What follows belongs to an exercise in optimizing a design on an open flow for small area, a short achievable clock period and few clock cycles per item; a production flow would make more cautious choices.
RTL that was checked went through simulation tests only; none was proved equivalent to the original.
Not every run is shown, and edits may drop behaviour that the tests do not exercise.
For runs 11 and 14 to 17, only the layout was checked, not whether the RTL still works.

==> flow/design.v <==
module non_rest #(parameter n=16, s=16) (output wire [s-1:0] QUOTIENT, REMAINDER, output wire done,
    input wire [n-1:0] x, y, input wire clk, reset, start);
    reg [15:0] Q, R, M;    
    reg [3:0]  cnt;        
    reg        fin;
    assign QUOTIENT  = Q;
    assign REMAINDER = R;
    assign done      = fin;
    wire        busy = |cnt;
    wire [16:0] T    = {R, Q[15]};
    wire [17:0] D    = {1'b0, T} - {2'b0, M};
    wire        qb   = ~D[17];
    wire y_le1 = ~|y[15:1];
    wire q0    = y_le1 & (~y[0] | x[15]);
    wire r0    = x[15] & ~(y_le1 & y[0]);
    wire c8 = |y[15:8];
    wire c4 = |y[15:4];
    always @(posedge clk, posedge reset)
        if (reset) begin
            cnt <= 4'd0; fin <= 1'b0;
        end else if (start) begin
            if (c8) begin cnt <= 4'd8; fin <= 1'b0; end
            else if (c4) begin cnt <= 4'd12; fin <= 1'b0; end
            else begin cnt <= 4'd15; fin <= 1'b0; end
        end else if (busy) begin
            cnt <= cnt - 4'd1;
            if (cnt == 4'd1) fin <= 1'b1;
        end
    always @(posedge clk)
        if (start) begin
            M <= y;
            if (c8) begin R <= {8'd0, x[15:8]}; Q <= {x[7:0], 8'd0}; end
            else if (c4) begin R <= {12'd0, x[15:12]}; Q <= {x[11:0], 4'd0}; end
            else begin R <= {15'd0, r0}; Q <= {x[14:0], q0}; end
        end else if (busy) begin
            R <= qb ? D[15:0] : T[15:0];
            Q <= {Q[14:0], qb};
        end
endmodule
==> flow/flow/run.sh <==
#!/bin/bash
# Standard layout, with the port buffers made from buf_1 cells instead of the
# default choice; the resizer still upsizes any of them that timing needs.
set -euo pipefail
bash standard.sh "BUFFER_PORTS_ARGS=-buffer_cell sky130_fd_sc_hd__buf_1" finish > orfs_make.log 2>&1
==> flow/standard.sh <==
#!/bin/bash
# synth_recipe.tcl (not shown) runs the flow's synth.tcl, then flattens the netlist and writes it again
# the make line also repeats each setting of config.mk as NAME=value (left out here)
make -C /OpenROAD-flow-scripts/flow DESIGN_CONFIG=/design/flow/config.mk WORK_HOME=/design/flow/orfs CLKGATE_MAP_FILE= SYNTH_SCRIPT=/design/flow/synth_recipe.tcl "${@:-finish}"
==> flow/config.mk <==
export PLATFORM = sky130hd
export DESIGN_NAME = non_rest
export DESIGN_NICKNAME = non_rest
export VERILOG_FILES = /design/flow/design.v
export SDC_FILE = /design/flow/constraint.sdc
export NUM_CORES = 4
export LEC_CHECK = 0
export CAP_MARGIN = 20
export CORE_MARGIN = 2
export CORE_UTILIZATION = 40
export SETUP_SLACK_MARGIN = 3.5
export SLEW_MARGIN = 20
==> flow/constraint.sdc <==
create_clock -name core_clock -period 6.0 [get_ports {clk}]
set_input_delay 1.2000 -clock core_clock [delete_from_list [all_inputs] [get_ports {clk}]]
set_output_delay 1.2000 -clock core_clock [all_outputs]
set_load 0.01 [all_outputs]
Run 1, sequential cells grouped by signal name:
Other sequential cells in the stronger gray, the rest of the logic in the fainter gray.
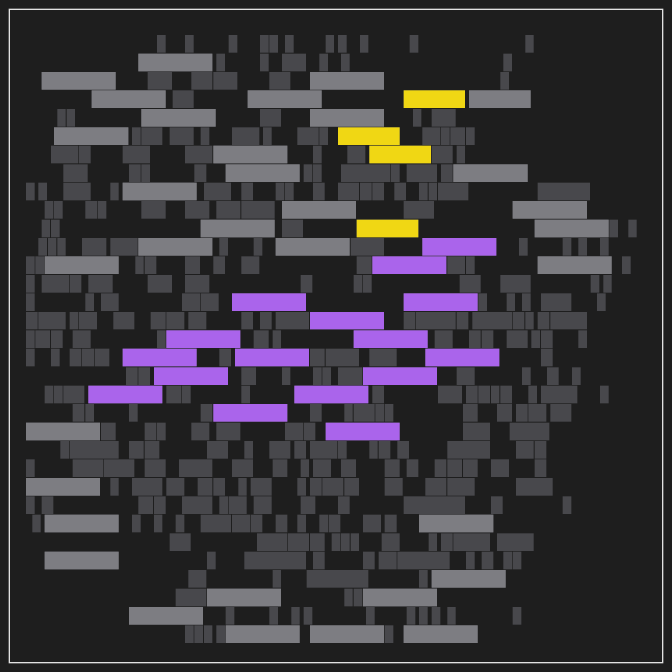
Key: yellow = cnt [flops 4, where top center]; purple = R [flops 16, where center]
Another 33 sequential cells are not colored.
Final Util: 0.4809
Storage cell area: 1567 sq um
fraction of area in registers: 0.3965

Run 1, clock network drawn from the DEF:
The bar under the picture is 20 um long.
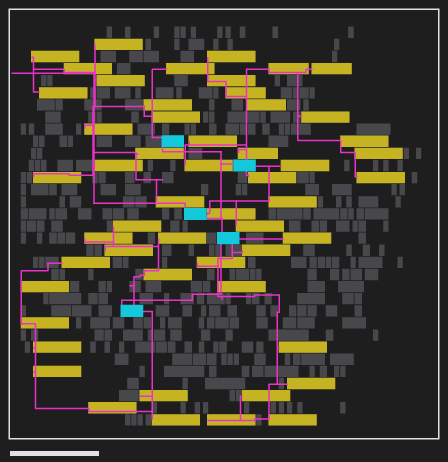
Key: yellow = flip-flops [count 53]; magenta = clock wires [length 702 um]; cyan = clock drivers [count 5]
There are 6 routed clock nets.
Worst-Skew Late Latency: 0.31 ns
Setup Skew: 0.008312 ns

==> summary.txt, run 1 <==
grt met1 use=0.2733; Synth Cell Area=3395 sq um; met2 Usage GRT=0.2980; Max Clock Freq=400.2 MHz; Reg2Reg Depth=6; area leader, netlist=edfxtp_1; outcome=complete, no violations; Core Area=8217 sq um; critical path cell sequence=ha_4 > nand2_1 > o21a_1 > or4_4 > and3_4 > o41ai_2; TritonCTS Buffers=5; MaxCap Viol Count=0; crit share post-route=0.4164; CTS max path bufs=2; CP max FO=13; WP depth=6; full die area=9239 sq um; Worst Max-Slew Pin Slew=1.053 ns; fin nets=452; PortBufs=67; Post-Syn Area per Cell=10.13 sq um; met3 wire len=433 um; delay-heaviest family, CP=simple AND/OR/NAND/NOR gates; DR pass1 iterations=4; Primary FF master, synth=edfxtp_1; final wirelength=8.507 mm; Synth Instances=335; final setup fails=0; postcts setup bufs=0; Mapped Nets=390; CTS tree=built; Post-synth top cells=edfxtp_1 (48), nand2_1 (43), a21oi_1 (27), inv_1 (24), o21ai_0 (21); antenna violations before repair=0; Buf/Inv on CP=0; Clock transition at path regs=about 0.10 ns; DP Wirelength=6.033 mm; max-slew violations=0; Max-slew headroom=0.2967; layout cells sized above 1=0.1156; Seq cells post-synth=53; critical path startpoint category=flop; global-route wire length before repair=13.32 mm; I/O Pins=68; Hold Fails Final Rpt=0; HP Class=flop to flop; crit end category=flop; number of global-route vias before repair=2,641; slowest CP cell=edfxtp_1; RD Place Congestion=0.8795; Netlist cell types=47; First DRT Iteration DRCs=140; Met2 Wirelength=4.037 mm; post-route ant nets=0; H-tree levels=2
Testbench counts for the RTL of run 1, summed over its fixed seeds: cycles 19,649, divisions 1,600.
Run 1, signal wires by layer:
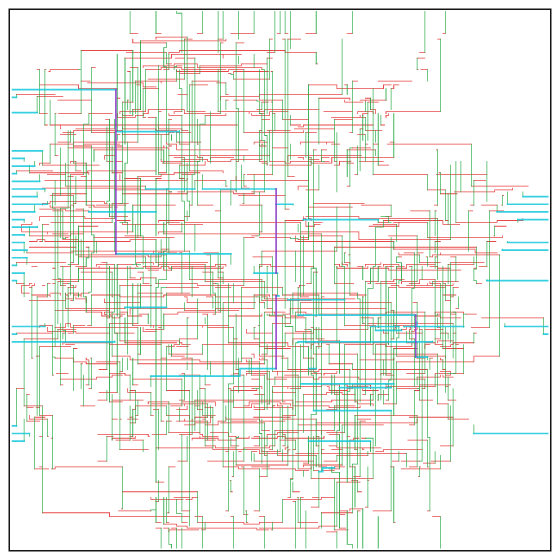
Key: green = metal 2 [wire length 4,040 um]; cyan = metal 3 [wire length 434 um]; red = metal 1 [wire length 3,970 um]; purple = metal 4 [wire length 64.6 um]
wire per inst: 16.91 um
All-Layer GR Usage: 0.1879
vias post-DR: 2,819

Run 1, the worst timing path:
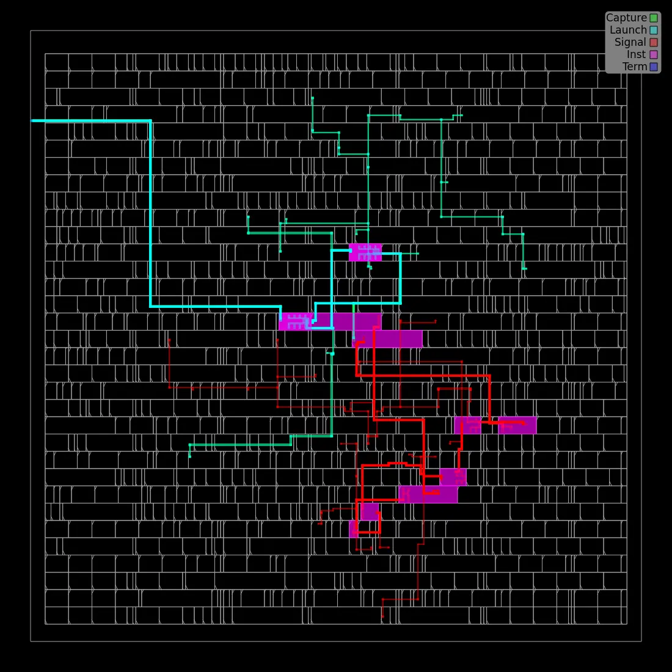
fin cells: 503
setup ws final: 3.501 ns
setup TNS: 0 ns
post-layout min period: 2.499 ns

-- run 1: kinds of logic (layout without fill, tap and decap cells) --
| family | after synthesis | in the layout | share of synthesized area |
|---|---|---|---|
| AOI/OAI and AO/OA | 93 | 93 | 0.1791 |
| xor gates and xnor gates | 10 | 10 | 0.02580 |
| adders and majority gates | 20 | 20 | 0.07593 |
| buffers and inverters | 41 | 102 | 0.05086 |
| DFF | 53 | 53 | 0.4615 |
| muxes | 22 | 22 | 0.06782 |
| and+or+nand+nor | 96 | 98 | 0.1390 |
-- run 1: registers in the layout, summed over array words and instances (netlist names) --
signal  count
M          16
fin         1
R          16
Q          16
cnt         4
-- run 1: path summary, 6_finish.rpt --
path,startpoint,endpoint,slack [ns]
min in group asynchronous,reset,fin,0.73
max in group asynchronous,reset,cnt[1],5.10
worst min-delay path,fin,fin,0.52
worst max-delay path,R[7],R[12],3.50
worst min register to register,fin,fin,0.52
worst max register to register,R[7],R[12],3.50
-- run 1: cells in the final DEF, fill, tap and decap left out, drive strengths merged, types with 7 or more instances in the layout --
cell type  netlist  layout
o21ai           22      22
mux2i           14      14
nand3           10      11
xnor2           10      10
edfxtp          48      48
nand2b           8       8
nor2            11      11
inv             25      26
a211oi           8       8
nor3             7       7
buf              9      68
ha              19      19
nand2           43      44
o2bb2ai          7       7
mux2             8       8
a21oi           29      29
-- run 1: metrics by stage --
stage	hold WS [ns]	setup slack [ns]
2_1_floorplan	0.4889	3.393
4_1_cts	0.5400	3.500
3_5_place_dp	0.5146	2.702
3_3_place_gp	0.4936	2.719
6_report	0.5190	3.501
5_1_grt	0.5812	3.406
-- run 1: worst register-to-register path: stages, from the launching register on --
cell,delay (ns)
edfxtp_1,0.50
ha_4,0.35
nand2_1,0.07
o21a_1,0.23
or4_4,0.48
and3_4,0.26
o41ai_2,0.40
-- run 1: cell type report --
cell class / instances / area, sq um / share of cell area
Clock buffer: 5 / 68.82 / 0.01742
Clock inverter: 3 / 26.28 / 0.006650
Inverter: 25 / 93.84 / 0.02375
Multi-Input combinational cell: 243 / 1793 / 0.4538
Sequential cell: 53 / 1567 / 0.3965
Tap cell: 105 / 131.4 / 0.03325
Timing Repair Buffer: 69 / 271.5 / 0.06871
-- run 1: what timing repair did --
action / 4_1_cts / 5_1_grt
hold buffers: 0 / 0
cloned: 1 / 1
pin swaps: 1 / 2
gates resized for setup: 14 / 12
endpoints found under the setup margin: 61 / 50
## Run 2: what changed since run 1
--- a/flow/config.mk
+++ b/flow/config.mk
@@ -7,2 +7,3 @@
 export LEC_CHECK = 0
+export ABC_AREA = 1
 export CAP_MARGIN = 20
==> run 2 against run 1 <==
Net effect: core utilization shrank 1.3 points; maximum frequency increased by 6.8%; highest routed layer unchanged; critical endpoint is now R[2]; final cell count increased by 33%; first-iteration DRC count decreased by 4.3%; largest cell class unchanged; synthesized cell count grew 44%; register-to-register slack gained 0.18 ns; worst setup slack improved by 0.16 ns; synthesized area increased by 10%.
==> summary.txt, run 2 <==
outcome=complete, no violations; fin nets=613; area leader, netlist=edfxtp_1; post-route ant nets=0; CTS max path bufs=2; post-synthesis simple-gate area fraction=0.3007; commonest non-fill, non-tap cell in the layout=nand2_1; post-synthesis adder-cell area fraction=0.06890; Largest regs=M (16), Q (16), R (16); First DRT Iteration DRCs=134; Worst-Skew Late Latency=0.30 ns; post-cts hold buffer count=0; Seq cells post-synth=53; post-synthesis compound-gate area fraction=0.09264; H-tree levels=2; RD Place Congestion=0.8226; Max Clock Freq=427.6 MHz; DP Wirelength=between 7 and 8 mm; max-slew violations=0; critical path cell sequence=buf_1 > nor2_1 > nand2_1 > nor2_4 > nand2_2 > inv_1 > nor2_1 > o211ai_1 > nand2_1; setup ws final=between 3 and 4 ns; CP max FO=8; final wirelength=9.575 mm; most frequent cells in the layout=nand2_1 (125), inv_1 (81), buf_1 (66), edfxtp_1 (48), nor2_1 (43); PortBufs=67; Max-slew headroom=0.6641; critical path startpoint category=input pin; mux cell area share after synthesis=0; TritonCTS Buffers=5; main combinational cell family by area after synthesis=simple AND/OR/NAND/NOR gates; grt met1 use=0.2452; Setup Skew=0.007041 ns; met2 Usage GRT=0.3349; wire per inst=14.29 um; Clock transition at path regs=0.10 ns; Worst Max-Slew Pin Slew=0.5038 ns; setup TNS=0 ns; Netlist cell types=33; Post-synth top cells=nand2_1 (127), inv_1 (83), edfxtp_1 (48), nor2_1 (43), nand3_1 (34); Synth Instances=approximately 480
[run 2: per-stage QoR]
step | utilization | hold slack, ns
finish | 0.4679 | 0.5358
global placement | 0.4454 | 0.5094
detailed placement | 0.4454 | 0.5285
CTS | 0.4569 | 0.5438
global route | 0.4679 | 0.5853
floorplan | - | 0.5479
[run 2: cells by family (layout without fill, tap and decap cells)]
kind of cell               after synthesis  after routing
AOI/OAI and AO/OA                       64             64
xor gates and xnor gates                 7              7
and+or+nand+nor                        245            245
DFF                                     53             53
adders and majority gates               20             20
buffers and inverters                   94            170
[run 2: critical path, delay by kind of cell]
kind / cells / cell delay (ns)
AOI/OAI and AO/OA: 1 / 0.13
buffers and inverters: 2 / 0.27
and+or+nand+nor: 6 / 0.80
[run 2: final cells by class]
type,instances,area [sq um]
fill,936,4870
timing repair buffer,78,341.6
clock inverter,3,21.27
multi-input combinational,336,1824
sequential,53,1567
inverter,84,321.6
clock buffer,5,68.82
tap,111,138.9
[run 2: final timing paths]
kind | start | to | slack, ns | cells after the start
worst max-delay path | y[15] | R[2] | 3.66 | 9
worst min-delay path | fin | fin | 0.54 | 2
worst max register to register | R[4] | R[8] | 3.68 | 10
worst min register to register | fin | fin | 0.54 | 2
max in group asynchronous | reset | cnt[2] | 5.00 | 2
min in group asynchronous | reset | fin | 0.79 | 2
[run 2: what timing repair did]
item                                    4_1_cts  5_1_grt
hold endpoints to repair                      0        0
resized for setup                             4        8
buffers inserted                              0       10
endpoints found under the setup margin       58       17
pin swaps                                     0        2
[run 2: routing by layer]
layer / wire length [um] / part of all wire
met1: 4269 / 0.45
met5: 0 / 0
met4: 187 / 0.020
met2: 4777 / 0.50
met3: 340 / 0.036
Run 2, signal wires by layer:
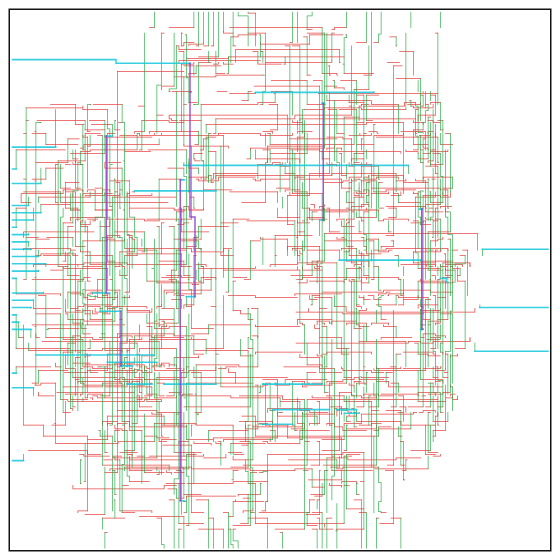
Key: purple = metal 4 [wire length 188 um]; cyan = metal 3 [wire length 340 um]; red = metal 1 [wire length 4,270 um]; green = metal 2 [wire length 4,780 um]
All-Layer GR Usage: 0.1921
vias post-DR: 3,407

Run 2, the worst timing path:
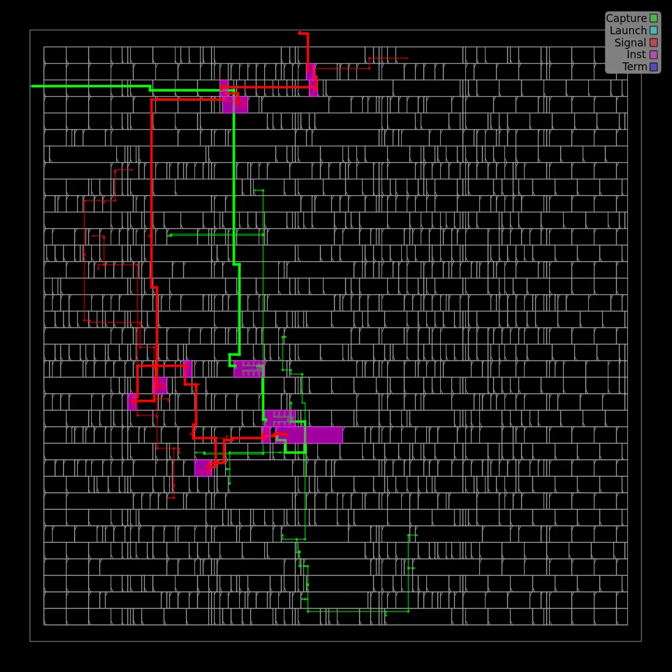
Final Util: 0.4679
fin cells: 670

## Run 3: what changed since run 2
--- a/flow/config.mk
+++ b/flow/config.mk
@@ -7,3 +7,2 @@
 export LEC_CHECK = 0
-export ABC_AREA = 1
 export CAP_MARGIN = 20
@@ -11,2 +10,3 @@
 export CORE_UTILIZATION = 40
+export PLACE_DENSITY = 0.8
 export SETUP_SLACK_MARGIN = 3.5
==> run 3 against run 2 <==
Net effect: still clean on timing, DRC and antenna; non-clock buffer count decreased by 5; final cell count shrank 24%; maximum frequency shrank 5.2%; critical path depth is 3 lower; synthesized cell count fell by 31%; via count is 14% lower; sequential share of layout area is 1.8 points higher; wire length down 8.3%; hold slack worse by 0.026 ns; critical path type is now flop to flop; critical endpoint is now R[13].
==> summary.txt, run 3 <==
All-Layer GR Usage=0.1879; Seq cells post-synth=53; post-synthesis compound-gate area fraction=0.1791; XOR/XNOR Fraction of Synth Area=0.02580; CTS tree=built; Worst Max-Slew Pin Slew=1.082 ns; HP Class=flop to flop; Storage cell area=roughly 1600 sq um; outcome=complete, no violations; main combinational cell family by area after synthesis=compound AO/OA/AOI/OAI gates; Worst Setup SP=R[5]; post-layout min period=~2.5 ns; I/O Pins=68; final setup fails=0; min-delay src=fin; mux cell area share after synthesis=0.06782; Synth Cell Area=3395 sq um; CP max FO=6; critical path cell sequence=ha_4 > a21oi_2 > o21a_1 > or4_4 > and3_2 > o41ai_2; fin cells=about 510; hold_ws=0.5102 ns; crit share post-route=0.4113; fillers=768; setup ws final=3.532 ns; commonest non-fill, non-tap cell in the layout=buf_1; max-slew violations=0; antenna violations before repair=0; critical path startpoint category=flop; Clock transition at path regs=0.11 ns; post-cts hold buffer count=0; area leader, netlist=edfxtp_1; Worst R2R Setup Slack=3.53 ns; Post-Syn Area per Cell=10.13 sq um; post-synthesis adder-cell area fraction=0.07593; pre-CTS WS=2.753 ns; fin nets=458; final wirelength=8.778 mm; Primary FF master, synth=edfxtp_1; setup TNS=0 ns; post-route ant nets=0; number of global-route vias before repair=2,720; H-tree levels=2; CTS max path bufs=2; full die area=9239 sq um; PortBufs=67; RD Place Congestion=0.9148; layout cells sized above 1=0.1361; Largest regs=M (16), Q (16), R (16)
run 3: cell count changes in the layout (fill, tap and decap cells not counted), sizes merged, moves of 14 or more:
cell / delta
inv: -58
nand2: -93
nor2: -37
nand3: -32
mux2i: +14
run 3: logic make-up (layout without fill, tap and decap cells):
family	count (synthesis)	in the layout
AND/OR/NAND/NOR	96	100
AO/OA/AOI/OAI	93	93
flip-flops	53	53
buffers and inverters	41	106
multiplexers	22	22
adder cells (fa/ha/maj)	20	20
XOR/XNOR	10	10
run 3: final timing paths:
kind / cells after the start / to
max: 6 / R[13]
min: 2 / fin
max reg2reg: 6 / R[13]
min reg2reg: 2 / fin
max in group asynchronous: 2 / cnt[1]
min in group asynchronous: 2 / fin
run 3: stage by stage:
step	util
final	0.4964
after global routing	0.4964
after CTS	0.4716
after detailed placement	0.4532
after global placement	0.4532
after floorplan	-
run 3: routing by layer:
metal | routed length [um] | vias up | GRT usage
met4 | 159 | 0 | 0.06548
li1 | - | 1380 | -
met5 | 0 | - | 0
met2 | 4258 | 126 | 0.3032
met3 | 696 | 17 | 0.02976
met1 | 3663 | 1421 | 0.2562
run 3: what timing repair did:
action / in CTS / in global routing
pin swaps: 2 / 5
gates resized for setup: 7 / 31
setup endpoints to repair: 60 / 55
cloned: 1 / 3
setup buffers: 1 / 3
run 3: critical path, delay by kind of cell, from the launching register on:
kind	cells	cell delay (ns)
simple gates	2	0.79
compound gates	3	0.65
flops	1	0.49
fa+ha+maj	1	0.36
run 3: final cells by class:
cell class | count | area share
flip-flops and latches | 53 | 0.3840
multi-input cells | 245 | 0.4629
well taps | 105 | 0.03221
clock buffers | 5 | 0.01687
clock inverters | 3 | 0.006135
repair buffers | 73 | 0.07485
inverters | 25 | 0.02301
Run 3, clock network drawn from the DEF:
The bar under the picture is 20 um long.
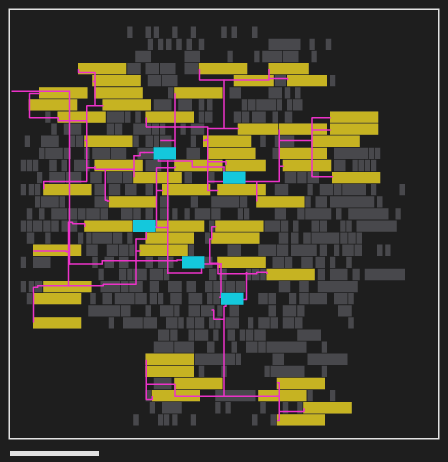
Key: yellow = flip-flops [count 53]; cyan = clock drivers [count 5]; magenta = clock wires [length 637 um]
There are 6 routed clock nets.
Setup Skew: 0.01243 ns

Run 3, wiring heat map:
The die is cut into 19 by 19 equal tiles; white is low, dark blue is high, scaled to the fullest tile. Values are wire area over tile area, all layers added.
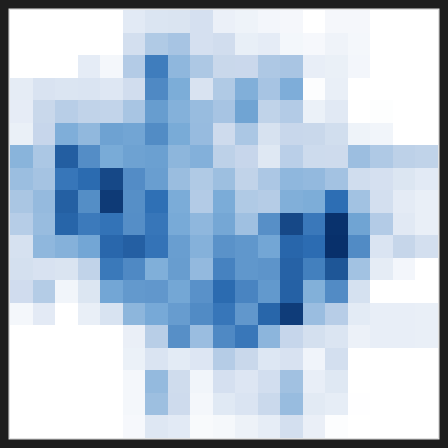
21% of the tiles are over half the peak. The mean over all tiles is 0.16. 22% of the tiles are nearly empty. The fullest tile reaches 0.57.

## Run 4: what changed since run 3
--- a/flow/design.v
+++ b/flow/design.v
@@ -30,3 +30,2 @@
         if (start) begin
-            M <= y;
             if (c8) begin R <= {8'd0, x[15:8]}; Q <= {x[7:0], 8'd0}; end
@@ -38,2 +37,4 @@
         end
+    always @(posedge clk)
+        if (!busy) M <= y;
 endmodule
--- a/flow/config.mk
+++ b/flow/config.mk
@@ -10,3 +10,2 @@
 export CORE_UTILIZATION = 40
-export PLACE_DENSITY = 0.8
 export SETUP_SLACK_MARGIN = 3.5
==> run 4 against run 3 <==
Net effect: first-iteration DRC count decreased by 30%; core utilization grew 1.2 points; non-clock buffer count is 13 higher; flip-flop and latch count unchanged; clock-buffer cell count up 1; register-to-register slack improved by 0.02 ns; sequential share of layout area shrank 0.72 points; critical endpoint is now R[12]; largest cell class unchanged; worst setup slack better by 0.025 ns; maximum frequency grew 1.0%; global-route usage is 1.0 points lower.
==> summary.txt, run 4 <==
outcome=complete, no violations; Largest regs=M (16), Q (16), R (16); grt met1 use=0.2570; max-slew violations=0; Mapped Nets=381; antenna violations before repair=0; R2R Path End=R[12]; Netlist cell types=49; global-route wire length before repair=roughly 12 mm; I/O Pins=68; RD Place Congestion=0.8147; critical path cell sequence=ha_4 > buf_12 > nor2b_2 > o2111ai_2 > a21oi_2 > o31a_1 > or3_1 > nand3_1 > a21oi_1; First DRT Iteration DRCs=175; final setup fails=0; H-tree levels=2; Reg2Reg Depth=9; HP Class=flop to flop; area leader, netlist=edfxtp_1; layout cells sized above 1=0.1760; Worst R2R Setup Slack=3.56 ns; end of the worst hold path=fin; Clock transition at path regs=0.10 ns; crit end category=flop; hold depth=2; most frequent cells in the layout=buf_1 (67), edfxtp_1 (48), nand2_1 (41), inv_1 (23), a21oi_1 (20); Max Clock Freq=approximately 410 MHz; Synth Instances=326; FF-to-FF Start=R[1]; post-route ant nets=0; post-layout min period=2.443 ns; post-cts hold buffer count=0; Post-synth top cells=edfxtp_1 (48), nand2_1 (43), inv_1 (24), a21oi_1 (23), ha_1 (19); Post-Syn Area per Cell=10.28 sq um; Seq cells post-synth=53; met2 Usage GRT=0.2774; crit share post-route=0.4072; CP max FO=3; DP Wirelength=5.712 mm; fin nets=between 400 and 500; Max-slew headroom=0.6156; TritonCTS Buffers=5; slowest CP cell=edfxtp_1; critical path startpoint category=flop; Hold Fails Final Rpt=0
Testbench counts for the RTL of run 4, summed over its fixed seeds: cycles 19,649, divisions 1,600.
-- run 4: critical path: cells and delay by family, from the launching register on --
family	cells	cell delay [ns]
buf+inv	1	0.13
flops	1	0.47
simple gates	3	0.55
fa+ha+maj	1	0.30
compound gates	4	0.74
-- run 4: cells by family after synthesis --
kind of cell,after synthesis,share of synthesized area
buffers and inverters,38,0.04703
multiplexers,22,0.06868
XOR/XNOR,12,0.03135
flip-flops,53,0.4673
adder cells (fa/ha/maj),20,0.07690
AO/OA/AOI/OAI,86,0.1732
AND/OR/NAND/NOR,95,0.1355
-- run 4: how the worst max path moves through the flow --
stage | startpoint | to | slack [ns] | depth (start not counted)
floorplan | y[5] | Q[14] | 3.47 | 6
global placement | start | Q[11] | 2.81 | 4
detailed placement | start | Q[15] | 2.79 | 4
CTS | R[3] | R[15] | 3.51 | 8
global route | R[1] | R[12] | 3.49 | 9
finish | R[1] | R[12] | 3.56 | 9
-- run 4: final cells by class --
type	count	area [sq um]	share of cell area
clock buffers	6	72.57	0.01746
clock inverters	2	10.01	0.002408
inverters	24	93.84	0.02258
multi-input cells	237	1857	0.4467
flip-flops and latches	53	1567	0.3769
well taps	105	131.4	0.03161
repair buffers	86	417.9	0.1005
repair inverters	1	7.507	0.001806
-- run 4: layer usage --
layer / routed length [um] / part of all wire / vias to the layer above
li1: - / - / 1369
met1: 3817 / 0.44 / 1373
met2: 4285 / 0.49 / 117
met3: 575 / 0.066 / 8
met4: 88 / 0.010 / 0
met5: 0 / 0 / -
-- run 4: through the flow --
step                        util  hold WS, ns  cells  worst slack (ns)
final                     0.5084       0.5477    514             3.557
after global placement    0.4539       0.5379    486             2.815
after detailed placement  0.4539       0.5344    486             2.789
after floorplan                -       0.5351    326             3.471
after CTS                 0.4689       0.5566    495             3.514
after global routing      0.5084       0.5876    514             3.487
-- run 4: repair_timing --
action | in CTS | in global routing
endpoints found under the setup margin | 64 | 64
resized for setup | 9 | 29
pin swaps | 1 | 13
cloned | 1 | 2
setup buffers | 0 | 16
hold endpoints to repair | 0 | 0
Run 4, signal wires by layer:
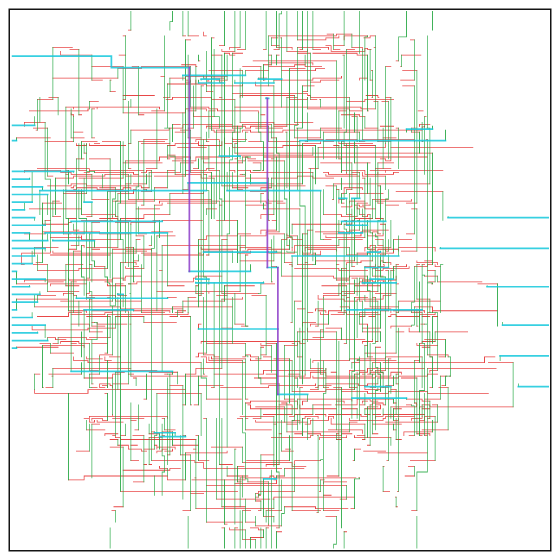
Key: red = metal 1 [wire length 3,820 um]; cyan = metal 3 [wire length 575 um]; green = metal 2 [wire length 4,290 um]; purple = metal 4 [wire length 88.4 um]
All-Layer GR Usage: 0.1779
final wirelength: 8.766 mm
wire per inst: 17.05 um
vias post-DR: 2,867

Run 4, clock network drawn from the DEF:
The bar under the picture is 20 um long.
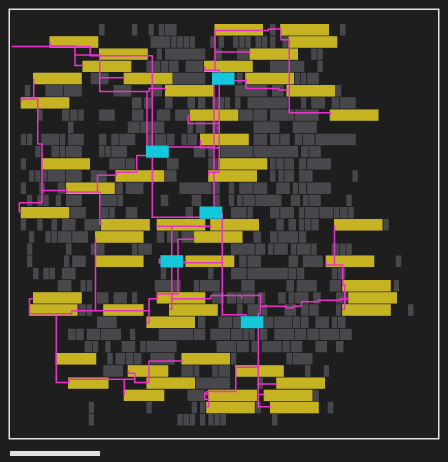
Key: magenta = clock wires [length 738 um]; yellow = flip-flops [count 53]; cyan = clock drivers [count 5]
There are 6 routed clock nets. Position of the flops: widely spread.
Setup Skew: 0.008346 ns

## Run 5: what changed since run 4
--- a/flow/config.mk
+++ b/flow/config.mk
@@ -9,3 +9,3 @@
 export CORE_MARGIN = 2
-export CORE_UTILIZATION = 40
+export CORE_UTILIZATION = 50
 export SETUP_SLACK_MARGIN = 3.5
==> run 5 against run 4 <==
Net effect: flip-flop and latch count unchanged; clock skew is 0.0021 ns higher; clock-buffer cell count unchanged; core utilization up 11 points; still clean; synthesized area unchanged; critical path type unchanged; critical endpoint is now R[13]; register-to-register slack better by 0.02 ns; via count fell by 3.9%; critical path depth decreased by 1; largest cell class unchanged; hold slack got worse by 0.033 ns.
==> summary.txt, run 5 <==
outcome=complete, no violations; fin nets=451; Mapped Nets=381; Placed Instances=459; Primary FF master, synth=edfxtp_1; post-cts hold buffer count=0; DP Wirelength=5.631 mm; PortBufs=67; Hold Fails Final Rpt=0; Max-slew headroom=0.7237; Largest regs=M (16), Q (16), R (16); Seq cells post-synth=53; most frequent cells in the layout=buf_1 (67), edfxtp_1 (48), nand2_1 (41), inv_1 (23), a21oi_1 (21); TritonCTS Buffers=5; RD Place Congestion=0.7955; CTS max path bufs=2; post-route ant nets=0; Core Area=between 6000 and 7000 sq um; HP Class=flop to flop; Synth Instances=326; First DRT Iteration DRCs=151; pre-CTS WS=2.772 ns; antenna violations before repair=0; number of global-route vias before repair=2,589; setup ws final=3.582 ns; min-delay src=fin; DR pass1 iterations=6
## run 5: repair_timing
action | 4_1_cts | 5_1_grt
endpoints found under the setup margin | 64 | 27
setup buffers | 0 | 5
cloned | 2 | 0
pin swaps | 1 | 1
gates resized for setup | 13 | 17
## run 5: worst paths after layout
check | depth (start not counted) | to | slack [ns]
max | 8 | R[13] | 3.58
min reg2reg | 2 | fin | 0.51
max in group asynchronous | 2 | cnt[3] | 5.08
min | 2 | fin | 0.51
min in group asynchronous | 2 | fin | 0.75
max reg2reg | 8 | R[13] | 3.58
## run 5: metrics by stage
step | instance area [sq um] | utilization | hold slack [ns]
after floorplan | 3393 | - | 0.5351
after global placement | 3684 | 0.5735 | 0.5073
after detailed placement | 3684 | 0.5735 | 0.4969
after CTS | 3840 | 0.5979 | 0.5201
after global routing | 3959 | 0.6164 | 0.5533
final | 3959 | 0.6164 | 0.5148
## run 5: critical path, cell delays in order, from the launching register on
cell	delay, ns
edfxtp_1	0.45
ha_2	0.43
nand2_2	0.08
a2111oi_4	0.35
nor2_1	0.12
nand2_2	0.14
a21oi_4	0.12
or3b_1	0.43
a21oi_2	0.16
## run 5: final cells by class
class                           instances  area [sq um]
Multi-Input combinational cell        236          1799
Clock buffer                            6         72.57
Clock inverter                          2         10.01
Timing Repair inverter                  1         5.005
Sequential cell                        53          1567
Timing Repair Buffer                   75         315.3
Inverter                               24         93.84
Fill cell                             602          2464
Tap cell                               77         96.34
## run 5: logic make-up after synthesis
| group | synth area share |
|---|---|
| multiplexers | 0.06868 |
| AO/OA/AOI/OAI | 0.1732 |
| buffers and inverters | 0.04703 |
| XOR/XNOR | 0.03135 |
| flip-flops | 0.4673 |
| AND/OR/NAND/NOR | 0.1355 |
| adder cells (fa/ha/maj) | 0.07690 |
## run 5: routing by layer
metal,vias up,GRT usage,share of wire
met4,0,0.05916,0.013
met1,1327,0.3186,0.47
met5,-,0,0
li1,1346,-,-
met3,9,0.02984,0.039
met2,74,0.3432,0.47
Run 5, sequential cells grouped by signal name:
Other sequential cells in the stronger gray, the rest of the logic in the fainter gray.
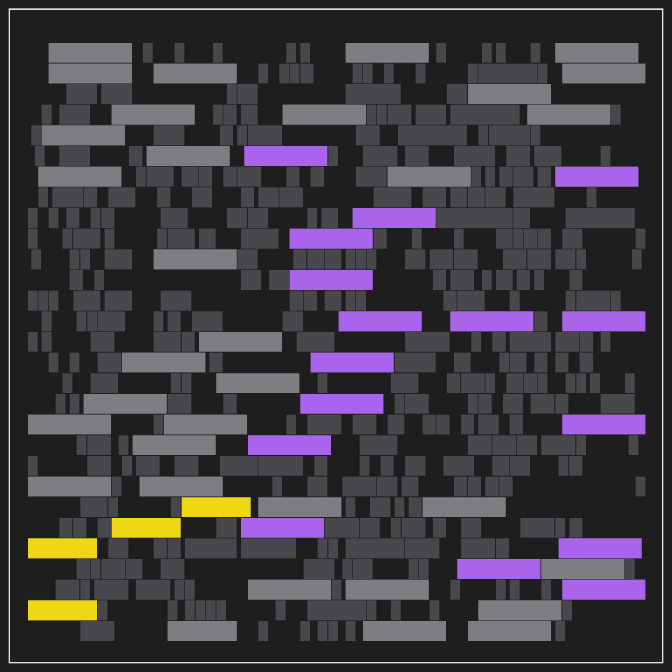
Key: purple = R [flops 16]; yellow = cnt [flops 4, where lower left]

Run 5, wiring heat map:
The die is cut into 17 by 17 equal tiles; white is low, dark blue is high, scaled to the fullest tile. Values are wire area over tile area, all layers added.
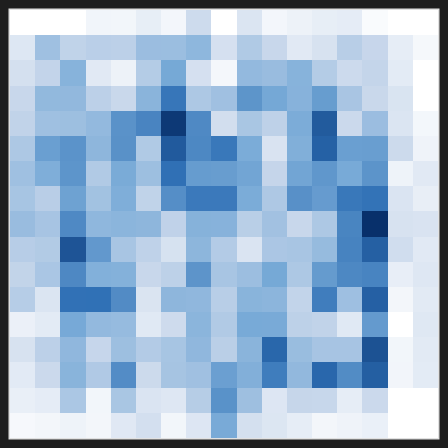
The mean over all tiles is 0.17. 22% of the tiles are over half the peak. 4.5% of the tiles are nearly empty.
vias post-DR: 2,756
All-Layer GR Usage: 0.2186
final wirelength: 8.006 mm
wire per inst: 16.89 um

## Run 6: what changed since run 5
--- a/flow/design.v
+++ b/flow/design.v
@@ -30,2 +30,3 @@
         if (start) begin
+            M <= y;
             if (c8) begin R <= {8'd0, x[15:8]}; Q <= {x[7:0], 8'd0}; end
@@ -37,4 +38,2 @@
         end
-    always @(posedge clk)
-        if (!busy) M <= y;
 endmodule
--- a/flow/config.mk
+++ b/flow/config.mk
@@ -9,3 +9,3 @@
 export CORE_MARGIN = 2
-export CORE_UTILIZATION = 50
+export CORE_UTILIZATION = 60
 export SETUP_SLACK_MARGIN = 3.5
==> run 6 against run 5 <==
Net effect: maximum frequency decreased by 0.46%; core utilization is 11 points higher; synthesized area increased by 1.3%; design area increased by 0.25%.
==> summary.txt, run 6 <==
post-route ant nets=0; FF-to-FF Start=R[13]; Largest regs=M (16), Q (16), R (16); pre-CTS WS=2.701 ns; max-slew violations=0; crit share post-route=0.4049; fillers=445; Mapped Nets=390; full die area=6275 sq um; final setup fails=0; CTS tree=built; Worst-Skew Late Latency=0.31 ns; Post-synth top cells=edfxtp_1 (48), nand2_1 (43), a21oi_1 (27), inv_1 (24), o21ai_0 (21); Max-slew headroom=0.2862; Seq cells post-synth=53; area leader, netlist=edfxtp_1; most frequent cells in the layout=buf_1 (66), edfxtp_1 (48), nand2_1 (41), a21oi_1 (25), inv_1 (24); critical path startpoint category=flop; Core Area=5473 sq um; CP max FO=13; Clock transition at path regs=0.10 ns; H-tree levels=2; DR pass1 iterations=4; TritonCTS Buffers=5; outcome=complete, no violations; HP Class=flop to flop; Synth Instances=335; post-cts hold buffer count=0; Worst Max-Slew Pin Slew=1.068 ns; Synth Cell Area=3395 sq um; CTS max path bufs=2; Worst Setup SP=R[13]; RD Place Congestion=0.8456; Setup Skew=~0.011 ns; fin nets=459
Testbench counts for the RTL of run 6, summed over its fixed seeds: cycles 19,649, divisions 1,600.
[run 6: cells by family (layout without fill, tap and decap cells)]
logic type               count (synthesis)  after routing  share of synthesized area
AO/OA/AOI/OAI                           93             93                     0.1791
buffers and inverters                   41            110                    0.05086
AND/OR/NAND/NOR                         96             97                     0.1390
XOR/XNOR                                10             10                    0.02580
adder cells (fa/ha/maj)                 20             20                    0.07593
multiplexers                            22             22                    0.06782
flip-flops                              53             53                     0.4615
[run 6: worst max-delay path: stages (launching register included)]
cell      delay, ns
edfxtp_1       0.47
ha_1           0.44
nand3_1        0.14
or4_4          0.56
and3_4         0.25
o41ai_2        0.37
[run 6: worst paths after layout]
check / to / depth (start not counted)
max in group asynchronous: cnt[1] / 2
setup / recovery: R[13] / 5
hold / removal: fin / 2
hold reg to reg: fin / 2
setup reg to reg: R[13] / 5
min in group asynchronous: fin / 2
[run 6: repair_timing]
action	4_1_cts	5_1_grt
pin swaps	1	4
setup endpoints to repair	59	20
setup buffers	3	5
gates resized for setup	8	21
hold endpoints to repair	0	0
gates cloned	1	0
[run 6: cell type report]
type | count | area [sq um] | area share
clock inverters | 3 | 25.02 | 0.006305
flip-flops and latches | 53 | 1567 | 0.3947
inverters | 25 | 93.84 | 0.02364
well taps | 72 | 90.09 | 0.02270
clock buffers | 5 | 68.82 | 0.01734
repair buffers | 77 | 335.3 | 0.08449
multi-input cells | 242 | 1789 | 0.4508
[run 6: through the flow]
step	cells	hold WS [ns]	utilization	instance area [sq um]
after detailed placement	460	0.5220	0.6728	3682
final	477	0.5494	0.7252	3969
after floorplan	335	0.4889	-	3402
after global placement	460	0.4835	0.6728	3682
after CTS	472	0.5456	0.7028	3846
after global routing	477	0.5773	0.7252	3969
[run 6: layer usage]
metal	vias up	track usage	wire length [um]
li1	1375	-	-
met1	1328	0.3816	3724
met2	99	0.4229	3893
met3	7	0.03750	451
met4	0	0.05862	54
met5	-	0	0
Run 6, wiring heat map:
The die is cut into 16 by 16 equal tiles; white is low, dark blue is high, scaled to the fullest tile. Values are wire area over tile area, all layers added.
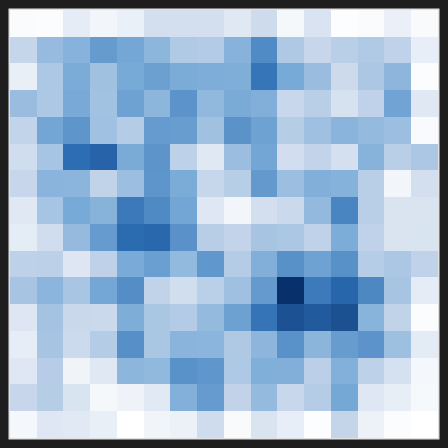
All-Layer GR Usage: 0.2632
wire per inst: 17.03 um
final wirelength: 8.123 mm
vias post-DR: 2,809

Run 6, the worst timing path:
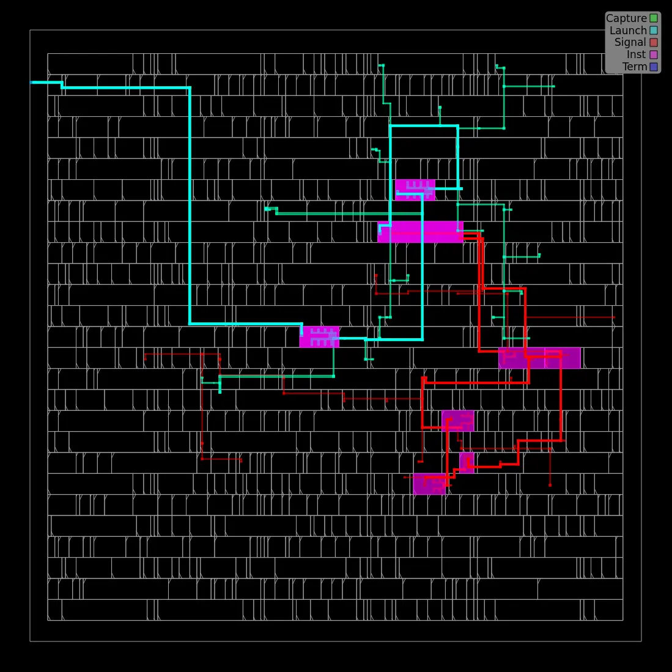
fin cells: 477
Final Util: 0.7252
post-layout min period: 2.430 ns
setup ws final: 3.570 ns

## Run 7: what changed since run 6
--- a/flow/config.mk
+++ b/flow/config.mk
@@ -9,4 +9,4 @@
 export CORE_MARGIN = 2
-export CORE_UTILIZATION = 60
-export SETUP_SLACK_MARGIN = 3.5
+export CORE_UTILIZATION = 40
+export SETUP_SLACK_MARGIN = 3.0
 export SLEW_MARGIN = 20
==> run 7 against run 6 <==
Net effect: still clean; register-to-register slack worse by 0.24 ns; maximum frequency is 11% lower; worst setup slack lost 0.30 ns; first-iteration DRC count rose by 7.5%; flip-flop and latch count did not move; wire length up 1.2%; sequential share of layout area grew 1.5 points; synthesized cell count unchanged; highest routed layer unchanged.
==> summary.txt, run 7 <==
outcome=complete, no violations; commonest non-fill, non-tap cell in the layout=buf_1; antenna violations before repair=0; max-slew violations=0; crit end category=flop; delay-heaviest family, CP=simple AND/OR/NAND/NOR gates; setup ws final=3.275 ns; postcts setup bufs=0; Post-synth top cells=edfxtp_1 (48), nand2_1 (43), a21oi_1 (27), inv_1 (24), o21ai_0 (21); Mapped Nets=390; hold_ws=~0.53 ns; Clock transition at path regs=0.11 ns; Netlist cell types=47; Primary FF master, synth=edfxtp_1; post-cts hold buffer count=0; number of global-route vias before repair=around 2,600; initial core utilization=0.4131; Buf/Inv on CP=1; MaxCap Viol Count=0; Hold Fails Final Rpt=0; post-CTS sizing=0; FF-to-FF Start=Q[15]; fin nets=451; Storage cell area=~1600 sq um; crit share post-route=0.4542; critical path cell sequence=buf_1 > nor4_1 > nand2_2 > nor3b_1 > a211oi_1 > a311oi_1; slowest CP cell=nor4_1; TritonCTS Buffers=5; Worst Max-Slew Pin Slew=0.5993 ns; Worst-Skew Late Latency=roughly 0.32 ns; Largest regs=M (16), Q (16), R (16); First DRT Iteration DRCs=between 150 and 200; CTS tree=built; DR pass1 iterations=4; Max-slew headroom=0.5996; setup TNS=0 ns; CTS max path bufs=2; post-layout min period=approximately 2.7 ns; full die area=slightly above 9000 sq um; Worst Setup SP=y[9]; fillers=between 800 and 900; DP Wirelength=about 6 mm; I/O Pins=68; final setup fails=0; min-delay src=fin; critical path startpoint category=input pin; RD Place Congestion=0.8805; Post-Syn Area per Cell=around 10 sq um; pre-CTS WS=roughly 2.7 ns
[run 7: cell counts after synthesis]
No cell type changed its count.
[run 7: final cells by class]
| cell class | count | area share |
|---|---|---|
| clock buffer | 5 | 0.01799 |
| clock inverter | 3 | 0.006542 |
| inverter | 25 | 0.02453 |
| multi-input combinational | 241 | 0.4351 |
| sequential | 53 | 0.4096 |
| tap | 105 | 0.03435 |
| timing repair buffer | 70 | 0.07197 |
[run 7: per-stage QoR]
stage | area [sq um] | std cells | util
2_1_floorplan | 3395 | 335 | -
3_3_place_gp | 3729 | 494 | 0.4538
3_5_place_dp | 3729 | 494 | 0.4538
4_1_cts | 3822 | 502 | 0.4652
5_1_grt | 3825 | 502 | 0.4655
6_report | 3825 | 502 | 0.4655
[run 7: worst paths after layout]
check                         end  slack (ns)  cells after the start
setup reg to reg            R[12]        3.33                      9
setup / recovery             R[1]        3.27                      6
max in group asynchronous  cnt[0]        5.10                      2
min in group asynchronous     fin        0.73                      2
hold / removal                fin        0.53                      2
hold reg to reg               fin        0.53                      2
[run 7: worst min-delay path, cell delays in order, from the launching register on]
cell and delay (ns):
dfrtp_1 0.37, a31oi_1 0.04, nor2_1 0.08
[run 7: cell families after synthesis]
group	Yosys count	synth area share
adders and majority gates	20	0.07593
and+or+nand+nor	96	0.1390
AOI/OAI and AO/OA	93	0.1791
xor gates and xnor gates	10	0.02580
muxes	22	0.06782
DFF	53	0.4615
buffers and inverters	41	0.05086
[run 7: metal layers]
layer	track usage	vias to the layer above	routed length, um
li1	-	1364	-
met1	0.2562	1338	3973
met2	0.2963	77	3799
met3	0.02428	6	377
met4	0.03929	0	67
met5	0	-	0
Run 7, signal wires by layer:
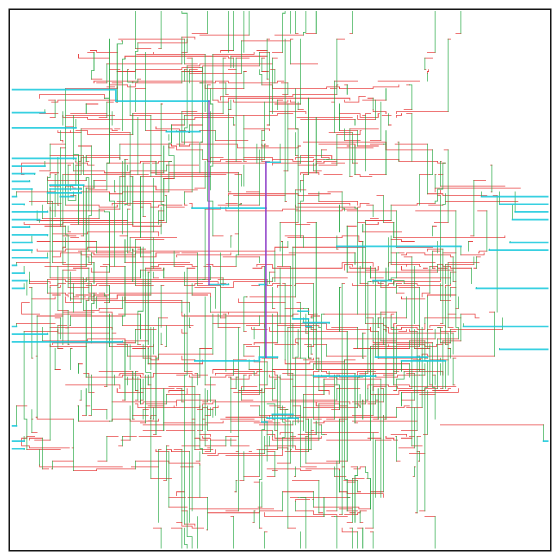
vias post-DR: 2,785
final wirelength: 8.218 mm
All-Layer GR Usage: 0.1812
wire per inst: 16.37 um

Run 7, sequential cells grouped by signal name:
Other sequential cells in the stronger gray, the rest of the logic in the fainter gray.
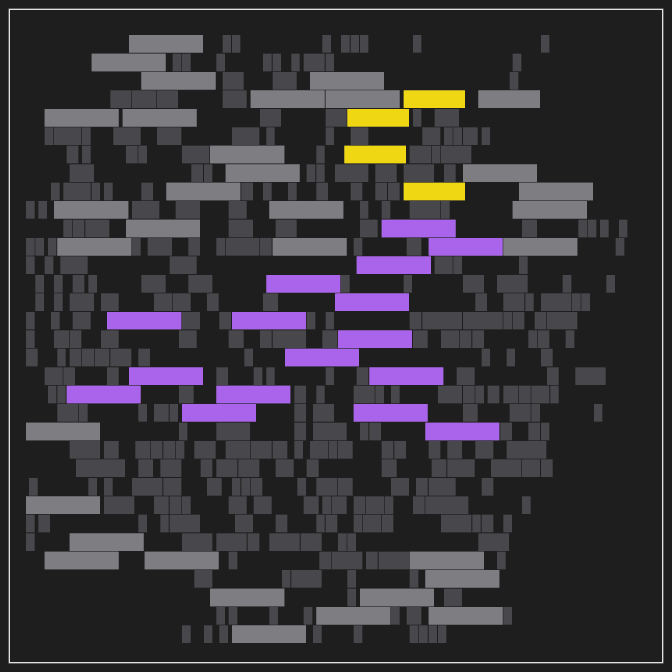
Final Util: 0.4655

## Run 8: what changed since run 7
--- a/flow/config.mk
+++ b/flow/config.mk
@@ -10,3 +10,3 @@
 export CORE_UTILIZATION = 40
-export SETUP_SLACK_MARGIN = 3.0
+export SETUP_SLACK_MARGIN = 3.8
 export SLEW_MARGIN = 20
==> run 8 against run 7 <==
Net effect: design area is 23% higher; via count is 11% higher; non-clock buffer count is 47 higher; first-iteration DRC count is 41% higher; register-to-register slack better by 0.37 ns; largest cell class unchanged.
==> summary.txt, run 8 <==
Max Clock Freq=around 430 MHz; antenna violations before repair=0; asr flop ratio synth=0.09434; area leader, netlist=edfxtp_1; post-cts hold buffer count=0; setup TNS=0 ns; TritonCTS Buffers=5; final setup fails=0; Core Area=8217 sq um; Hold Fails Final Rpt=0; total overflow reported by the global router=0; outcome=complete, no violations; wire per inst=~17 um; number of global-route vias before repair=2,905; Worst Max-Slew Pin Slew=roughly 0.56 ns; commonest non-fill, non-tap cell in the layout=buf_1; most frequent cells in the layout=buf_1 (57), edfxtp_1 (48), buf_4 (39), nand2_1 (33), inv_1 (24); Seq cells post-synth=53; layout cells sized above 1=0.3011; full die area=9239 sq um; global-route wire length before repair=14.40 mm; critical path startpoint category=input pin; FF-to-FF Start=R[11]; fin nets=499; CTS max path bufs=2; min-delay src=fin; H-tree levels=2; I/O Pins=68; Clock transition at path regs=between 0.1 and 0.15 ns; Post-Syn Area per Cell=roughly 10 sq um; RSZ-0062 raised after global routing=true; Primary FF master, synth=edfxtp_1; DP Wirelength=roughly 6 mm; Worst R2R Setup Slack=3.70 ns; max-slew violations=0; CTS tree=built; Worst Setup SP=y[6]; RD Place Congestion=between 0.8 and 0.9; Mapped Nets=390; First DRT Iteration DRCs=244; CP max FO=6; crit share post-route=0.3893; initial core utilization=0.4131; DIE WIDTH=about 96 um; fillers=716; DR pass1 iterations=5; HP Class=flop to flop; Final Util=0.5729; post-layout min period=2.336 ns; MaxCap Viol Count=0
run 8: cell types whose count changed in the layout (fill, tap and decap cells not counted), sizes merged:
cell,before,now
buf,69,113
clkbuf,6,9
nand2,43,44
run 8: worst max-delay path: stages:
cell and delay, ns:
buf_8 0.10, nor4_4 0.34, buf_4 0.23, mux2i_1 0.20, o21ai_0 0.08, mux2_2 0.26
run 8: layout make-up:
type | instances | area [sq um] | area share
repair buffers | 117 | 739.5 | 0.1571
inverters | 25 | 96.34 | 0.02047
well taps | 105 | 131.4 | 0.02791
flip-flops and latches | 53 | 1567 | 0.3328
multi-input cells | 242 | 2079 | 0.4418
clock buffers | 5 | 68.82 | 0.01462
clock inverters | 3 | 25.02 | 0.005316
run 8: cell families after synthesis:
group / Yosys count / share of synthesized area
muxes: 22 / 0.06782
xor gates and xnor gates: 10 / 0.02580
adders and majority gates: 20 / 0.07593
AOI/OAI and AO/OA: 93 / 0.1791
buffers and inverters: 41 / 0.05086
DFF: 53 / 0.4615
and+or+nand+nor: 96 / 0.1390
run 8: repair_timing:
action                                  CTS  global route
buffers inserted                         37            10
cloned                                    1             1
endpoints found under the hold margin     0             0
gates resized for setup                  48            57
pin swaps                                21            16
endpoints found under the setup margin   67            75
run 8: final timing paths:
path / depth (start not counted) / endpoint
worst min register to register: 2 / fin
max in group asynchronous: 2 / cnt[2]
worst max register to register: 7 / R[2]
worst min-delay path: 2 / fin
min in group asynchronous: 2 / fin
worst max-delay path: 6 / Q[8]
run 8: metrics by stage:
| stage | hold slack [ns] | instances | cell area, sq um | worst slack (ns) |
|---|---|---|---|---|
| floorplan | 0.4889 | 335 | 3563 | 3.486 |
| global placement | 0.5032 | 493 | 3819 | 2.916 |
| detailed placement | 0.5068 | 493 | 3819 | 2.895 |
| CTS | 0.5319 | 539 | 4458 | 3.684 |
| global route | 0.5636 | 550 | 4707 | 3.595 |
| finish | 0.5248 | 550 | 4707 | 3.664 |
run 8: per-layer routing:
| metal | vias up | share of wire | track usage |
|---|---|---|---|
| met5 | - | 0 | 0 |
| met4 | 0 | 0.021 | 0.05952 |
| met3 | 17 | 0.055 | 0.03211 |
| met2 | 114 | 0.48 | 0.3287 |
| met1 | 1493 | 0.44 | 0.2828 |
| li1 | 1459 | - | - |
Run 8, signal wires by layer:
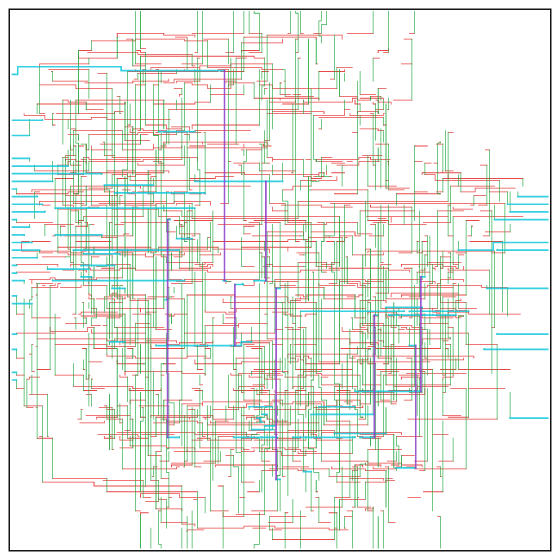
final wirelength: 9.481 mm
vias post-DR: 3,083
All-Layer GR Usage: 0.2038

Run 8, clock network drawn from the DEF:
The bar under the picture is 20 um long.
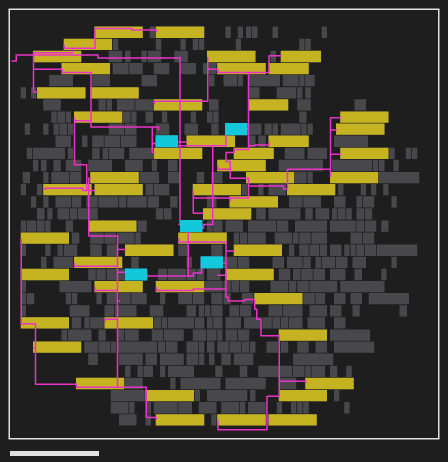
Worst-Skew Late Latency: 0.32 ns
Setup Skew: 0.01358 ns

## Run 9: what changed since run 8
--- a/flow/config.mk
+++ b/flow/config.mk
@@ -10,3 +10,3 @@
 export CORE_UTILIZATION = 40
-export SETUP_SLACK_MARGIN = 3.8
+export SETUP_SLACK_MARGIN = 3.6
 export SLEW_MARGIN = 20
==> run 9 against run 8 <==
Net effect: flip-flop and latch count did not move; non-clock buffer count fell by 27; hold slack improved by 0.0015 ns; sequential share of layout area rose by 2.8 points; clock skew fell by 0.0027 ns; die area did not move; register-to-register slack got worse by 0.14 ns.
==> summary.txt, run 9 <==
Synth Instances=335; Worst-Skew Late Latency=0.32 ns; number of global-route vias before repair=2,696; post-cts hold buffer count=0; initial core utilization=0.4131; antenna violations before repair=0; setup TNS=0 ns; global-route wire length before repair=14.24 mm; HP Class=flop to flop; outcome=complete, no violations; Post-Syn Area per Cell=10.13 sq um; RD Place Congestion=0.8799; wire per inst=between 15 and 20 um; CP max FO=5; Hold Fails Final Rpt=0; vias post-DR=3,020; First DRT Iteration DRCs=229; Crit path largest cell delay=0.55 ns; Setup Skew=0.01091 ns; full die area=9239 sq um; most frequent cells in the layout=buf_1 (66), edfxtp_1 (48), nand2_1 (38), inv_1 (24), a21oi_1 (21); asr flop ratio synth=0.09434; I/O Pins=68; DIE WIDTH=96.12 um; crit end category=flop; total overflow reported by the global router=0; Core Area=8217 sq um; final setup fails=0; commonest non-fill, non-tap cell in the layout=buf_1; CTS max path bufs=2; Largest regs=M (16), Q (16), R (16); max-slew violations=0; critical path startpoint category=flop; crit share post-route=0.4059; DP Wirelength=6.087 mm; PortBufs=67; post-route ant nets=0; MaxCap Viol Count=0; Seq cells post-synth=53; TritonCTS Buffers=5
run 9: stage by stage:
step	hold slack, ns	instances	setup slack [ns]	cell area (sq um)	util
detailed placement	0.5134	493	2.710	3732	0.4542
global placement	0.4841	493	2.758	3732	0.4542
finish	0.5264	526	3.565	4343	0.5286
global route	0.5593	526	3.539	4343	0.5286
floorplan	0.4889	335	3.479	3438	-
CTS	0.5369	511	3.585	4051	0.4931
run 9: tightest hold or removal path, delay by kind of cell, from the launching register on:
kind               cells  cell delay [ns]
and+or+nand+nor        1             0.09
AOI/OAI and AO/OA      1             0.04
DFF                    1             0.36
run 9: kinds of logic (layout without fill, tap and decap cells):
| logic type | Yosys count | in the layout | synth area share |
|---|---|---|---|
| xor+xnor | 10 | 10 | 0.02580 |
| fa+ha+maj | 20 | 20 | 0.07593 |
| mux | 22 | 22 | 0.06782 |
| flops | 53 | 53 | 0.4615 |
| simple gates | 96 | 100 | 0.1390 |
| buf+inv | 41 | 123 | 0.05086 |
| compound gates | 93 | 93 | 0.1791 |
run 9: area by class of cell:
type	instances	area (sq um)
clock buffer	5	68.82
timing repair buffer	90	461.7
tap	105	131.4
inverter	25	96.34
sequential	53	1567
clock inverter	3	22.52
multi-input combinational	245	1996
fill	767	3874
run 9: path summary, 6_finish.rpt:
| path | startpoint | end | slack, ns | depth (start not counted) |
|---|---|---|---|---|
| max | R[5] | R[12] | 3.56 | 7 |
| max reg2reg | R[5] | R[12] | 3.56 | 7 |
| min reg2reg | fin | fin | 0.53 | 2 |
| min in group asynchronous | reset | cnt[0] | 0.73 | 2 |
| min | fin | fin | 0.53 | 2 |
| max in group asynchronous | reset | fin | 5.10 | 2 |
run 9: per-layer routing:
metal,wire [um],up-vias,global-route usage
met1,4334,1480,0.2935
met5,0,-,0
li1,-,1416,-
met4,136,0,0.06190
met3,502,14,0.03132
met2,4648,110,0.3229
run 9: repair_timing:
item	4_1_cts	5_1_grt
pin swaps	3	16
setup buffers	7	13
setup endpoints to repair	67	53
cloned	3	2
resized for setup	32	32
Run 9, sequential cells grouped by signal name:
Other sequential cells in the stronger gray, the rest of the logic in the fainter gray.
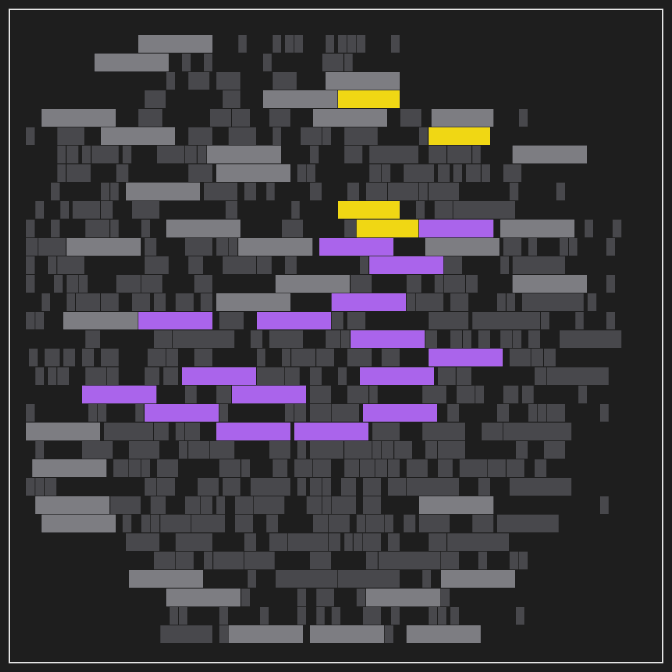
Final Util: 0.5286

Run 9, the worst timing path:
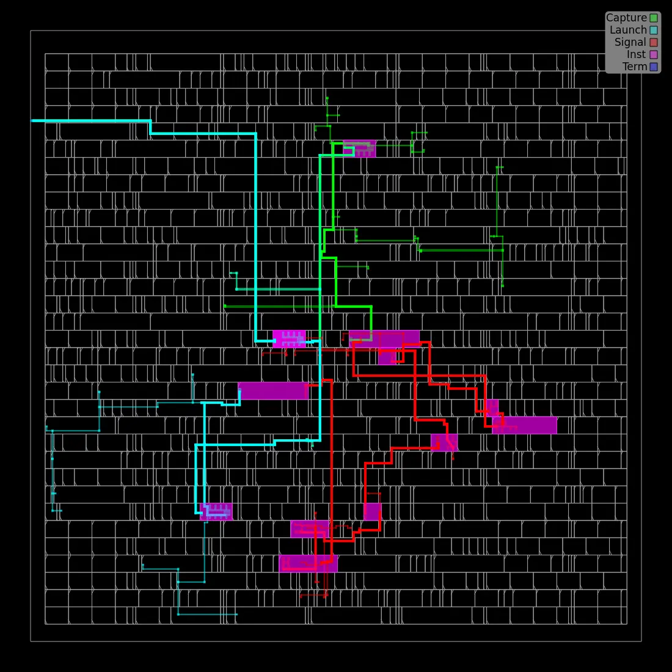
post-layout min period: 2.435 ns
setup ws final: 3.565 ns
fin cells: 526

## Run 10: what changed since run 9
--- a/flow/config.mk
+++ b/flow/config.mk
@@ -10,3 +10,3 @@
 export CORE_UTILIZATION = 40
-export SETUP_SLACK_MARGIN = 3.6
+export SETUP_SLACK_MARGIN = 3.3
 export SLEW_MARGIN = 20
==> run 10 against run 9 <==
Net effect: final cell count is 4.4% lower; synthesized area stayed put; wire length is 14% lower; still clean; clock-buffer cell count is 2 higher; clock skew is 0.0012 ns higher; global-route usage is 2.4 points lower; worst setup slack worse by 0.17 ns.
==> summary.txt, run 10 <==
DIE WIDTH=96.12 um; grt peak-use layer=met2; initial core utilization=0.4131; setup TNS=0 ns; outcome=complete, no violations; DR pass1 iterations=4; asr flop ratio synth=0.09434; Worst Max-Slew Pin Slew=between 0.5 and 0.6 ns; RD Place Congestion=0.8856; PortBufs=67; Core Area=8217 sq um; crit share post-route=0.4346; met2 Usage GRT=0.2870; total overflow reported by the global router=0; All-Layer GR Usage=0.1816; full die area=9239 sq um; Synth Instances=335; HP Class=flop to flop; GRT met3 Usage=0.02897; layout cells sized above 1=0.08543; pre-CTS WS=2.714 ns; setup ws final=3.392 ns; critical path startpoint category=flop; CTS max path bufs=2; wire per inst=16.54 um; area leader, netlist=edfxtp_1; fillers=792; Crit path largest cell delay=0.47 ns; antenna violations before repair=0; H-tree levels=2; crit end category=flop; Synth Cell Area=between 3000 and 4000 sq um; Seq cells post-synth=53; Post-synth top cells=edfxtp_1 (48), nand2_1 (43), a21oi_1 (27), inv_1 (24), o21ai_0 (21); number of global-route vias before repair=2,487; RSZ-0062 raised after global routing=false; max-slew violations=0; most frequent cells in the layout=buf_1 (66), edfxtp_1 (48), nand2_1 (42), a21oi_1 (26), inv_1 (24); Mapped Nets=390; vias post-DR=2,801; Post-Syn Area per Cell=10.13 sq um; MaxCap Viol Count=0; global-route wire length before repair=between 10 and 15 mm; Largest regs=M (16), Q (16), R (16); Clock transition at path regs=0.10 ns; First DRT Iteration DRCs=~170; post-layout min period=2.608 ns; post-route ant nets=0; final setup fails=0; I/O Pins=a little under 70; critical path cell sequence=ha_1 > a21oi_2 > o21a_1 > or4_4 > and3_4 > o41ai_2; commonest non-fill, non-tap cell in the layout=buf_1; Primary FF master, synth=edfxtp_1; CTS tree=built; grt met1 use=0.2620; Hold Fails Final Rpt=0; Netlist cell types=47; slowest CP cell=edfxtp_1
==> run 10: cell counts after synthesis <==
Identical to the previous run, type by type.
==> run 10: kinds of logic (layout without fill, tap and decap cells) <==
kind of cell / Yosys count / after routing / share of synthesized area
AO/OA/AOI/OAI: 93 / 93 / 0.1791
XOR/XNOR: 10 / 10 / 0.02580
adder cells (fa/ha/maj): 20 / 20 / 0.07593
buffers and inverters: 41 / 103 / 0.05086
flip-flops: 53 / 53 / 0.4615
multiplexers: 22 / 22 / 0.06782
AND/OR/NAND/NOR: 96 / 97 / 0.1390
==> run 10: stage by stage <==
stage,instances,util,hold slack [ns],area [sq um]
4_1_cts,502,0.4660,0.5399,3829
2_1_floorplan,335,-,0.4889,3397
5_1_grt,503,0.4708,0.5894,3869
6_report,503,0.4708,0.5310,3869
3_5_place_dp,494,0.4538,0.5168,3729
3_3_place_gp,494,0.4538,0.4940,3729
==> run 10: cell type report <==
class                      instances  area [sq um]  area share
inverter                          25         93.84     0.02426
tap                              105         131.4     0.03396
multi-input combinational        242          1704      0.4405
clock inverter                     1         7.507    0.001940
sequential                        53          1567      0.4049
clock buffer                       7         86.33     0.02232
timing repair buffer              70         279.0     0.07212
==> run 10: repair_timing <==
action | 4_1_cts | 5_1_grt
pin swaps | 0 | 2
resized for setup | 2 | 7
endpoints found under the setup margin | 56 | 21
hold buffers | 0 | 0
cloned | 0 | 1
==> run 10: final timing paths <==
kind                        from     end  cells past startpoint  slack, ns
max in group asynchronous  reset  cnt[0]                      2       5.06
max reg2reg                 R[5]   R[12]                      6       3.39
min in group asynchronous  reset  cnt[3]                      2       0.76
min                          fin     fin                      2       0.53
min reg2reg                  fin     fin                      2       0.53
max                         R[5]   R[12]                      6       3.39
==> run 10: worst min-delay path: stages (launching register included) <==
cell	delay (ns)
dfrtp_1	0.36
a31oi_1	0.04
nor2_1	0.09
==> run 10: routing by layer <==
layer,share of wire,wire [um]
met1,0.46,3863
met2,0.47,3924
met3,0.050,414
met4,0.014,115
met5,0,0
Run 10, signal wires by layer:
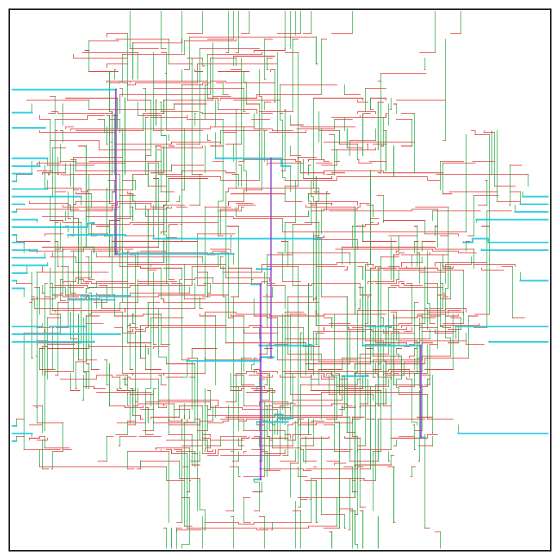
Key: cyan = metal 3 [wire length 415 um]; purple = metal 4 [wire length 116 um]; green = metal 2 [wire length 3,920 um]; red = metal 1 [wire length 3,860 um]

Run 10, clock network drawn from the DEF:
The bar under the picture is 20 um long.
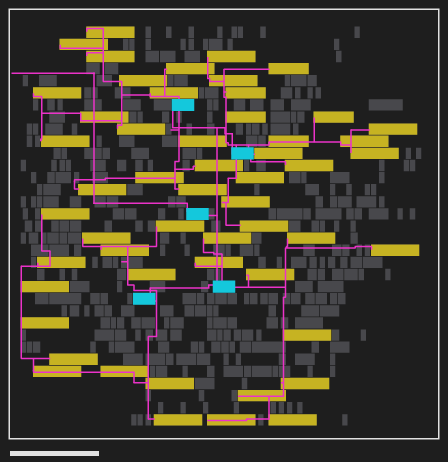
Setup Skew: 0.01214 ns
Worst-Skew Late Latency: 0.31 ns

## Run 11: what changed since run 10
--- a/flow/design.v
+++ b/flow/design.v
@@ -15,2 +15,3 @@
     wire r0    = x[15] & ~(y_le1 & y[0]);
+    wire c12 = |y[15:12];
     wire c8 = |y[15:8];
@@ -21,3 +22,4 @@
         end else if (start) begin
-            if (c8) begin cnt <= 4'd8; fin <= 1'b0; end
+            if (c12) begin cnt <= 4'd4; fin <= 1'b0; end
+            else if (c8) begin cnt <= 4'd8; fin <= 1'b0; end
             else if (c4) begin cnt <= 4'd12; fin <= 1'b0; end
@@ -31,3 +33,4 @@
             M <= y;
-            if (c8) begin R <= {8'd0, x[15:8]}; Q <= {x[7:0], 8'd0}; end
+            if (c12) begin R <= {4'd0, x[15:4]}; Q <= {x[3:0], 12'd0}; end
+            else if (c8) begin R <= {8'd0, x[15:8]}; Q <= {x[7:0], 8'd0}; end
             else if (c4) begin R <= {12'd0, x[15:12]}; Q <= {x[11:0], 4'd0}; end
--- a/flow/config.mk
+++ b/flow/config.mk
@@ -10,3 +10,3 @@
 export CORE_UTILIZATION = 40
-export SETUP_SLACK_MARGIN = 3.3
+export SETUP_SLACK_MARGIN = 3.5
 export SLEW_MARGIN = 20
==> run 11 against run 10 <==
Net effect: sequential share of layout area decreased by 3.3 points; register-to-register slack improved by 0.21 ns; synthesized cell count stayed put; wire length rose by 10%; global-route usage grew 0.59 points; critical path depth decreased by 1; flip-flop and latch count did not move; maximum frequency grew 3.5%; non-clock buffer count grew 13; via count is 4.1% higher.
==> summary.txt, run 11 <==
outcome=complete, no violations; DR pass1 iterations=5; MaxCap Viol Count=0; Primary FF master, synth=edfxtp_1; setup ws final=3.480 ns; pre-CTS WS=2.606 ns; DIE WIDTH=97.44 um; total overflow reported by the global router=0; Buf/Inv on CP=1; PortBufs=67; Post-synth top cells=edfxtp_1 (48), a21oi_1 (40), nor2_1 (28), inv_1 (24), mux2i_1 (22); delay-heaviest family, CP=compound AO/OA/AOI/OAI gates; RSZ-0062 raised after global routing=true; Synth Cell Area=3492 sq um; antenna violations before repair=0; dpl cell area=3889 sq um; crit share post-route=0.4200; First DRT Iteration DRCs=205; WP depth=5; I/O Pins=68; Setup Skew=approximately 0.019 ns; DP Wirelength=6.395 mm; slowest CP cell=or4_4; setup TNS=0 ns; global-route wire length before repair=14.37 mm; Reg2Reg Depth=7; FF-to-FF Start=R[13]; crit end category=flop; critical path cell sequence=buf_1 > or4_4 > a221o_1 > o211ai_1 > o311ai_1; Final Instance Area=approximately 4200 sq um; commonest non-fill, non-tap cell in the layout=buf_1; post-route ant nets=0; Worst Max-Slew Pin Slew=0.7760 ns; Max Clock Freq=396.9 MHz; Placed Instances=approximately 500; initial core utilization=0.4064; H-tree levels=2; HP Class=flop to flop; Core Area=8593 sq um; hold_ws=between 0.5 and 0.6 ns; Largest regs=M (16), Q (16), R (16); fin nets=between 400 and 500; layout cells sized above 1=0.1473; max-slew violations=0; Post-Syn Area per Cell=10.42 sq um; Hold Fails Final Rpt=0; RD Place Congestion=0.8942
## run 11: cell count changes in the layout (fill, tap and decap cells not counted), moves of 8 or more
cell	delta
nand2_1	-25
o21ai_0	-17
nor2_1	+14
a21oi_1	+13
buf_4	+11
mux2_2	-8
mux2i_1	+8
## run 11: routing by layer
| metal | GRT usage | part of all wire | vias to the layer above |
|---|---|---|---|
| met3 | 0.02446 | 0.048 | 5 |
| met1 | 0.2598 | 0.45 | 1400 |
| li1 | - | - | 1423 |
| met5 | 0 | 0 | - |
| met2 | 0.3167 | 0.49 | 87 |
| met4 | 0.03846 | 0.0070 | 0 |
## run 11: timing repair
action                     in CTS  in global routing
pin swaps                       2                  1
setup endpoints to repair      59                 16
gates resized for setup         7                 12
cloned                          2                  1
buffers inserted                5                  7
## run 11: cell families (layout without fill, tap and decap cells)
family                   Yosys count  count (layout)  share of synthesized area
flip-flops                        53              53                     0.4486
AND/OR/NAND/NOR                   83              84                     0.1218
XOR/XNOR                          14              14                    0.03511
buffers and inverters             40             117                    0.05231
adder cells (fa/ha/maj)           20              20                    0.07381
multiplexers                      22              22                    0.06306
AO/OA/AOI/OAI                    103             104                     0.2053
## run 11: worst min-delay path by stage
stage           start  endpoint  depth (start not counted)
4_1_cts           fin       fin                          2
6_report          fin       fin                          2
5_1_grt           fin       fin                          2
2_1_floorplan  cnt[1]    cnt[1]                          2
3_3_place_gp      fin       fin                          2
3_5_place_dp      fin       fin                          2
## run 11: worst min-delay path: stages, from the launching register on
cell and delay (ns):
dfrtp_1 0.35, a31oi_1 0.05, nor2_1 0.08
## run 11: layout make-up
cell class,instances,area [sq um]
Timing Repair inverter,1,7.507
Sequential cell,53,1567
Clock buffer,6,82.58
Fill cell,822,4380
Inverter,25,97.59
Tap cell,108,135.1
Clock inverter,2,37.54
Multi-Input combinational cell,244,1889
Timing Repair Buffer,83,396.6
Run 11, the worst timing path:
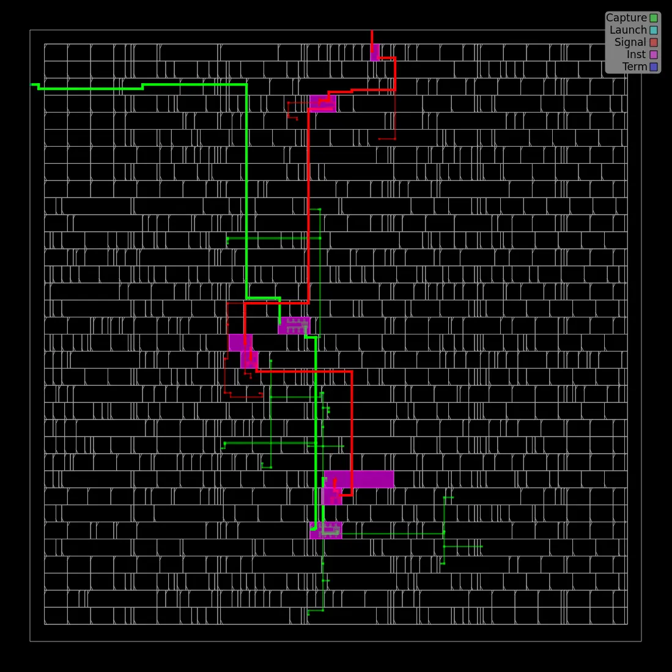
Final Util: 0.4902
fin cells: 522

Run 11, signal wires by layer:
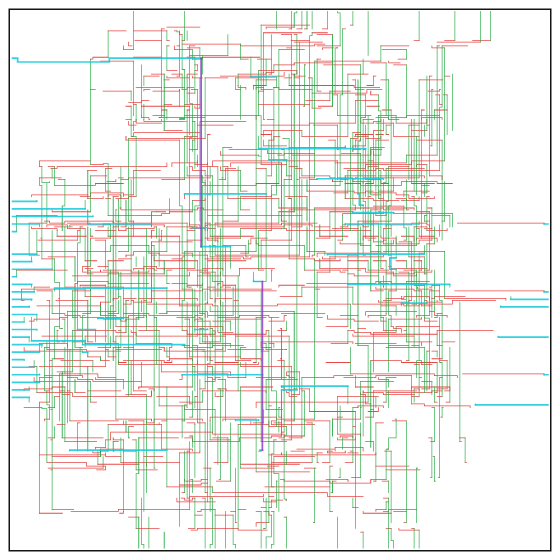
Key: green = metal 2 [wire length 4,510 um]; cyan = metal 3 [wire length 441 um]; purple = metal 4 [wire length 64.4 um]; red = metal 1 [wire length 4,160 um]
vias post-DR: 2,915
final wirelength: 9.182 mm
All-Layer GR Usage: 0.1875

## Run 12: what changed since run 11
--- a/flow/design.v
+++ b/flow/design.v
@@ -32,3 +32,2 @@
         if (start) begin
-            M <= y;
             if (c12) begin R <= {4'd0, x[15:4]}; Q <= {x[3:0], 12'd0}; end
@@ -41,2 +40,4 @@
         end
+    always @(posedge clk)
+        if (!busy) M <= y;
 endmodule
--- a/flow/config.mk
+++ b/flow/config.mk
@@ -9,3 +9,3 @@
 export CORE_MARGIN = 2
-export CORE_UTILIZATION = 40
+export CORE_UTILIZATION = 50
 export SETUP_SLACK_MARGIN = 3.5
==> run 12 against run 11 <==
Net effect: design area shrank 3.4%; critical path depth is the same; final cell count shrank 7.1%; flip-flop and latch count is the same; critical path type unchanged.
==> summary.txt, run 12 <==
RSZ-0062 raised after global routing=true; area leader, netlist=edfxtp_1; wire per inst=between 15 and 20 um; PortBufs=67; final setup fails=0; pre-CTS WS=around 2.4 ns; slowest CP cell=or4_4; Post-synth top cells=edfxtp_1 (48), a21oi_1 (42), nor2_1 (27), inv_1 (26), mux2i_1 (26); Max Clock Freq=around 400 MHz; critical path cell sequence=buf_1 > or4_4 > a221o_1 > o21ai_0 > mux2i_1; Post-Syn Area per Cell=10.50 sq um; crit share post-route=0.4129; initial core utilization=0.5157; DP Wirelength=about 6.3 mm; most frequent cells in the layout=buf_1 (67), edfxtp_1 (48), a21oi_1 (40), mux2i_1 (26), inv_1 (25); Hold Fails Final Rpt=0; fin nets=459; critical path startpoint category=input pin; setup TNS=0 ns; TritonCTS Buffers=5; post-cts hold buffer count=0; CTS max path bufs=2; max-slew violations=0; Primary FF master, synth=edfxtp_1; H-tree levels=2; DR pass1 iterations=4; Clock transition at path regs=0.10 ns; outcome=complete, no violations; MaxCap Viol Count=0; First DRT Iteration DRCs=around 150; Worst Max-Slew Pin Slew=about 0.93 ns; CTS tree=built; Seq cells post-synth=53; Placed Instances=~470; number of global-route vias before repair=2,770
Testbench counts for the RTL of run 12, summed over its fixed seeds: cycles 18,501, divisions 1,600.
run 12: metal layers:
metal  share of wire  GRT usage
met1            0.48     0.3329
met2            0.47     0.3643
met3           0.036    0.03128
met4           0.015    0.06993
met5               0          0
run 12: stage by stage:
stage	util	cell area [sq um]
floorplan	-	3532
global placement	0.5613	3792
detailed placement	0.5613	3792
CTS	0.5919	3999
global route	0.6020	4068
finish	0.6020	4068
run 12: cells by family (layout without fill, tap and decap cells):
family                     after synthesis  count (layout)  synth area share
AOI/OAI and AO/OA                      101             101            0.2011
and+or+nand+nor                         77              77            0.1106
DFF                                     53              53            0.4496
buffers and inverters                   40             113           0.05242
muxes                                   26              26           0.07469
adders and majority gates               20              20           0.07397
xor gates and xnor gates                15              15           0.03770
run 12: final timing paths:
kind	from	slack, ns	to	cells after the start
worst max-delay path	y[13]	3.52	R[2]	5
min in group asynchronous	reset	0.74	fin	2
worst min register to register	fin	0.52	fin	2
worst max register to register	Q[15]	3.60	R[12]	9
worst min-delay path	fin	0.52	fin	2
max in group asynchronous	reset	5.10	cnt[1]	2
run 12: layout make-up:
| type | instances | area [sq um] | area share |
|---|---|---|---|
| Clock buffer | 6 | 72.57 | 0.01784 |
| Multi-Input combinational cell | 239 | 1836 | 0.4512 |
| Timing Repair inverter | 1 | 7.507 | 0.001846 |
| Inverter | 26 | 101.3 | 0.02492 |
| Tap cell | 80 | 100.1 | 0.02461 |
| Timing Repair Buffer | 78 | 350.3 | 0.08613 |
| Clock inverter | 2 | 33.78 | 0.008305 |
| Sequential cell | 53 | 1567 | 0.3851 |
run 12: worst reg2reg max path, cell delays in order (launching register included):
cell and delay, ns:
edfxtp_1 0.38, inv_1 0.06, ha_1 0.21, fa_2 0.37, nand2b_1 0.19, a21o_1 0.20, a21oi_2 0.16, o211ai_1 0.13
a311o_1 0.38, a21oi_1 0.17
run 12: repair_timing:
action,in CTS,in global routing
pin swaps,2,0
setup buffers,4,5
setup endpoints to repair,65,37
gates cloned,1,0
gates resized for setup,12,8
Run 12, sequential cells grouped by signal name:
Other sequential cells in the stronger gray, the rest of the logic in the fainter gray.
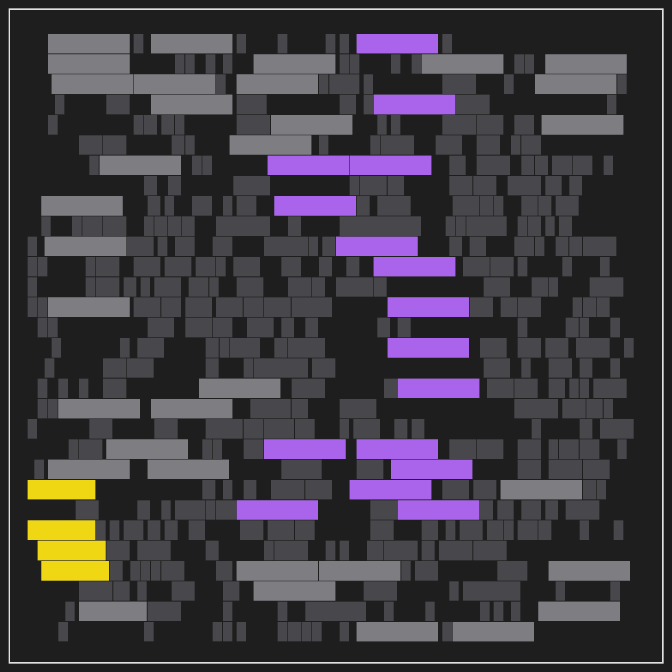
Key: yellow = cnt [flops 4, where lower left]; purple = R [flops 16]
Another 33 sequential cells are not colored.

Run 12, the worst timing path:
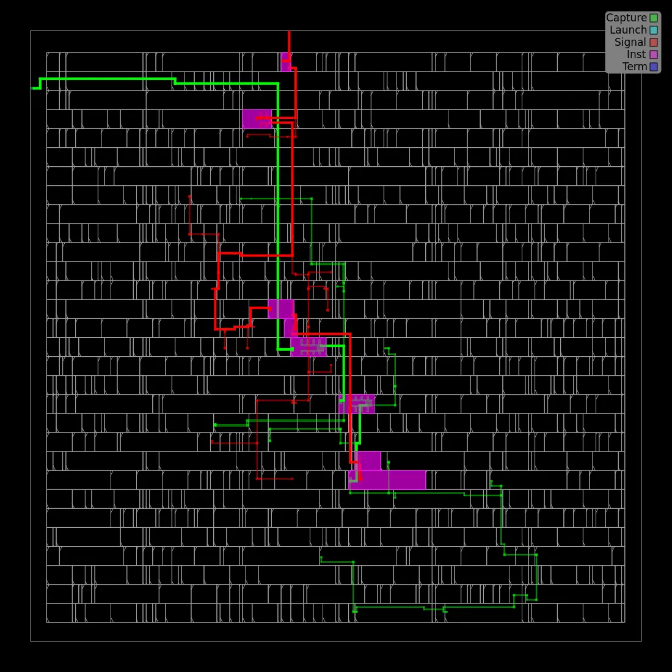
post-layout min period: 2.478 ns
fin cells: 485
setup ws final: 3.522 ns
Final Util: 0.6020

## Run 13: what changed since run 12
--- a/flow/config.mk
+++ b/flow/config.mk
@@ -7,2 +7,3 @@
 export LEC_CHECK = 0
+export ABC_AREA = 1
 export CAP_MARGIN = 20
==> run 13 against run 12 <==
Net effect: clock skew decreased by 0.0060 ns; clock-buffer cell count unchanged; die area up 11%; sequential share of layout area fell by 3.2 points; register-to-register slack improved by 0.09 ns; synthesized cell count is 60% higher; design area is 9.2% higher; critical path depth increased by 6; first-iteration DRC count grew 66%; final cell count up 45%.
==> summary.txt, run 13 <==
DP Wirelength=~8.1 mm; Primary FF master, synth=edfxtp_1; max-slew violations=0; HP Class=flop to flop; First DRT Iteration DRCs=250; Worst R2R Setup Slack=3.69 ns; antenna violations before repair=0; fillers=about 800; post-layout min period=around 2.4 ns; initial core utilization=0.5098; dpl cell area=4205 sq um; Max-slew headroom=0.4670; Synth Instances=530; Setup Skew=0.004545 ns; PortBufs=67; Final Instance Area=4442 sq um; min-delay src=fin; final setup fails=0; Post-Syn Area per Cell=approximately 7.4 sq um; RSZ-0062 raised after global routing=false; XOR/XNOR Fraction of Synth Area=0.02022; post-cts hold buffer count=0; FF-to-FF Start=cnt[0]; main combinational cell family by area after synthesis=simple AND/OR/NAND/NOR gates; layout cells sized above 1=0.06344; post-synthesis simple-gate area fraction=0.3216; DR pass1 iterations=5; outcome=complete, no violations; Seq cells post-synth=53; Core Area=7647 sq um
## run 13: layer usage
metal / global-route usage / part of all wire / up-vias
met2: 0.4465 / 0.51 / 103
li1: - / - / 1875
met5: 0 / 0 / -
met3: 0.03173 / 0.052 / 12
met1: 0.3425 / 0.43 / 1731
met4: 0.05597 / 0.012 / 0
## run 13: worst max path at each step
stage / start / endpoint / slack, ns / depth (start not counted)
floorplan: start / cnt[1] / 3.58 / 5
global placement: y[5] / Q[7] / 2.61 / 7
detailed placement: y[5] / Q[7] / 2.65 / 7
CTS: y[13] / Q[7] / 3.51 / 8
global route: y[5] / Q[14] / 3.50 / 9
finish: y[5] / R[0] / 3.57 / 11
## run 13: final cells by class
| type | instances | area share |
|---|---|---|
| well taps | 102 | 0.02873 |
| clock inverters | 2 | 0.002254 |
| clock buffers | 6 | 0.01634 |
| repair buffers | 74 | 0.07014 |
| inverters | 88 | 0.07521 |
| flip-flops and latches | 53 | 0.3527 |
| multi-input cells | 376 | 0.4546 |
## run 13: cell families (layout without fill, tap and decap cells)
group           count (synthesis)  in the layout
fa+ha+maj                      20             20
simple gates                  288            291
flops                          53             53
xor+xnor                        9              9
buf+inv                       104            170
compound gates                 56             56
## run 13: stage by stage
stage,std cells,hold slack (ns),worst slack (ns)
after detailed placement,684,0.4916,2.654
after floorplan,530,0.5288,3.581
after CTS,692,0.5138,3.513
final,701,0.5087,3.571
after global routing,701,0.5699,3.505
after global placement,684,0.4960,2.608
## run 13: what timing repair did
| item | 4_1_cts | 5_1_grt |
|---|---|---|
| setup buffers | 0 | 6 |
| resized for setup | 13 | 7 |
| endpoints found under the setup margin | 67 | 30 |
| cloned | 0 | 3 |
| pin swaps | 0 | 3 |
## run 13: worst max-delay path, stage by stage
cell and delay (ns):
buf_1 0.10, nor2_2 0.30, nand3_4 0.27, clkinvlp_4 0.20, buf_4 0.15, nor2_1 0.04, nor2_1 0.09, nand2_1 0.06
nand2_1 0.05, nand2_1 0.07, nand2_1 0.07
Run 13, sequential cells grouped by signal name:
Other sequential cells in the stronger gray, the rest of the logic in the fainter gray.
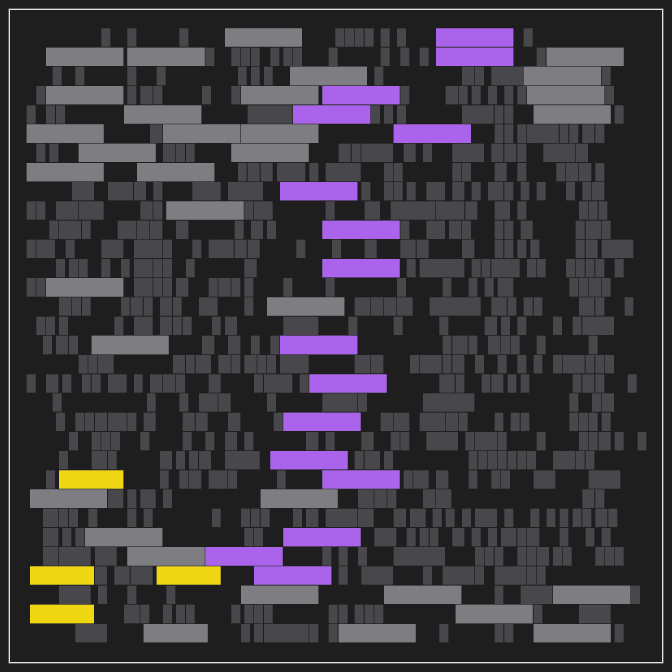
fraction of area in registers: 0.3527
Final Util: 0.5808

Run 13, wiring heat map:
The die is cut into 18 by 18 equal tiles; white is low, dark blue is high, scaled to the fullest tile. Values are wire area over tile area, all layers added.
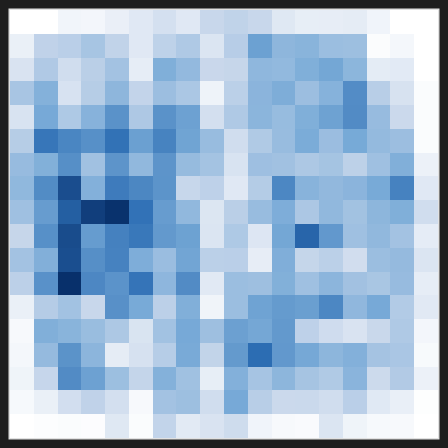
vias post-DR: 3,721
final wirelength: 10.87 mm
wire per inst: 15.51 um
All-Layer GR Usage: 0.2561

## Run 14: what changed since run 13
==> flow/design.v (replaced) <==
module non_rest #(parameter n=16, s=16) (output wire [s-1:0] QUOTIENT, REMAINDER, output wire done,
    input wire [n-1:0] x, y, input wire clk, reset, start);
    reg [15:0] Q, R, M;
    reg [3:0]  cnt;
    reg        fin;
    assign QUOTIENT  = Q;
    assign REMAINDER = R;
    assign done      = fin;
    wire        busy = |cnt;
    wire [16:0] T    = {R, Q[15]};
    wire [17:0] D    = {1'b0, T} - {2'b0, M};
    wire        qb   = ~D[17];
    wire y_le1 = ~|y[15:1];
    wire q0    = y_le1 & (~y[0] | x[15]);
    wire r0    = x[15] & ~(y_le1 & y[0]);
    always @(posedge clk, posedge reset)
        if (reset) begin
            cnt <= 4'd0; fin <= 1'b0;
        end else if (start) begin
            cnt <= 4'd15; fin <= 1'b0;
        end else if (busy) begin
            cnt <= cnt - 4'd1;
            if (cnt == 4'd1) fin <= 1'b1;
        end
    always @(posedge clk)
        if (start) begin
            M <= y;
            R <= {15'd0, r0};
            Q <= {x[14:0], q0};
        end else if (busy) begin
            R <= qb ? D[15:0] : T[15:0];
            Q <= {Q[14:0], qb};
        end
endmodule
==> flow/run.sh (new file) <==
#!/bin/bash
# synth_recipe.tcl (not shown) runs the flow's synth.tcl, then flattens the netlist and writes it again
# the make line also repeats each setting of config.mk as NAME=value (left out here)
make -C /OpenROAD-flow-scripts/flow DESIGN_CONFIG=/design/flow/config.mk WORK_HOME=/design/flow/orfs CLKGATE_MAP_FILE= SYNTH_SCRIPT=/design/flow/synth_recipe.tcl finish
--- a/flow/config.mk
+++ b/flow/config.mk
@@ -7,7 +7,5 @@
 export LEC_CHECK = 0
-export ABC_AREA = 1
 export CAP_MARGIN = 20
 export CORE_MARGIN = 2
-export CORE_UTILIZATION = 50
-export SETUP_SLACK_MARGIN = 3.5
+export CORE_UTILIZATION = 40
 export SLEW_MARGIN = 20
removed: flow/flow/run.sh
removed: flow/standard.sh
==> run 14 against run 13 <==
Net effect: still clean on timing, DRC and antenna; global-route usage decreased by 7.1 points; clock-buffer cell count unchanged; final cell count decreased by 29%; critical path type unchanged.
==> summary.txt, run 14 <==
min-delay src=R[15]; Largest regs=M (16), Q (16), R (16); post-layout min period=between 2 and 3 ns; wire per inst=16.47 um; FF-to-FF Start=R[9]; CP max FO=42; outcome=complete, no violations; RSZ-0062 raised after global routing=false; Placed Instances=488; PortBufs=67; fin nets=445; Mapped Nets=390; Seq cells post-synth=53; most frequent cells in the layout=clkdlybuf4s50_1 (66), edfxtp_1 (33), inv_1 (27), o21ai_0 (27); DIE WIDTH=94.96 um; asr flop ratio synth=0.09434; critical path startpoint category=input pin; antenna violations before repair=0; Hold Fails Final Rpt=0; setup TNS=0 ns; Netlist cell types=63; Reg2Reg Depth=7; total overflow reported by the global router=0; dpl cell area=around 4000 sq um; First DRT Iteration DRCs=about 140; layout cells sized above 1=0.09207; DR pass1 iterations=4; Max Clock Freq=351.1 MHz; crit end category=flop; Synth Cell Area=3309 sq um; Core Area=8134 sq um; All-Layer GR Usage=0.1853; post-route ant nets=0; HP Class=flop to flop; final wirelength=8.170 mm; CTS tree=built; Final Instance Area=4086 sq um; Worst-Skew Late Latency=approximately 0.32 ns; I/O Pins=68; H-tree levels=2; postcts setup bufs=0; area leader, netlist=edfxtp_1; Worst Max-Slew Pin Slew=0.9820 ns; Primary FF master, synth=edfxtp_1; Clock transition at path regs=0.10 ns; post-cts hold buffer count=0; hold depth=2; initial core utilization=0.4069; commonest non-fill, non-tap cell in the layout=clkdlybuf4s50_1; TritonCTS Buffers=5
[run 14: changes by cell type in the layout (fill, tap and decap cells not counted), sizes merged, moves of 31 or more]
cell / previous run / this run
clkdlybuf4s50: 0 / 66
nand3: 53 / 13
buf: 73 / 2
nand2: 167 / 19
inv: 87 / 28
nor2: 51 / 20
[run 14: critical path, stage by stage]
cell and delay [ns]:
buf_2 0.07, buf_4 0.45, inv_1 0.41, nand2_1 0.64
[run 14: area by class of cell]
class,instances,area (sq um)
multi-input combinational,235,1678
timing repair buffer,68,673.1
clock inverter,2,13.76
sequential,53,1416
clock buffer,6,72.57
inverter,27,101.3
fill,756,4048
tap,105,131.4
[run 14: per-stage QoR]
stage          setup slack, ns  hold WS, ns
6_report                 3.152       0.5070
5_1_grt                  2.990       0.5631
4_1_cts                  3.154       0.5106
3_5_place_dp             2.802       0.4955
3_3_place_gp             2.872       0.4950
2_1_floorplan            3.429       0.4990
[run 14: metal layers]
layer,vias up,routed length (um),track usage
li1,1358,-,-
met5,-,0,0
met4,0,113,0.04710
met2,62,3890,0.3073
met3,9,289,0.02953
met1,1338,3876,0.2524
[run 14: path summary, 6_finish.rpt]
kind	to	slack [ns]
worst max-delay path	Q[8]	3.15
worst min-delay path	R[15]	0.51
worst max register to register	R[8]	3.31
worst min register to register	R[15]	0.51
max in group asynchronous	cnt[1]	4.75
min in group asynchronous	cnt[2]	1.07
[run 14: cell families after synthesis]
kind of cell / Yosys count / synth area share
mux: 17 / 0.05709
xor+xnor: 7 / 0.01853
fa+ha+maj: 20 / 0.07788
flops: 53 / 0.4280
compound gates: 106 / 0.2227
simple gates: 85 / 0.1308
buf+inv: 47 / 0.06503
Run 14, clock network drawn from the DEF:
The bar under the picture is 20 um long.
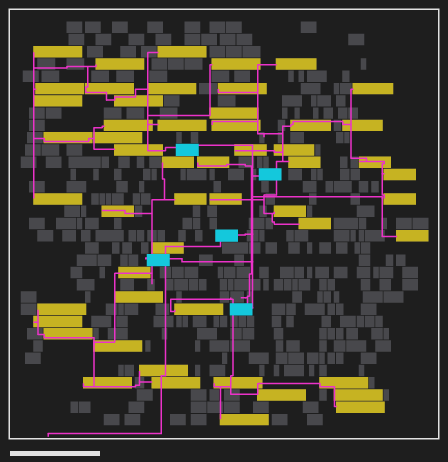
Key: magenta = clock wires [length 788 um]; yellow = flip-flops [count 53]; cyan = clock drivers [count 5]
There are 6 routed clock nets. Position of the flops: widely spread.
Setup Skew: 0.01226 ns

Run 14, sequential cells grouped by signal name:
Other sequential cells in the stronger gray, the rest of the logic in the fainter gray.
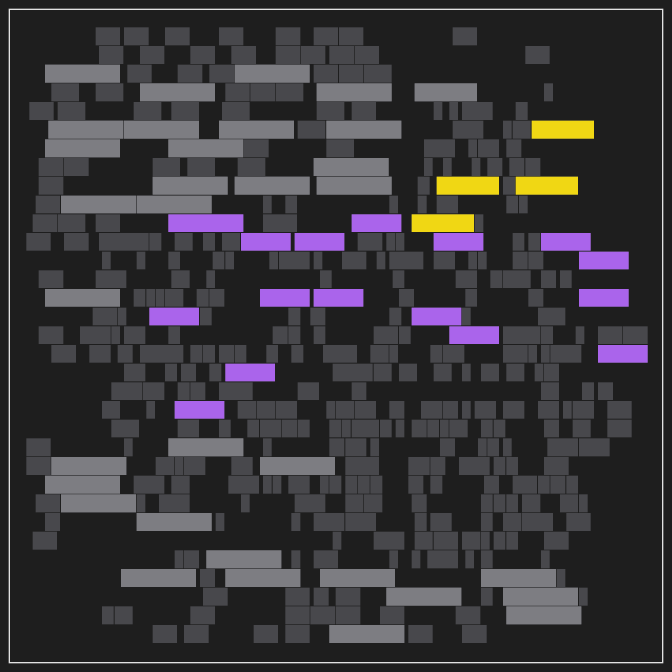
fraction of area in registers: 0.3466
Final Util: 0.5024
Storage cell area: 1416 sq um

## Run 15: what changed since run 14
--- a/flow/config.mk
+++ b/flow/config.mk
@@ -10,2 +10,3 @@
 export CORE_UTILIZATION = 40
+export SETUP_SLACK_MARGIN = 3.5
 export SLEW_MARGIN = 20
==> run 15 against run 14 <==
Net effect: die area unchanged; still clean; core utilization increased by 1.8 points; critical endpoint is now R[0]; sequential share of layout area decreased by 0.78 points; critical path depth increased by 1; worst setup slack improved by 0.33 ns; first-iteration DRC count increased by 2.1%; non-clock buffer count increased by 5.
==> summary.txt, run 15 <==
outcome=complete, no violations; full die area=9017 sq um; final setup fails=0; fillers=733; Crit path largest cell delay=0.45 ns; setup ws final=3.481 ns; postcts setup bufs=1; post-CTS sizing=19; DIE WIDTH=approximately 95 um; DP Wirelength=between 5 and 6 mm; initial core utilization=0.4069; Post-synth top cells=edfxtp_1 (33), inv_1 (27), o21ai_0 (27); post-cts hold buffer count=0; critical path startpoint category=input pin; post-route ant nets=0; commonest non-fill, non-tap cell in the layout=clkdlybuf4s50_1; First DRT Iteration DRCs=145; Post-Syn Area per Cell=9.879 sq um; All-Layer GR Usage=0.1852; Netlist cell types=63; CP max FO=2; critical path cell sequence=clkdlybuf4s50_1 > nor4_2 > nand4_1 > o211ai_1 > o31ai_1; asr flop ratio synth=0.09434; global-route wire length before repair=12.87 mm; slowest CP cell=clkdlybuf4s50_1; MaxCap Viol Count=0
-- run 15: cell counts after synthesis --
Identical to the previous run, type by type.
-- run 15: cell type report --
cell class              count  area [sq um]  area share
repair buffers             73         714.4      0.1689
flip-flops and latches     53          1433      0.3388
inverters                  27         105.1     0.02485
clock buffers               6         72.57     0.01716
well taps                 105         131.4     0.03107
clock inverters             2         15.01    0.003550
multi-input cells         235          1758      0.4157
-- run 15: logic make-up (layout without fill, tap and decap cells) --
logic type               count (synthesis)  after routing  synth area share
adder cells (fa/ha/maj)                 20             20           0.07788
XOR/XNOR                                 7              7           0.01853
AO/OA/AOI/OAI                          106            106            0.2227
buffers and inverters                   47            108           0.06503
flip-flops                              53             53            0.4280
AND/OR/NAND/NOR                         85             85            0.1308
multiplexers                            17             17           0.05709
-- run 15: worst paths after layout --
check | slack, ns | to | start | cells after the start
max in group asynchronous | 4.75 | cnt[0] | reset | 2
min in group asynchronous | 1.08 | fin | reset | 2
hold / removal | 0.51 | R[15] | R[15] | 2
setup reg to reg | 3.54 | R[13] | R[0] | 7
setup / recovery | 3.48 | R[0] | y[7] | 5
hold reg to reg | 0.51 | R[15] | R[15] | 2
-- run 15: critical path, delay by kind of cell --
kind | cells | cell delay, ns
buf+inv | 1 | 0.45
compound gates | 2 | 0.30
simple gates | 2 | 0.62
-- run 15: routing by layer --
metal / part of all wire / vias up / wire [um] / track usage
met5: 0 / - / 0 / 0
met4: 0.014 / 0 / 120 / 0.03986
met3: 0.041 / 10 / 341 / 0.02873
met2: 0.49 / 78 / 4100 / 0.3138
met1: 0.45 / 1379 / 3774 / 0.2504
li1: - / 1369 / - / -
-- run 15: through the flow --
| stage | instance area (sq um) | hold WS, ns |
|---|---|---|
| after floorplan | 3312 | 0.4990 |
| after global placement | 4018 | 0.4957 |
| after detailed placement | 4018 | 0.4985 |
| after CTS | 4153 | 0.5133 |
| after global routing | 4229 | 0.5400 |
| final | 4229 | 0.5079 |
Run 15, clock network drawn from the DEF:
The bar under the picture is 20 um long.
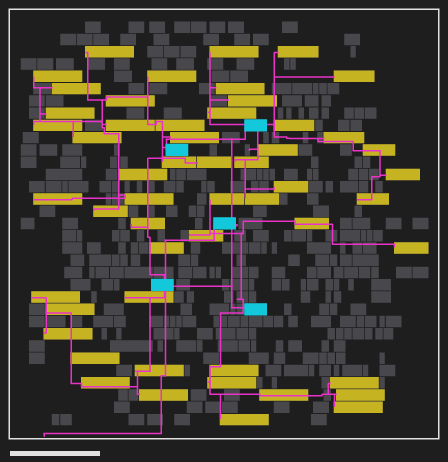
Key: cyan = clock drivers [count 5]; magenta = clock wires [length 747 um]; yellow = flip-flops [count 53]
There are 6 routed clock nets. Position of the flops: widely spread.
Setup Skew: 0.007003 ns

Run 15, signal wires by layer:
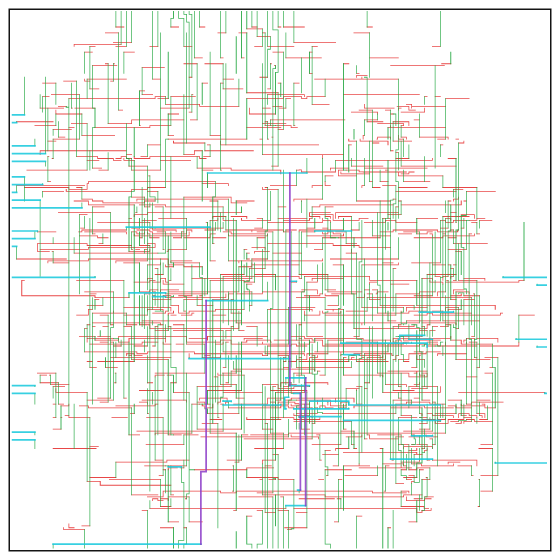
Key: green = metal 2 [wire length 4,100 um]; red = metal 1 [wire length 3,770 um]; cyan = metal 3 [wire length 342 um]; purple = metal 4 [wire length 121 um]

## Run 16: what changed since run 15
--- a/flow/config.mk
+++ b/flow/config.mk
@@ -10,3 +10,3 @@
 export CORE_UTILIZATION = 40
-export SETUP_SLACK_MARGIN = 3.5
+export SETUP_SLACK_MARGIN = 4.2
 export SLEW_MARGIN = 20
==> run 16 against run 15 <==
Net effect: still clean; core utilization is 9.9 points higher; via count is 9.7% higher; register-to-register slack better by 0.13 ns; maximum frequency is 8.0% higher; design area is 19% higher.
==> summary.txt, run 16 <==
asr flop ratio synth=0.09434; critical path startpoint category=flop; critical path cell sequence=inv_2 > ha_4 > fa_2 > nor2b_4 > o2111ai_4 > buf_4 > a21oi_2 > or3_1 > a221o_1 > o311a_1; DIE WIDTH=94.96 um; HP Class=flop to flop; outcome=complete, no violations; Post-Syn Area per Cell=9.879 sq um; H-tree levels=2; Final Util=0.6188; setup ws final=around 3.7 ns; antenna violations before repair=0; crit share post-route=0.3888; fin cells=548; max-slew violations=0; All-Layer GR Usage=0.2163; total overflow reported by the global router=0; CTS tree=built; CP max FO=4; Synth Cell Area=3309 sq um; Max-slew headroom=0.6238; number of global-route vias before repair=3,008; Clock transition at path regs=0.10 ns; DR pass1 iterations=5; slowest CP cell=edfxtp_1; Core Area=around 8100 sq um; vias post-DR=around 3,100; Max Clock Freq=428.7 MHz
## run 16: cell counts after synthesis
No cell type changed its count.
## run 16: area by class of cell
class	instances	area [sq um]
fillers	676	3100
repair buffers	116	1041
clock inverters	3	17.52
well taps	105	131.4
clock buffers	5	68.82
flip-flops and latches	53	1453
multi-input cells	239	2213
inverters	27	108.9
## run 16: final timing paths
path | from | to | slack, ns | cells past startpoint
worst max-delay path | Q[15] | R[8] | 3.67 | 10
worst min-delay path | fin | fin | 0.51 | 2
worst max register to register | Q[15] | R[8] | 3.67 | 10
worst min register to register | fin | fin | 0.51 | 2
max in group asynchronous | reset | cnt[1] | 4.76 | 2
min in group asynchronous | reset | fin | 1.07 | 2
## run 16: kinds of logic after synthesis
kind of cell	after synthesis	synth area share
xor gates and xnor gates	7	0.01853
AOI/OAI and AO/OA	106	0.2227
adders and majority gates	20	0.07788
and+or+nand+nor	85	0.1308
DFF	53	0.4280
muxes	17	0.05709
buffers and inverters	47	0.06503
## run 16: worst max-delay path, delay by kind of cell, from the launching register on
kind | cells | cell delay (ns)
compound gates | 4 | 0.76
flops | 1 | 0.47
simple gates | 2 | 0.38
fa+ha+maj | 2 | 0.36
buf+inv | 2 | 0.26
## run 16: routing by layer
metal | track usage | vias up | part of all wire
li1 | - | 1474 | -
met1 | 0.2906 | 1514 | 0.46
met2 | 0.3534 | 104 | 0.47
met3 | 0.03113 | 20 | 0.043
met4 | 0.08092 | 0 | 0.026
met5 | 0 | - | 0
## run 16: what timing repair did
item | in CTS | in global routing
hold buffers | 0 | 0
setup endpoints to repair | 103 | 69
gates cloned | 4 | 0
setup buffers | 39 | 10
gates resized for setup | 233 | 37
pin swaps | 33 | 29
Run 16, sequential cells grouped by signal name:
Other sequential cells in the stronger gray, the rest of the logic in the fainter gray.
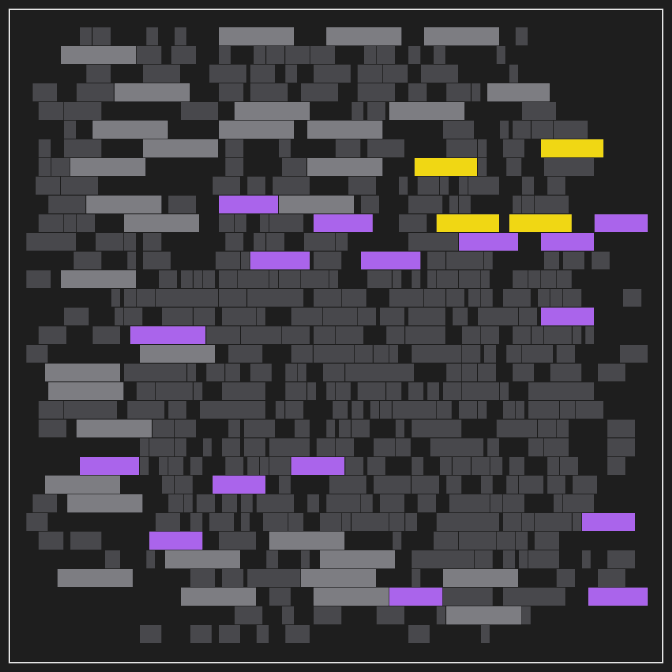
Key: purple = R [flops 16]; yellow = cnt [flops 4]
Another 33 sequential cells are not colored.

Run 16, clock network drawn from the DEF:
The bar under the picture is 20 um long.
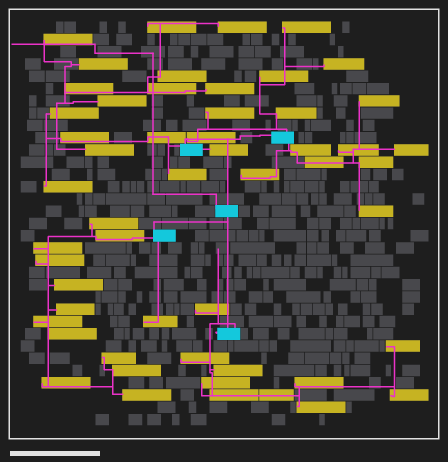
Key: yellow = flip-flops [count 53]; cyan = clock drivers [count 5]; magenta = clock wires [length 753 um]
Position of the flops: widely spread. There are 6 routed clock nets.
Worst-Skew Late Latency: 0.32 ns

## Run 17: what changed since run 16
==> flow/flow/run.sh (new file) <==
#!/bin/bash
# Standard layout, with the port buffers made from buf_1 cells instead of the
# default choice; the resizer still upsizes any of them that timing needs.
set -euo pipefail
bash standard.sh "BUFFER_PORTS_ARGS=-buffer_cell sky130_fd_sc_hd__buf_1" finish > orfs_make.log 2>&1
==> flow/standard.sh (new file) <==
#!/bin/bash
# synth_recipe.tcl (not shown) runs the flow's synth.tcl, then flattens the netlist and writes it again
# the make line also repeats each setting of config.mk as NAME=value (left out here)
make -C /OpenROAD-flow-scripts/flow DESIGN_CONFIG=/design/flow/config.mk WORK_HOME=/design/flow/orfs CLKGATE_MAP_FILE= SYNTH_SCRIPT=/design/flow/synth_recipe.tcl "${@:-finish}"
--- a/flow/config.mk
+++ b/flow/config.mk
@@ -10,3 +10,3 @@
 export CORE_UTILIZATION = 40
-export SETUP_SLACK_MARGIN = 4.2
+export SETUP_SLACK_MARGIN = 3.5
 export SLEW_MARGIN = 20
removed: flow/run.sh
==> run 17 against run 16 <==
Net effect: sequential share of layout area up 8.3 points; final cell count down 8.0%; worst setup slack worse by 0.033 ns; wire length down 20%; critical path depth down 3; design area down 24%; critical path type unchanged; critical endpoint is now R[12]; largest cell class unchanged.
==> summary.txt, run 17 <==
outcome=complete, no violations; CTS tree=built; Netlist cell types=63; RSZ-0062 raised after global routing=false; CTS max path bufs=2; Setup Skew=0.004497 ns; critical path cell sequence=ha_1 > nand4_1 > nor2_2 > nand2_1 > a21o_4 > a211o_1 > a311oi_2; fillers=809; HP Class=flop to flop; asr flop ratio synth=0.09434; most frequent cells in the layout=buf_1 (66), edfxtp_1 (33), o21ai_0 (27), inv_1 (26), ha_1 (19); commonest non-fill, non-tap cell in the layout=buf_1; CP max FO=18; antenna violations before repair=0; Largest regs=M (16), Q (16), R (16); global-route wire length before repair=12.24 mm; crit end category=flop; layout cells sized above 1=0.1429; First DRT Iteration DRCs=~150; Crit path largest cell delay=about 0.45 ns; crit share post-route=0.3942; total overflow reported by the global router=0; final wirelength=7.777 mm; H-tree levels=2
-- run 17: worst paths after layout --
| path | slack (ns) | startpoint | endpoint |
|---|---|---|---|
| worst max-delay path | 3.63 | R[10] | R[12] |
| worst min-delay path | 0.51 | R[15] | R[15] |
| worst max register to register | 3.63 | R[10] | R[12] |
| worst min register to register | 0.51 | R[15] | R[15] |
| max in group asynchronous | 5.08 | reset | cnt[0] |
| min in group asynchronous | 0.74 | reset | cnt[2] |
-- run 17: what timing repair did --
action / in CTS / in global routing
buffers inserted: 1 / 7
gates resized for setup: 6 / 13
setup endpoints to repair: 27 / 28
pin swaps: 0 / 1
-- run 17: cell families (layout without fill, tap and decap cells) --
logic type	count (synthesis)	in the layout	share of synthesized area
AO/OA/AOI/OAI	106	106	0.2227
AND/OR/NAND/NOR	85	85	0.1308
flip-flops	53	53	0.4280
buffers and inverters	47	111	0.06503
adder cells (fa/ha/maj)	20	20	0.07788
multiplexers	17	17	0.05709
XOR/XNOR	7	7	0.01853
-- run 17: final cells by class --
class / instances / area, sq um / area share
Tap cell: 105 / 131.4 / 0.03448
Sequential cell: 53 / 1416 / 0.3718
Clock buffer: 6 / 72.57 / 0.01905
Multi-Input combinational cell: 235 / 1750 / 0.4594
Clock inverter: 2 / 13.76 / 0.003612
Timing Repair Buffer: 76 / 320.3 / 0.08407
Inverter: 27 / 105.1 / 0.02759
-- run 17: stage by stage --
| stage | utilization | setup slack [ns] | instance area (sq um) | hold slack [ns] |
|---|---|---|---|---|
| after floorplan | - | 3.577 | 3312 | 0.4990 |
| after CTS | 0.4553 | 3.517 | 3704 | 0.5212 |
| after global placement | 0.4413 | 3.089 | 3590 | 0.4867 |
| after detailed placement | 0.4413 | 3.052 | 3590 | 0.4956 |
| after global routing | 0.4684 | 3.503 | 3810 | 0.5685 |
| final | 0.4684 | 3.635 | 3810 | 0.5090 |
-- run 17: routing by layer --
layer | track usage | routed length [um]
met1 | 0.2404 | 3574
met2 | 0.2914 | 3795
met3 | 0.02953 | 275
met4 | 0.04710 | 131
met5 | 0 | 0
Run 17, sequential cells grouped by signal name:
Other sequential cells in the stronger gray, the rest of the logic in the fainter gray.
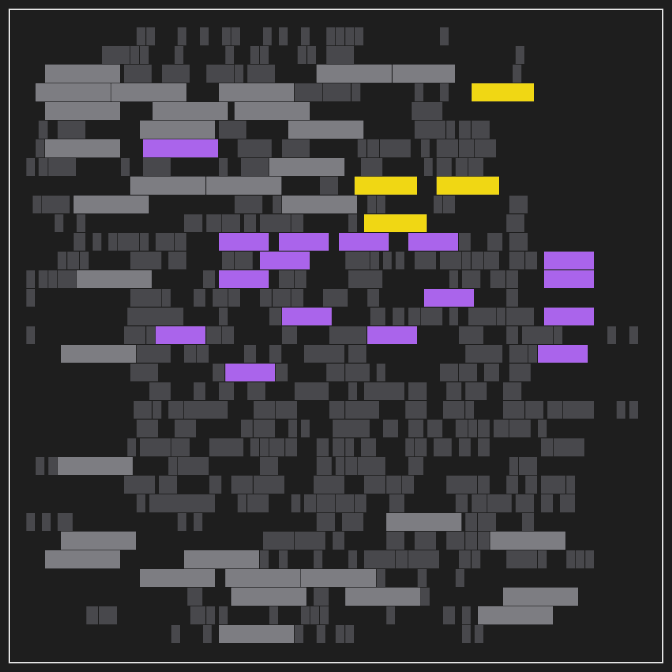
Key: yellow = cnt [flops 4]; purple = R [flops 16]
Another 33 sequential cells are not colored.
Final Util: 0.4684
fraction of area in registers: 0.3718

Run 17, the worst timing path:
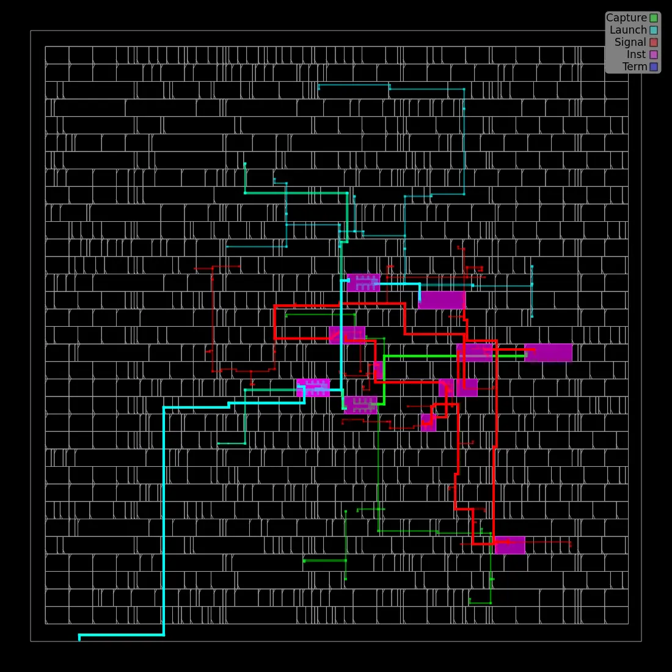
setup ws final: 3.635 ns
post-layout min period: 2.365 ns
fin cells: 504


==> layout pictures side by side <==
The worst timing path.
Plate I
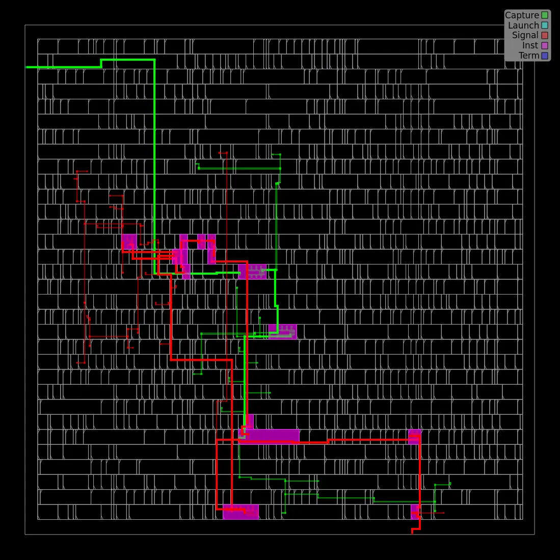
Plate II
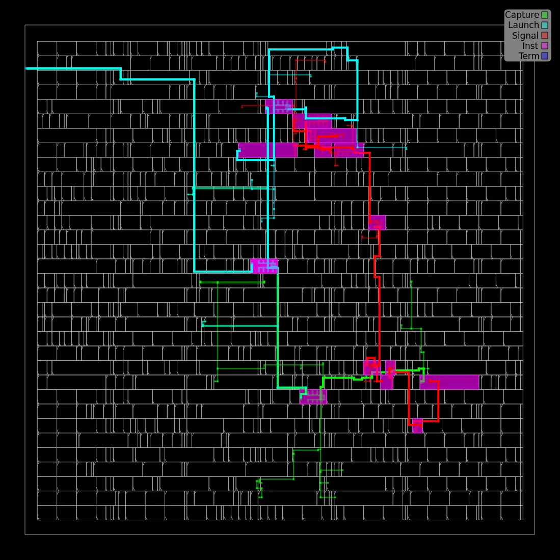
- most cells: Plate I
For run 4, see Plate II.
For run 13, see Plate I.

-- port drivers added, routing unchanged --
How much do the figures lean on ideal ports? The routed layouts below were timed once more, with nothing changed but the port constraints.
Step 1, drivers: a clkbuf_16 drives clk and a buf_2 each remaining input, both assumed.
Step 2, shift: input delay + t, output delay - t, t = (earliest + latest rising clock arrival at the registers) / 2. This alone moves slack from input paths to output paths.
Three values: ideal, step 1, step 2; two values: the first two.
| run | t (ns) | setup slack, ns | worst setup path at the end | clock arrival spread, ns | cell pins on the clock port's net |
|---|---|---|---|---|---|
| run 1 | 0.340 | 3.501 / 3.501 / 3.238 | input to register | 0.008 / 0.008 | 1 |
| run 2 | 0.330 | 3.661 / 3.671 / 3.341 | input to register | 0.007 / 0.007 | 1 |
| run 3 | 0.338 | 3.532 / 3.532 / 3.297 | input to register | 0.012 / 0.013 | 1 |
| run 4 | 0.343 | 3.557 / 3.557 / 3.283 | input to register | 0.008 / 0.009 | 1 |
| run 5 | 0.337 | 3.582 / 3.582 / 3.265 | input to register | 0.010 / 0.011 | 1 |
| run 6 | 0.335 | 3.570 / 3.570 / 3.304 | input to register | 0.011 / 0.012 | 1 |
| run 7 | 0.340 | 3.275 / 3.285 / 2.946 | input to register | 0.013 / 0.013 | 1 |
| run 8 | 0.339 | 3.664 / 3.656 / 3.317 | input to register | 0.013 / 0.014 | 1 |
| run 9 | 0.348 | 3.565 / 3.565 / 3.304 | input to register | 0.011 / 0.011 | 1 |
| run 10 | 0.336 | 3.392 / 3.392 / 3.105 | input to register | 0.013 / 0.013 | 1 |
| run 11 | 0.341 | 3.480 / 3.492 / 3.152 | input to register | 0.020 / 0.019 | 1 |
| run 12 | 0.328 | 3.522 / 3.533 / 3.206 | input to register | 0.011 / 0.011 | 1 |
| run 13 | 0.332 | 3.570 / 3.582 / 3.250 | input to register | 0.005 / 0.005 | 1 |
| run 14 | 0.343 | 3.152 / 3.160 / 2.817 | input to register | 0.012 / 0.012 | 1 |
| run 15 | 0.341 | 3.481 / 3.489 / 3.148 | input to register | 0.007 / 0.007 | 1 |
| run 16 | 0.348 | 3.667 / 3.667 / 3.582 | input to register | 0.014 / 0.014 | 1 |
| run 17 | 0.337 | 3.635 / 3.635 / 3.354 | input to register | 0.004 / 0.004 | 1 |
After both steps every run listed still meets setup and hold. For run 8, which loses most, drivers alone change the setup slack by -0.008 ns; drivers and shift together by -0.347 ns.
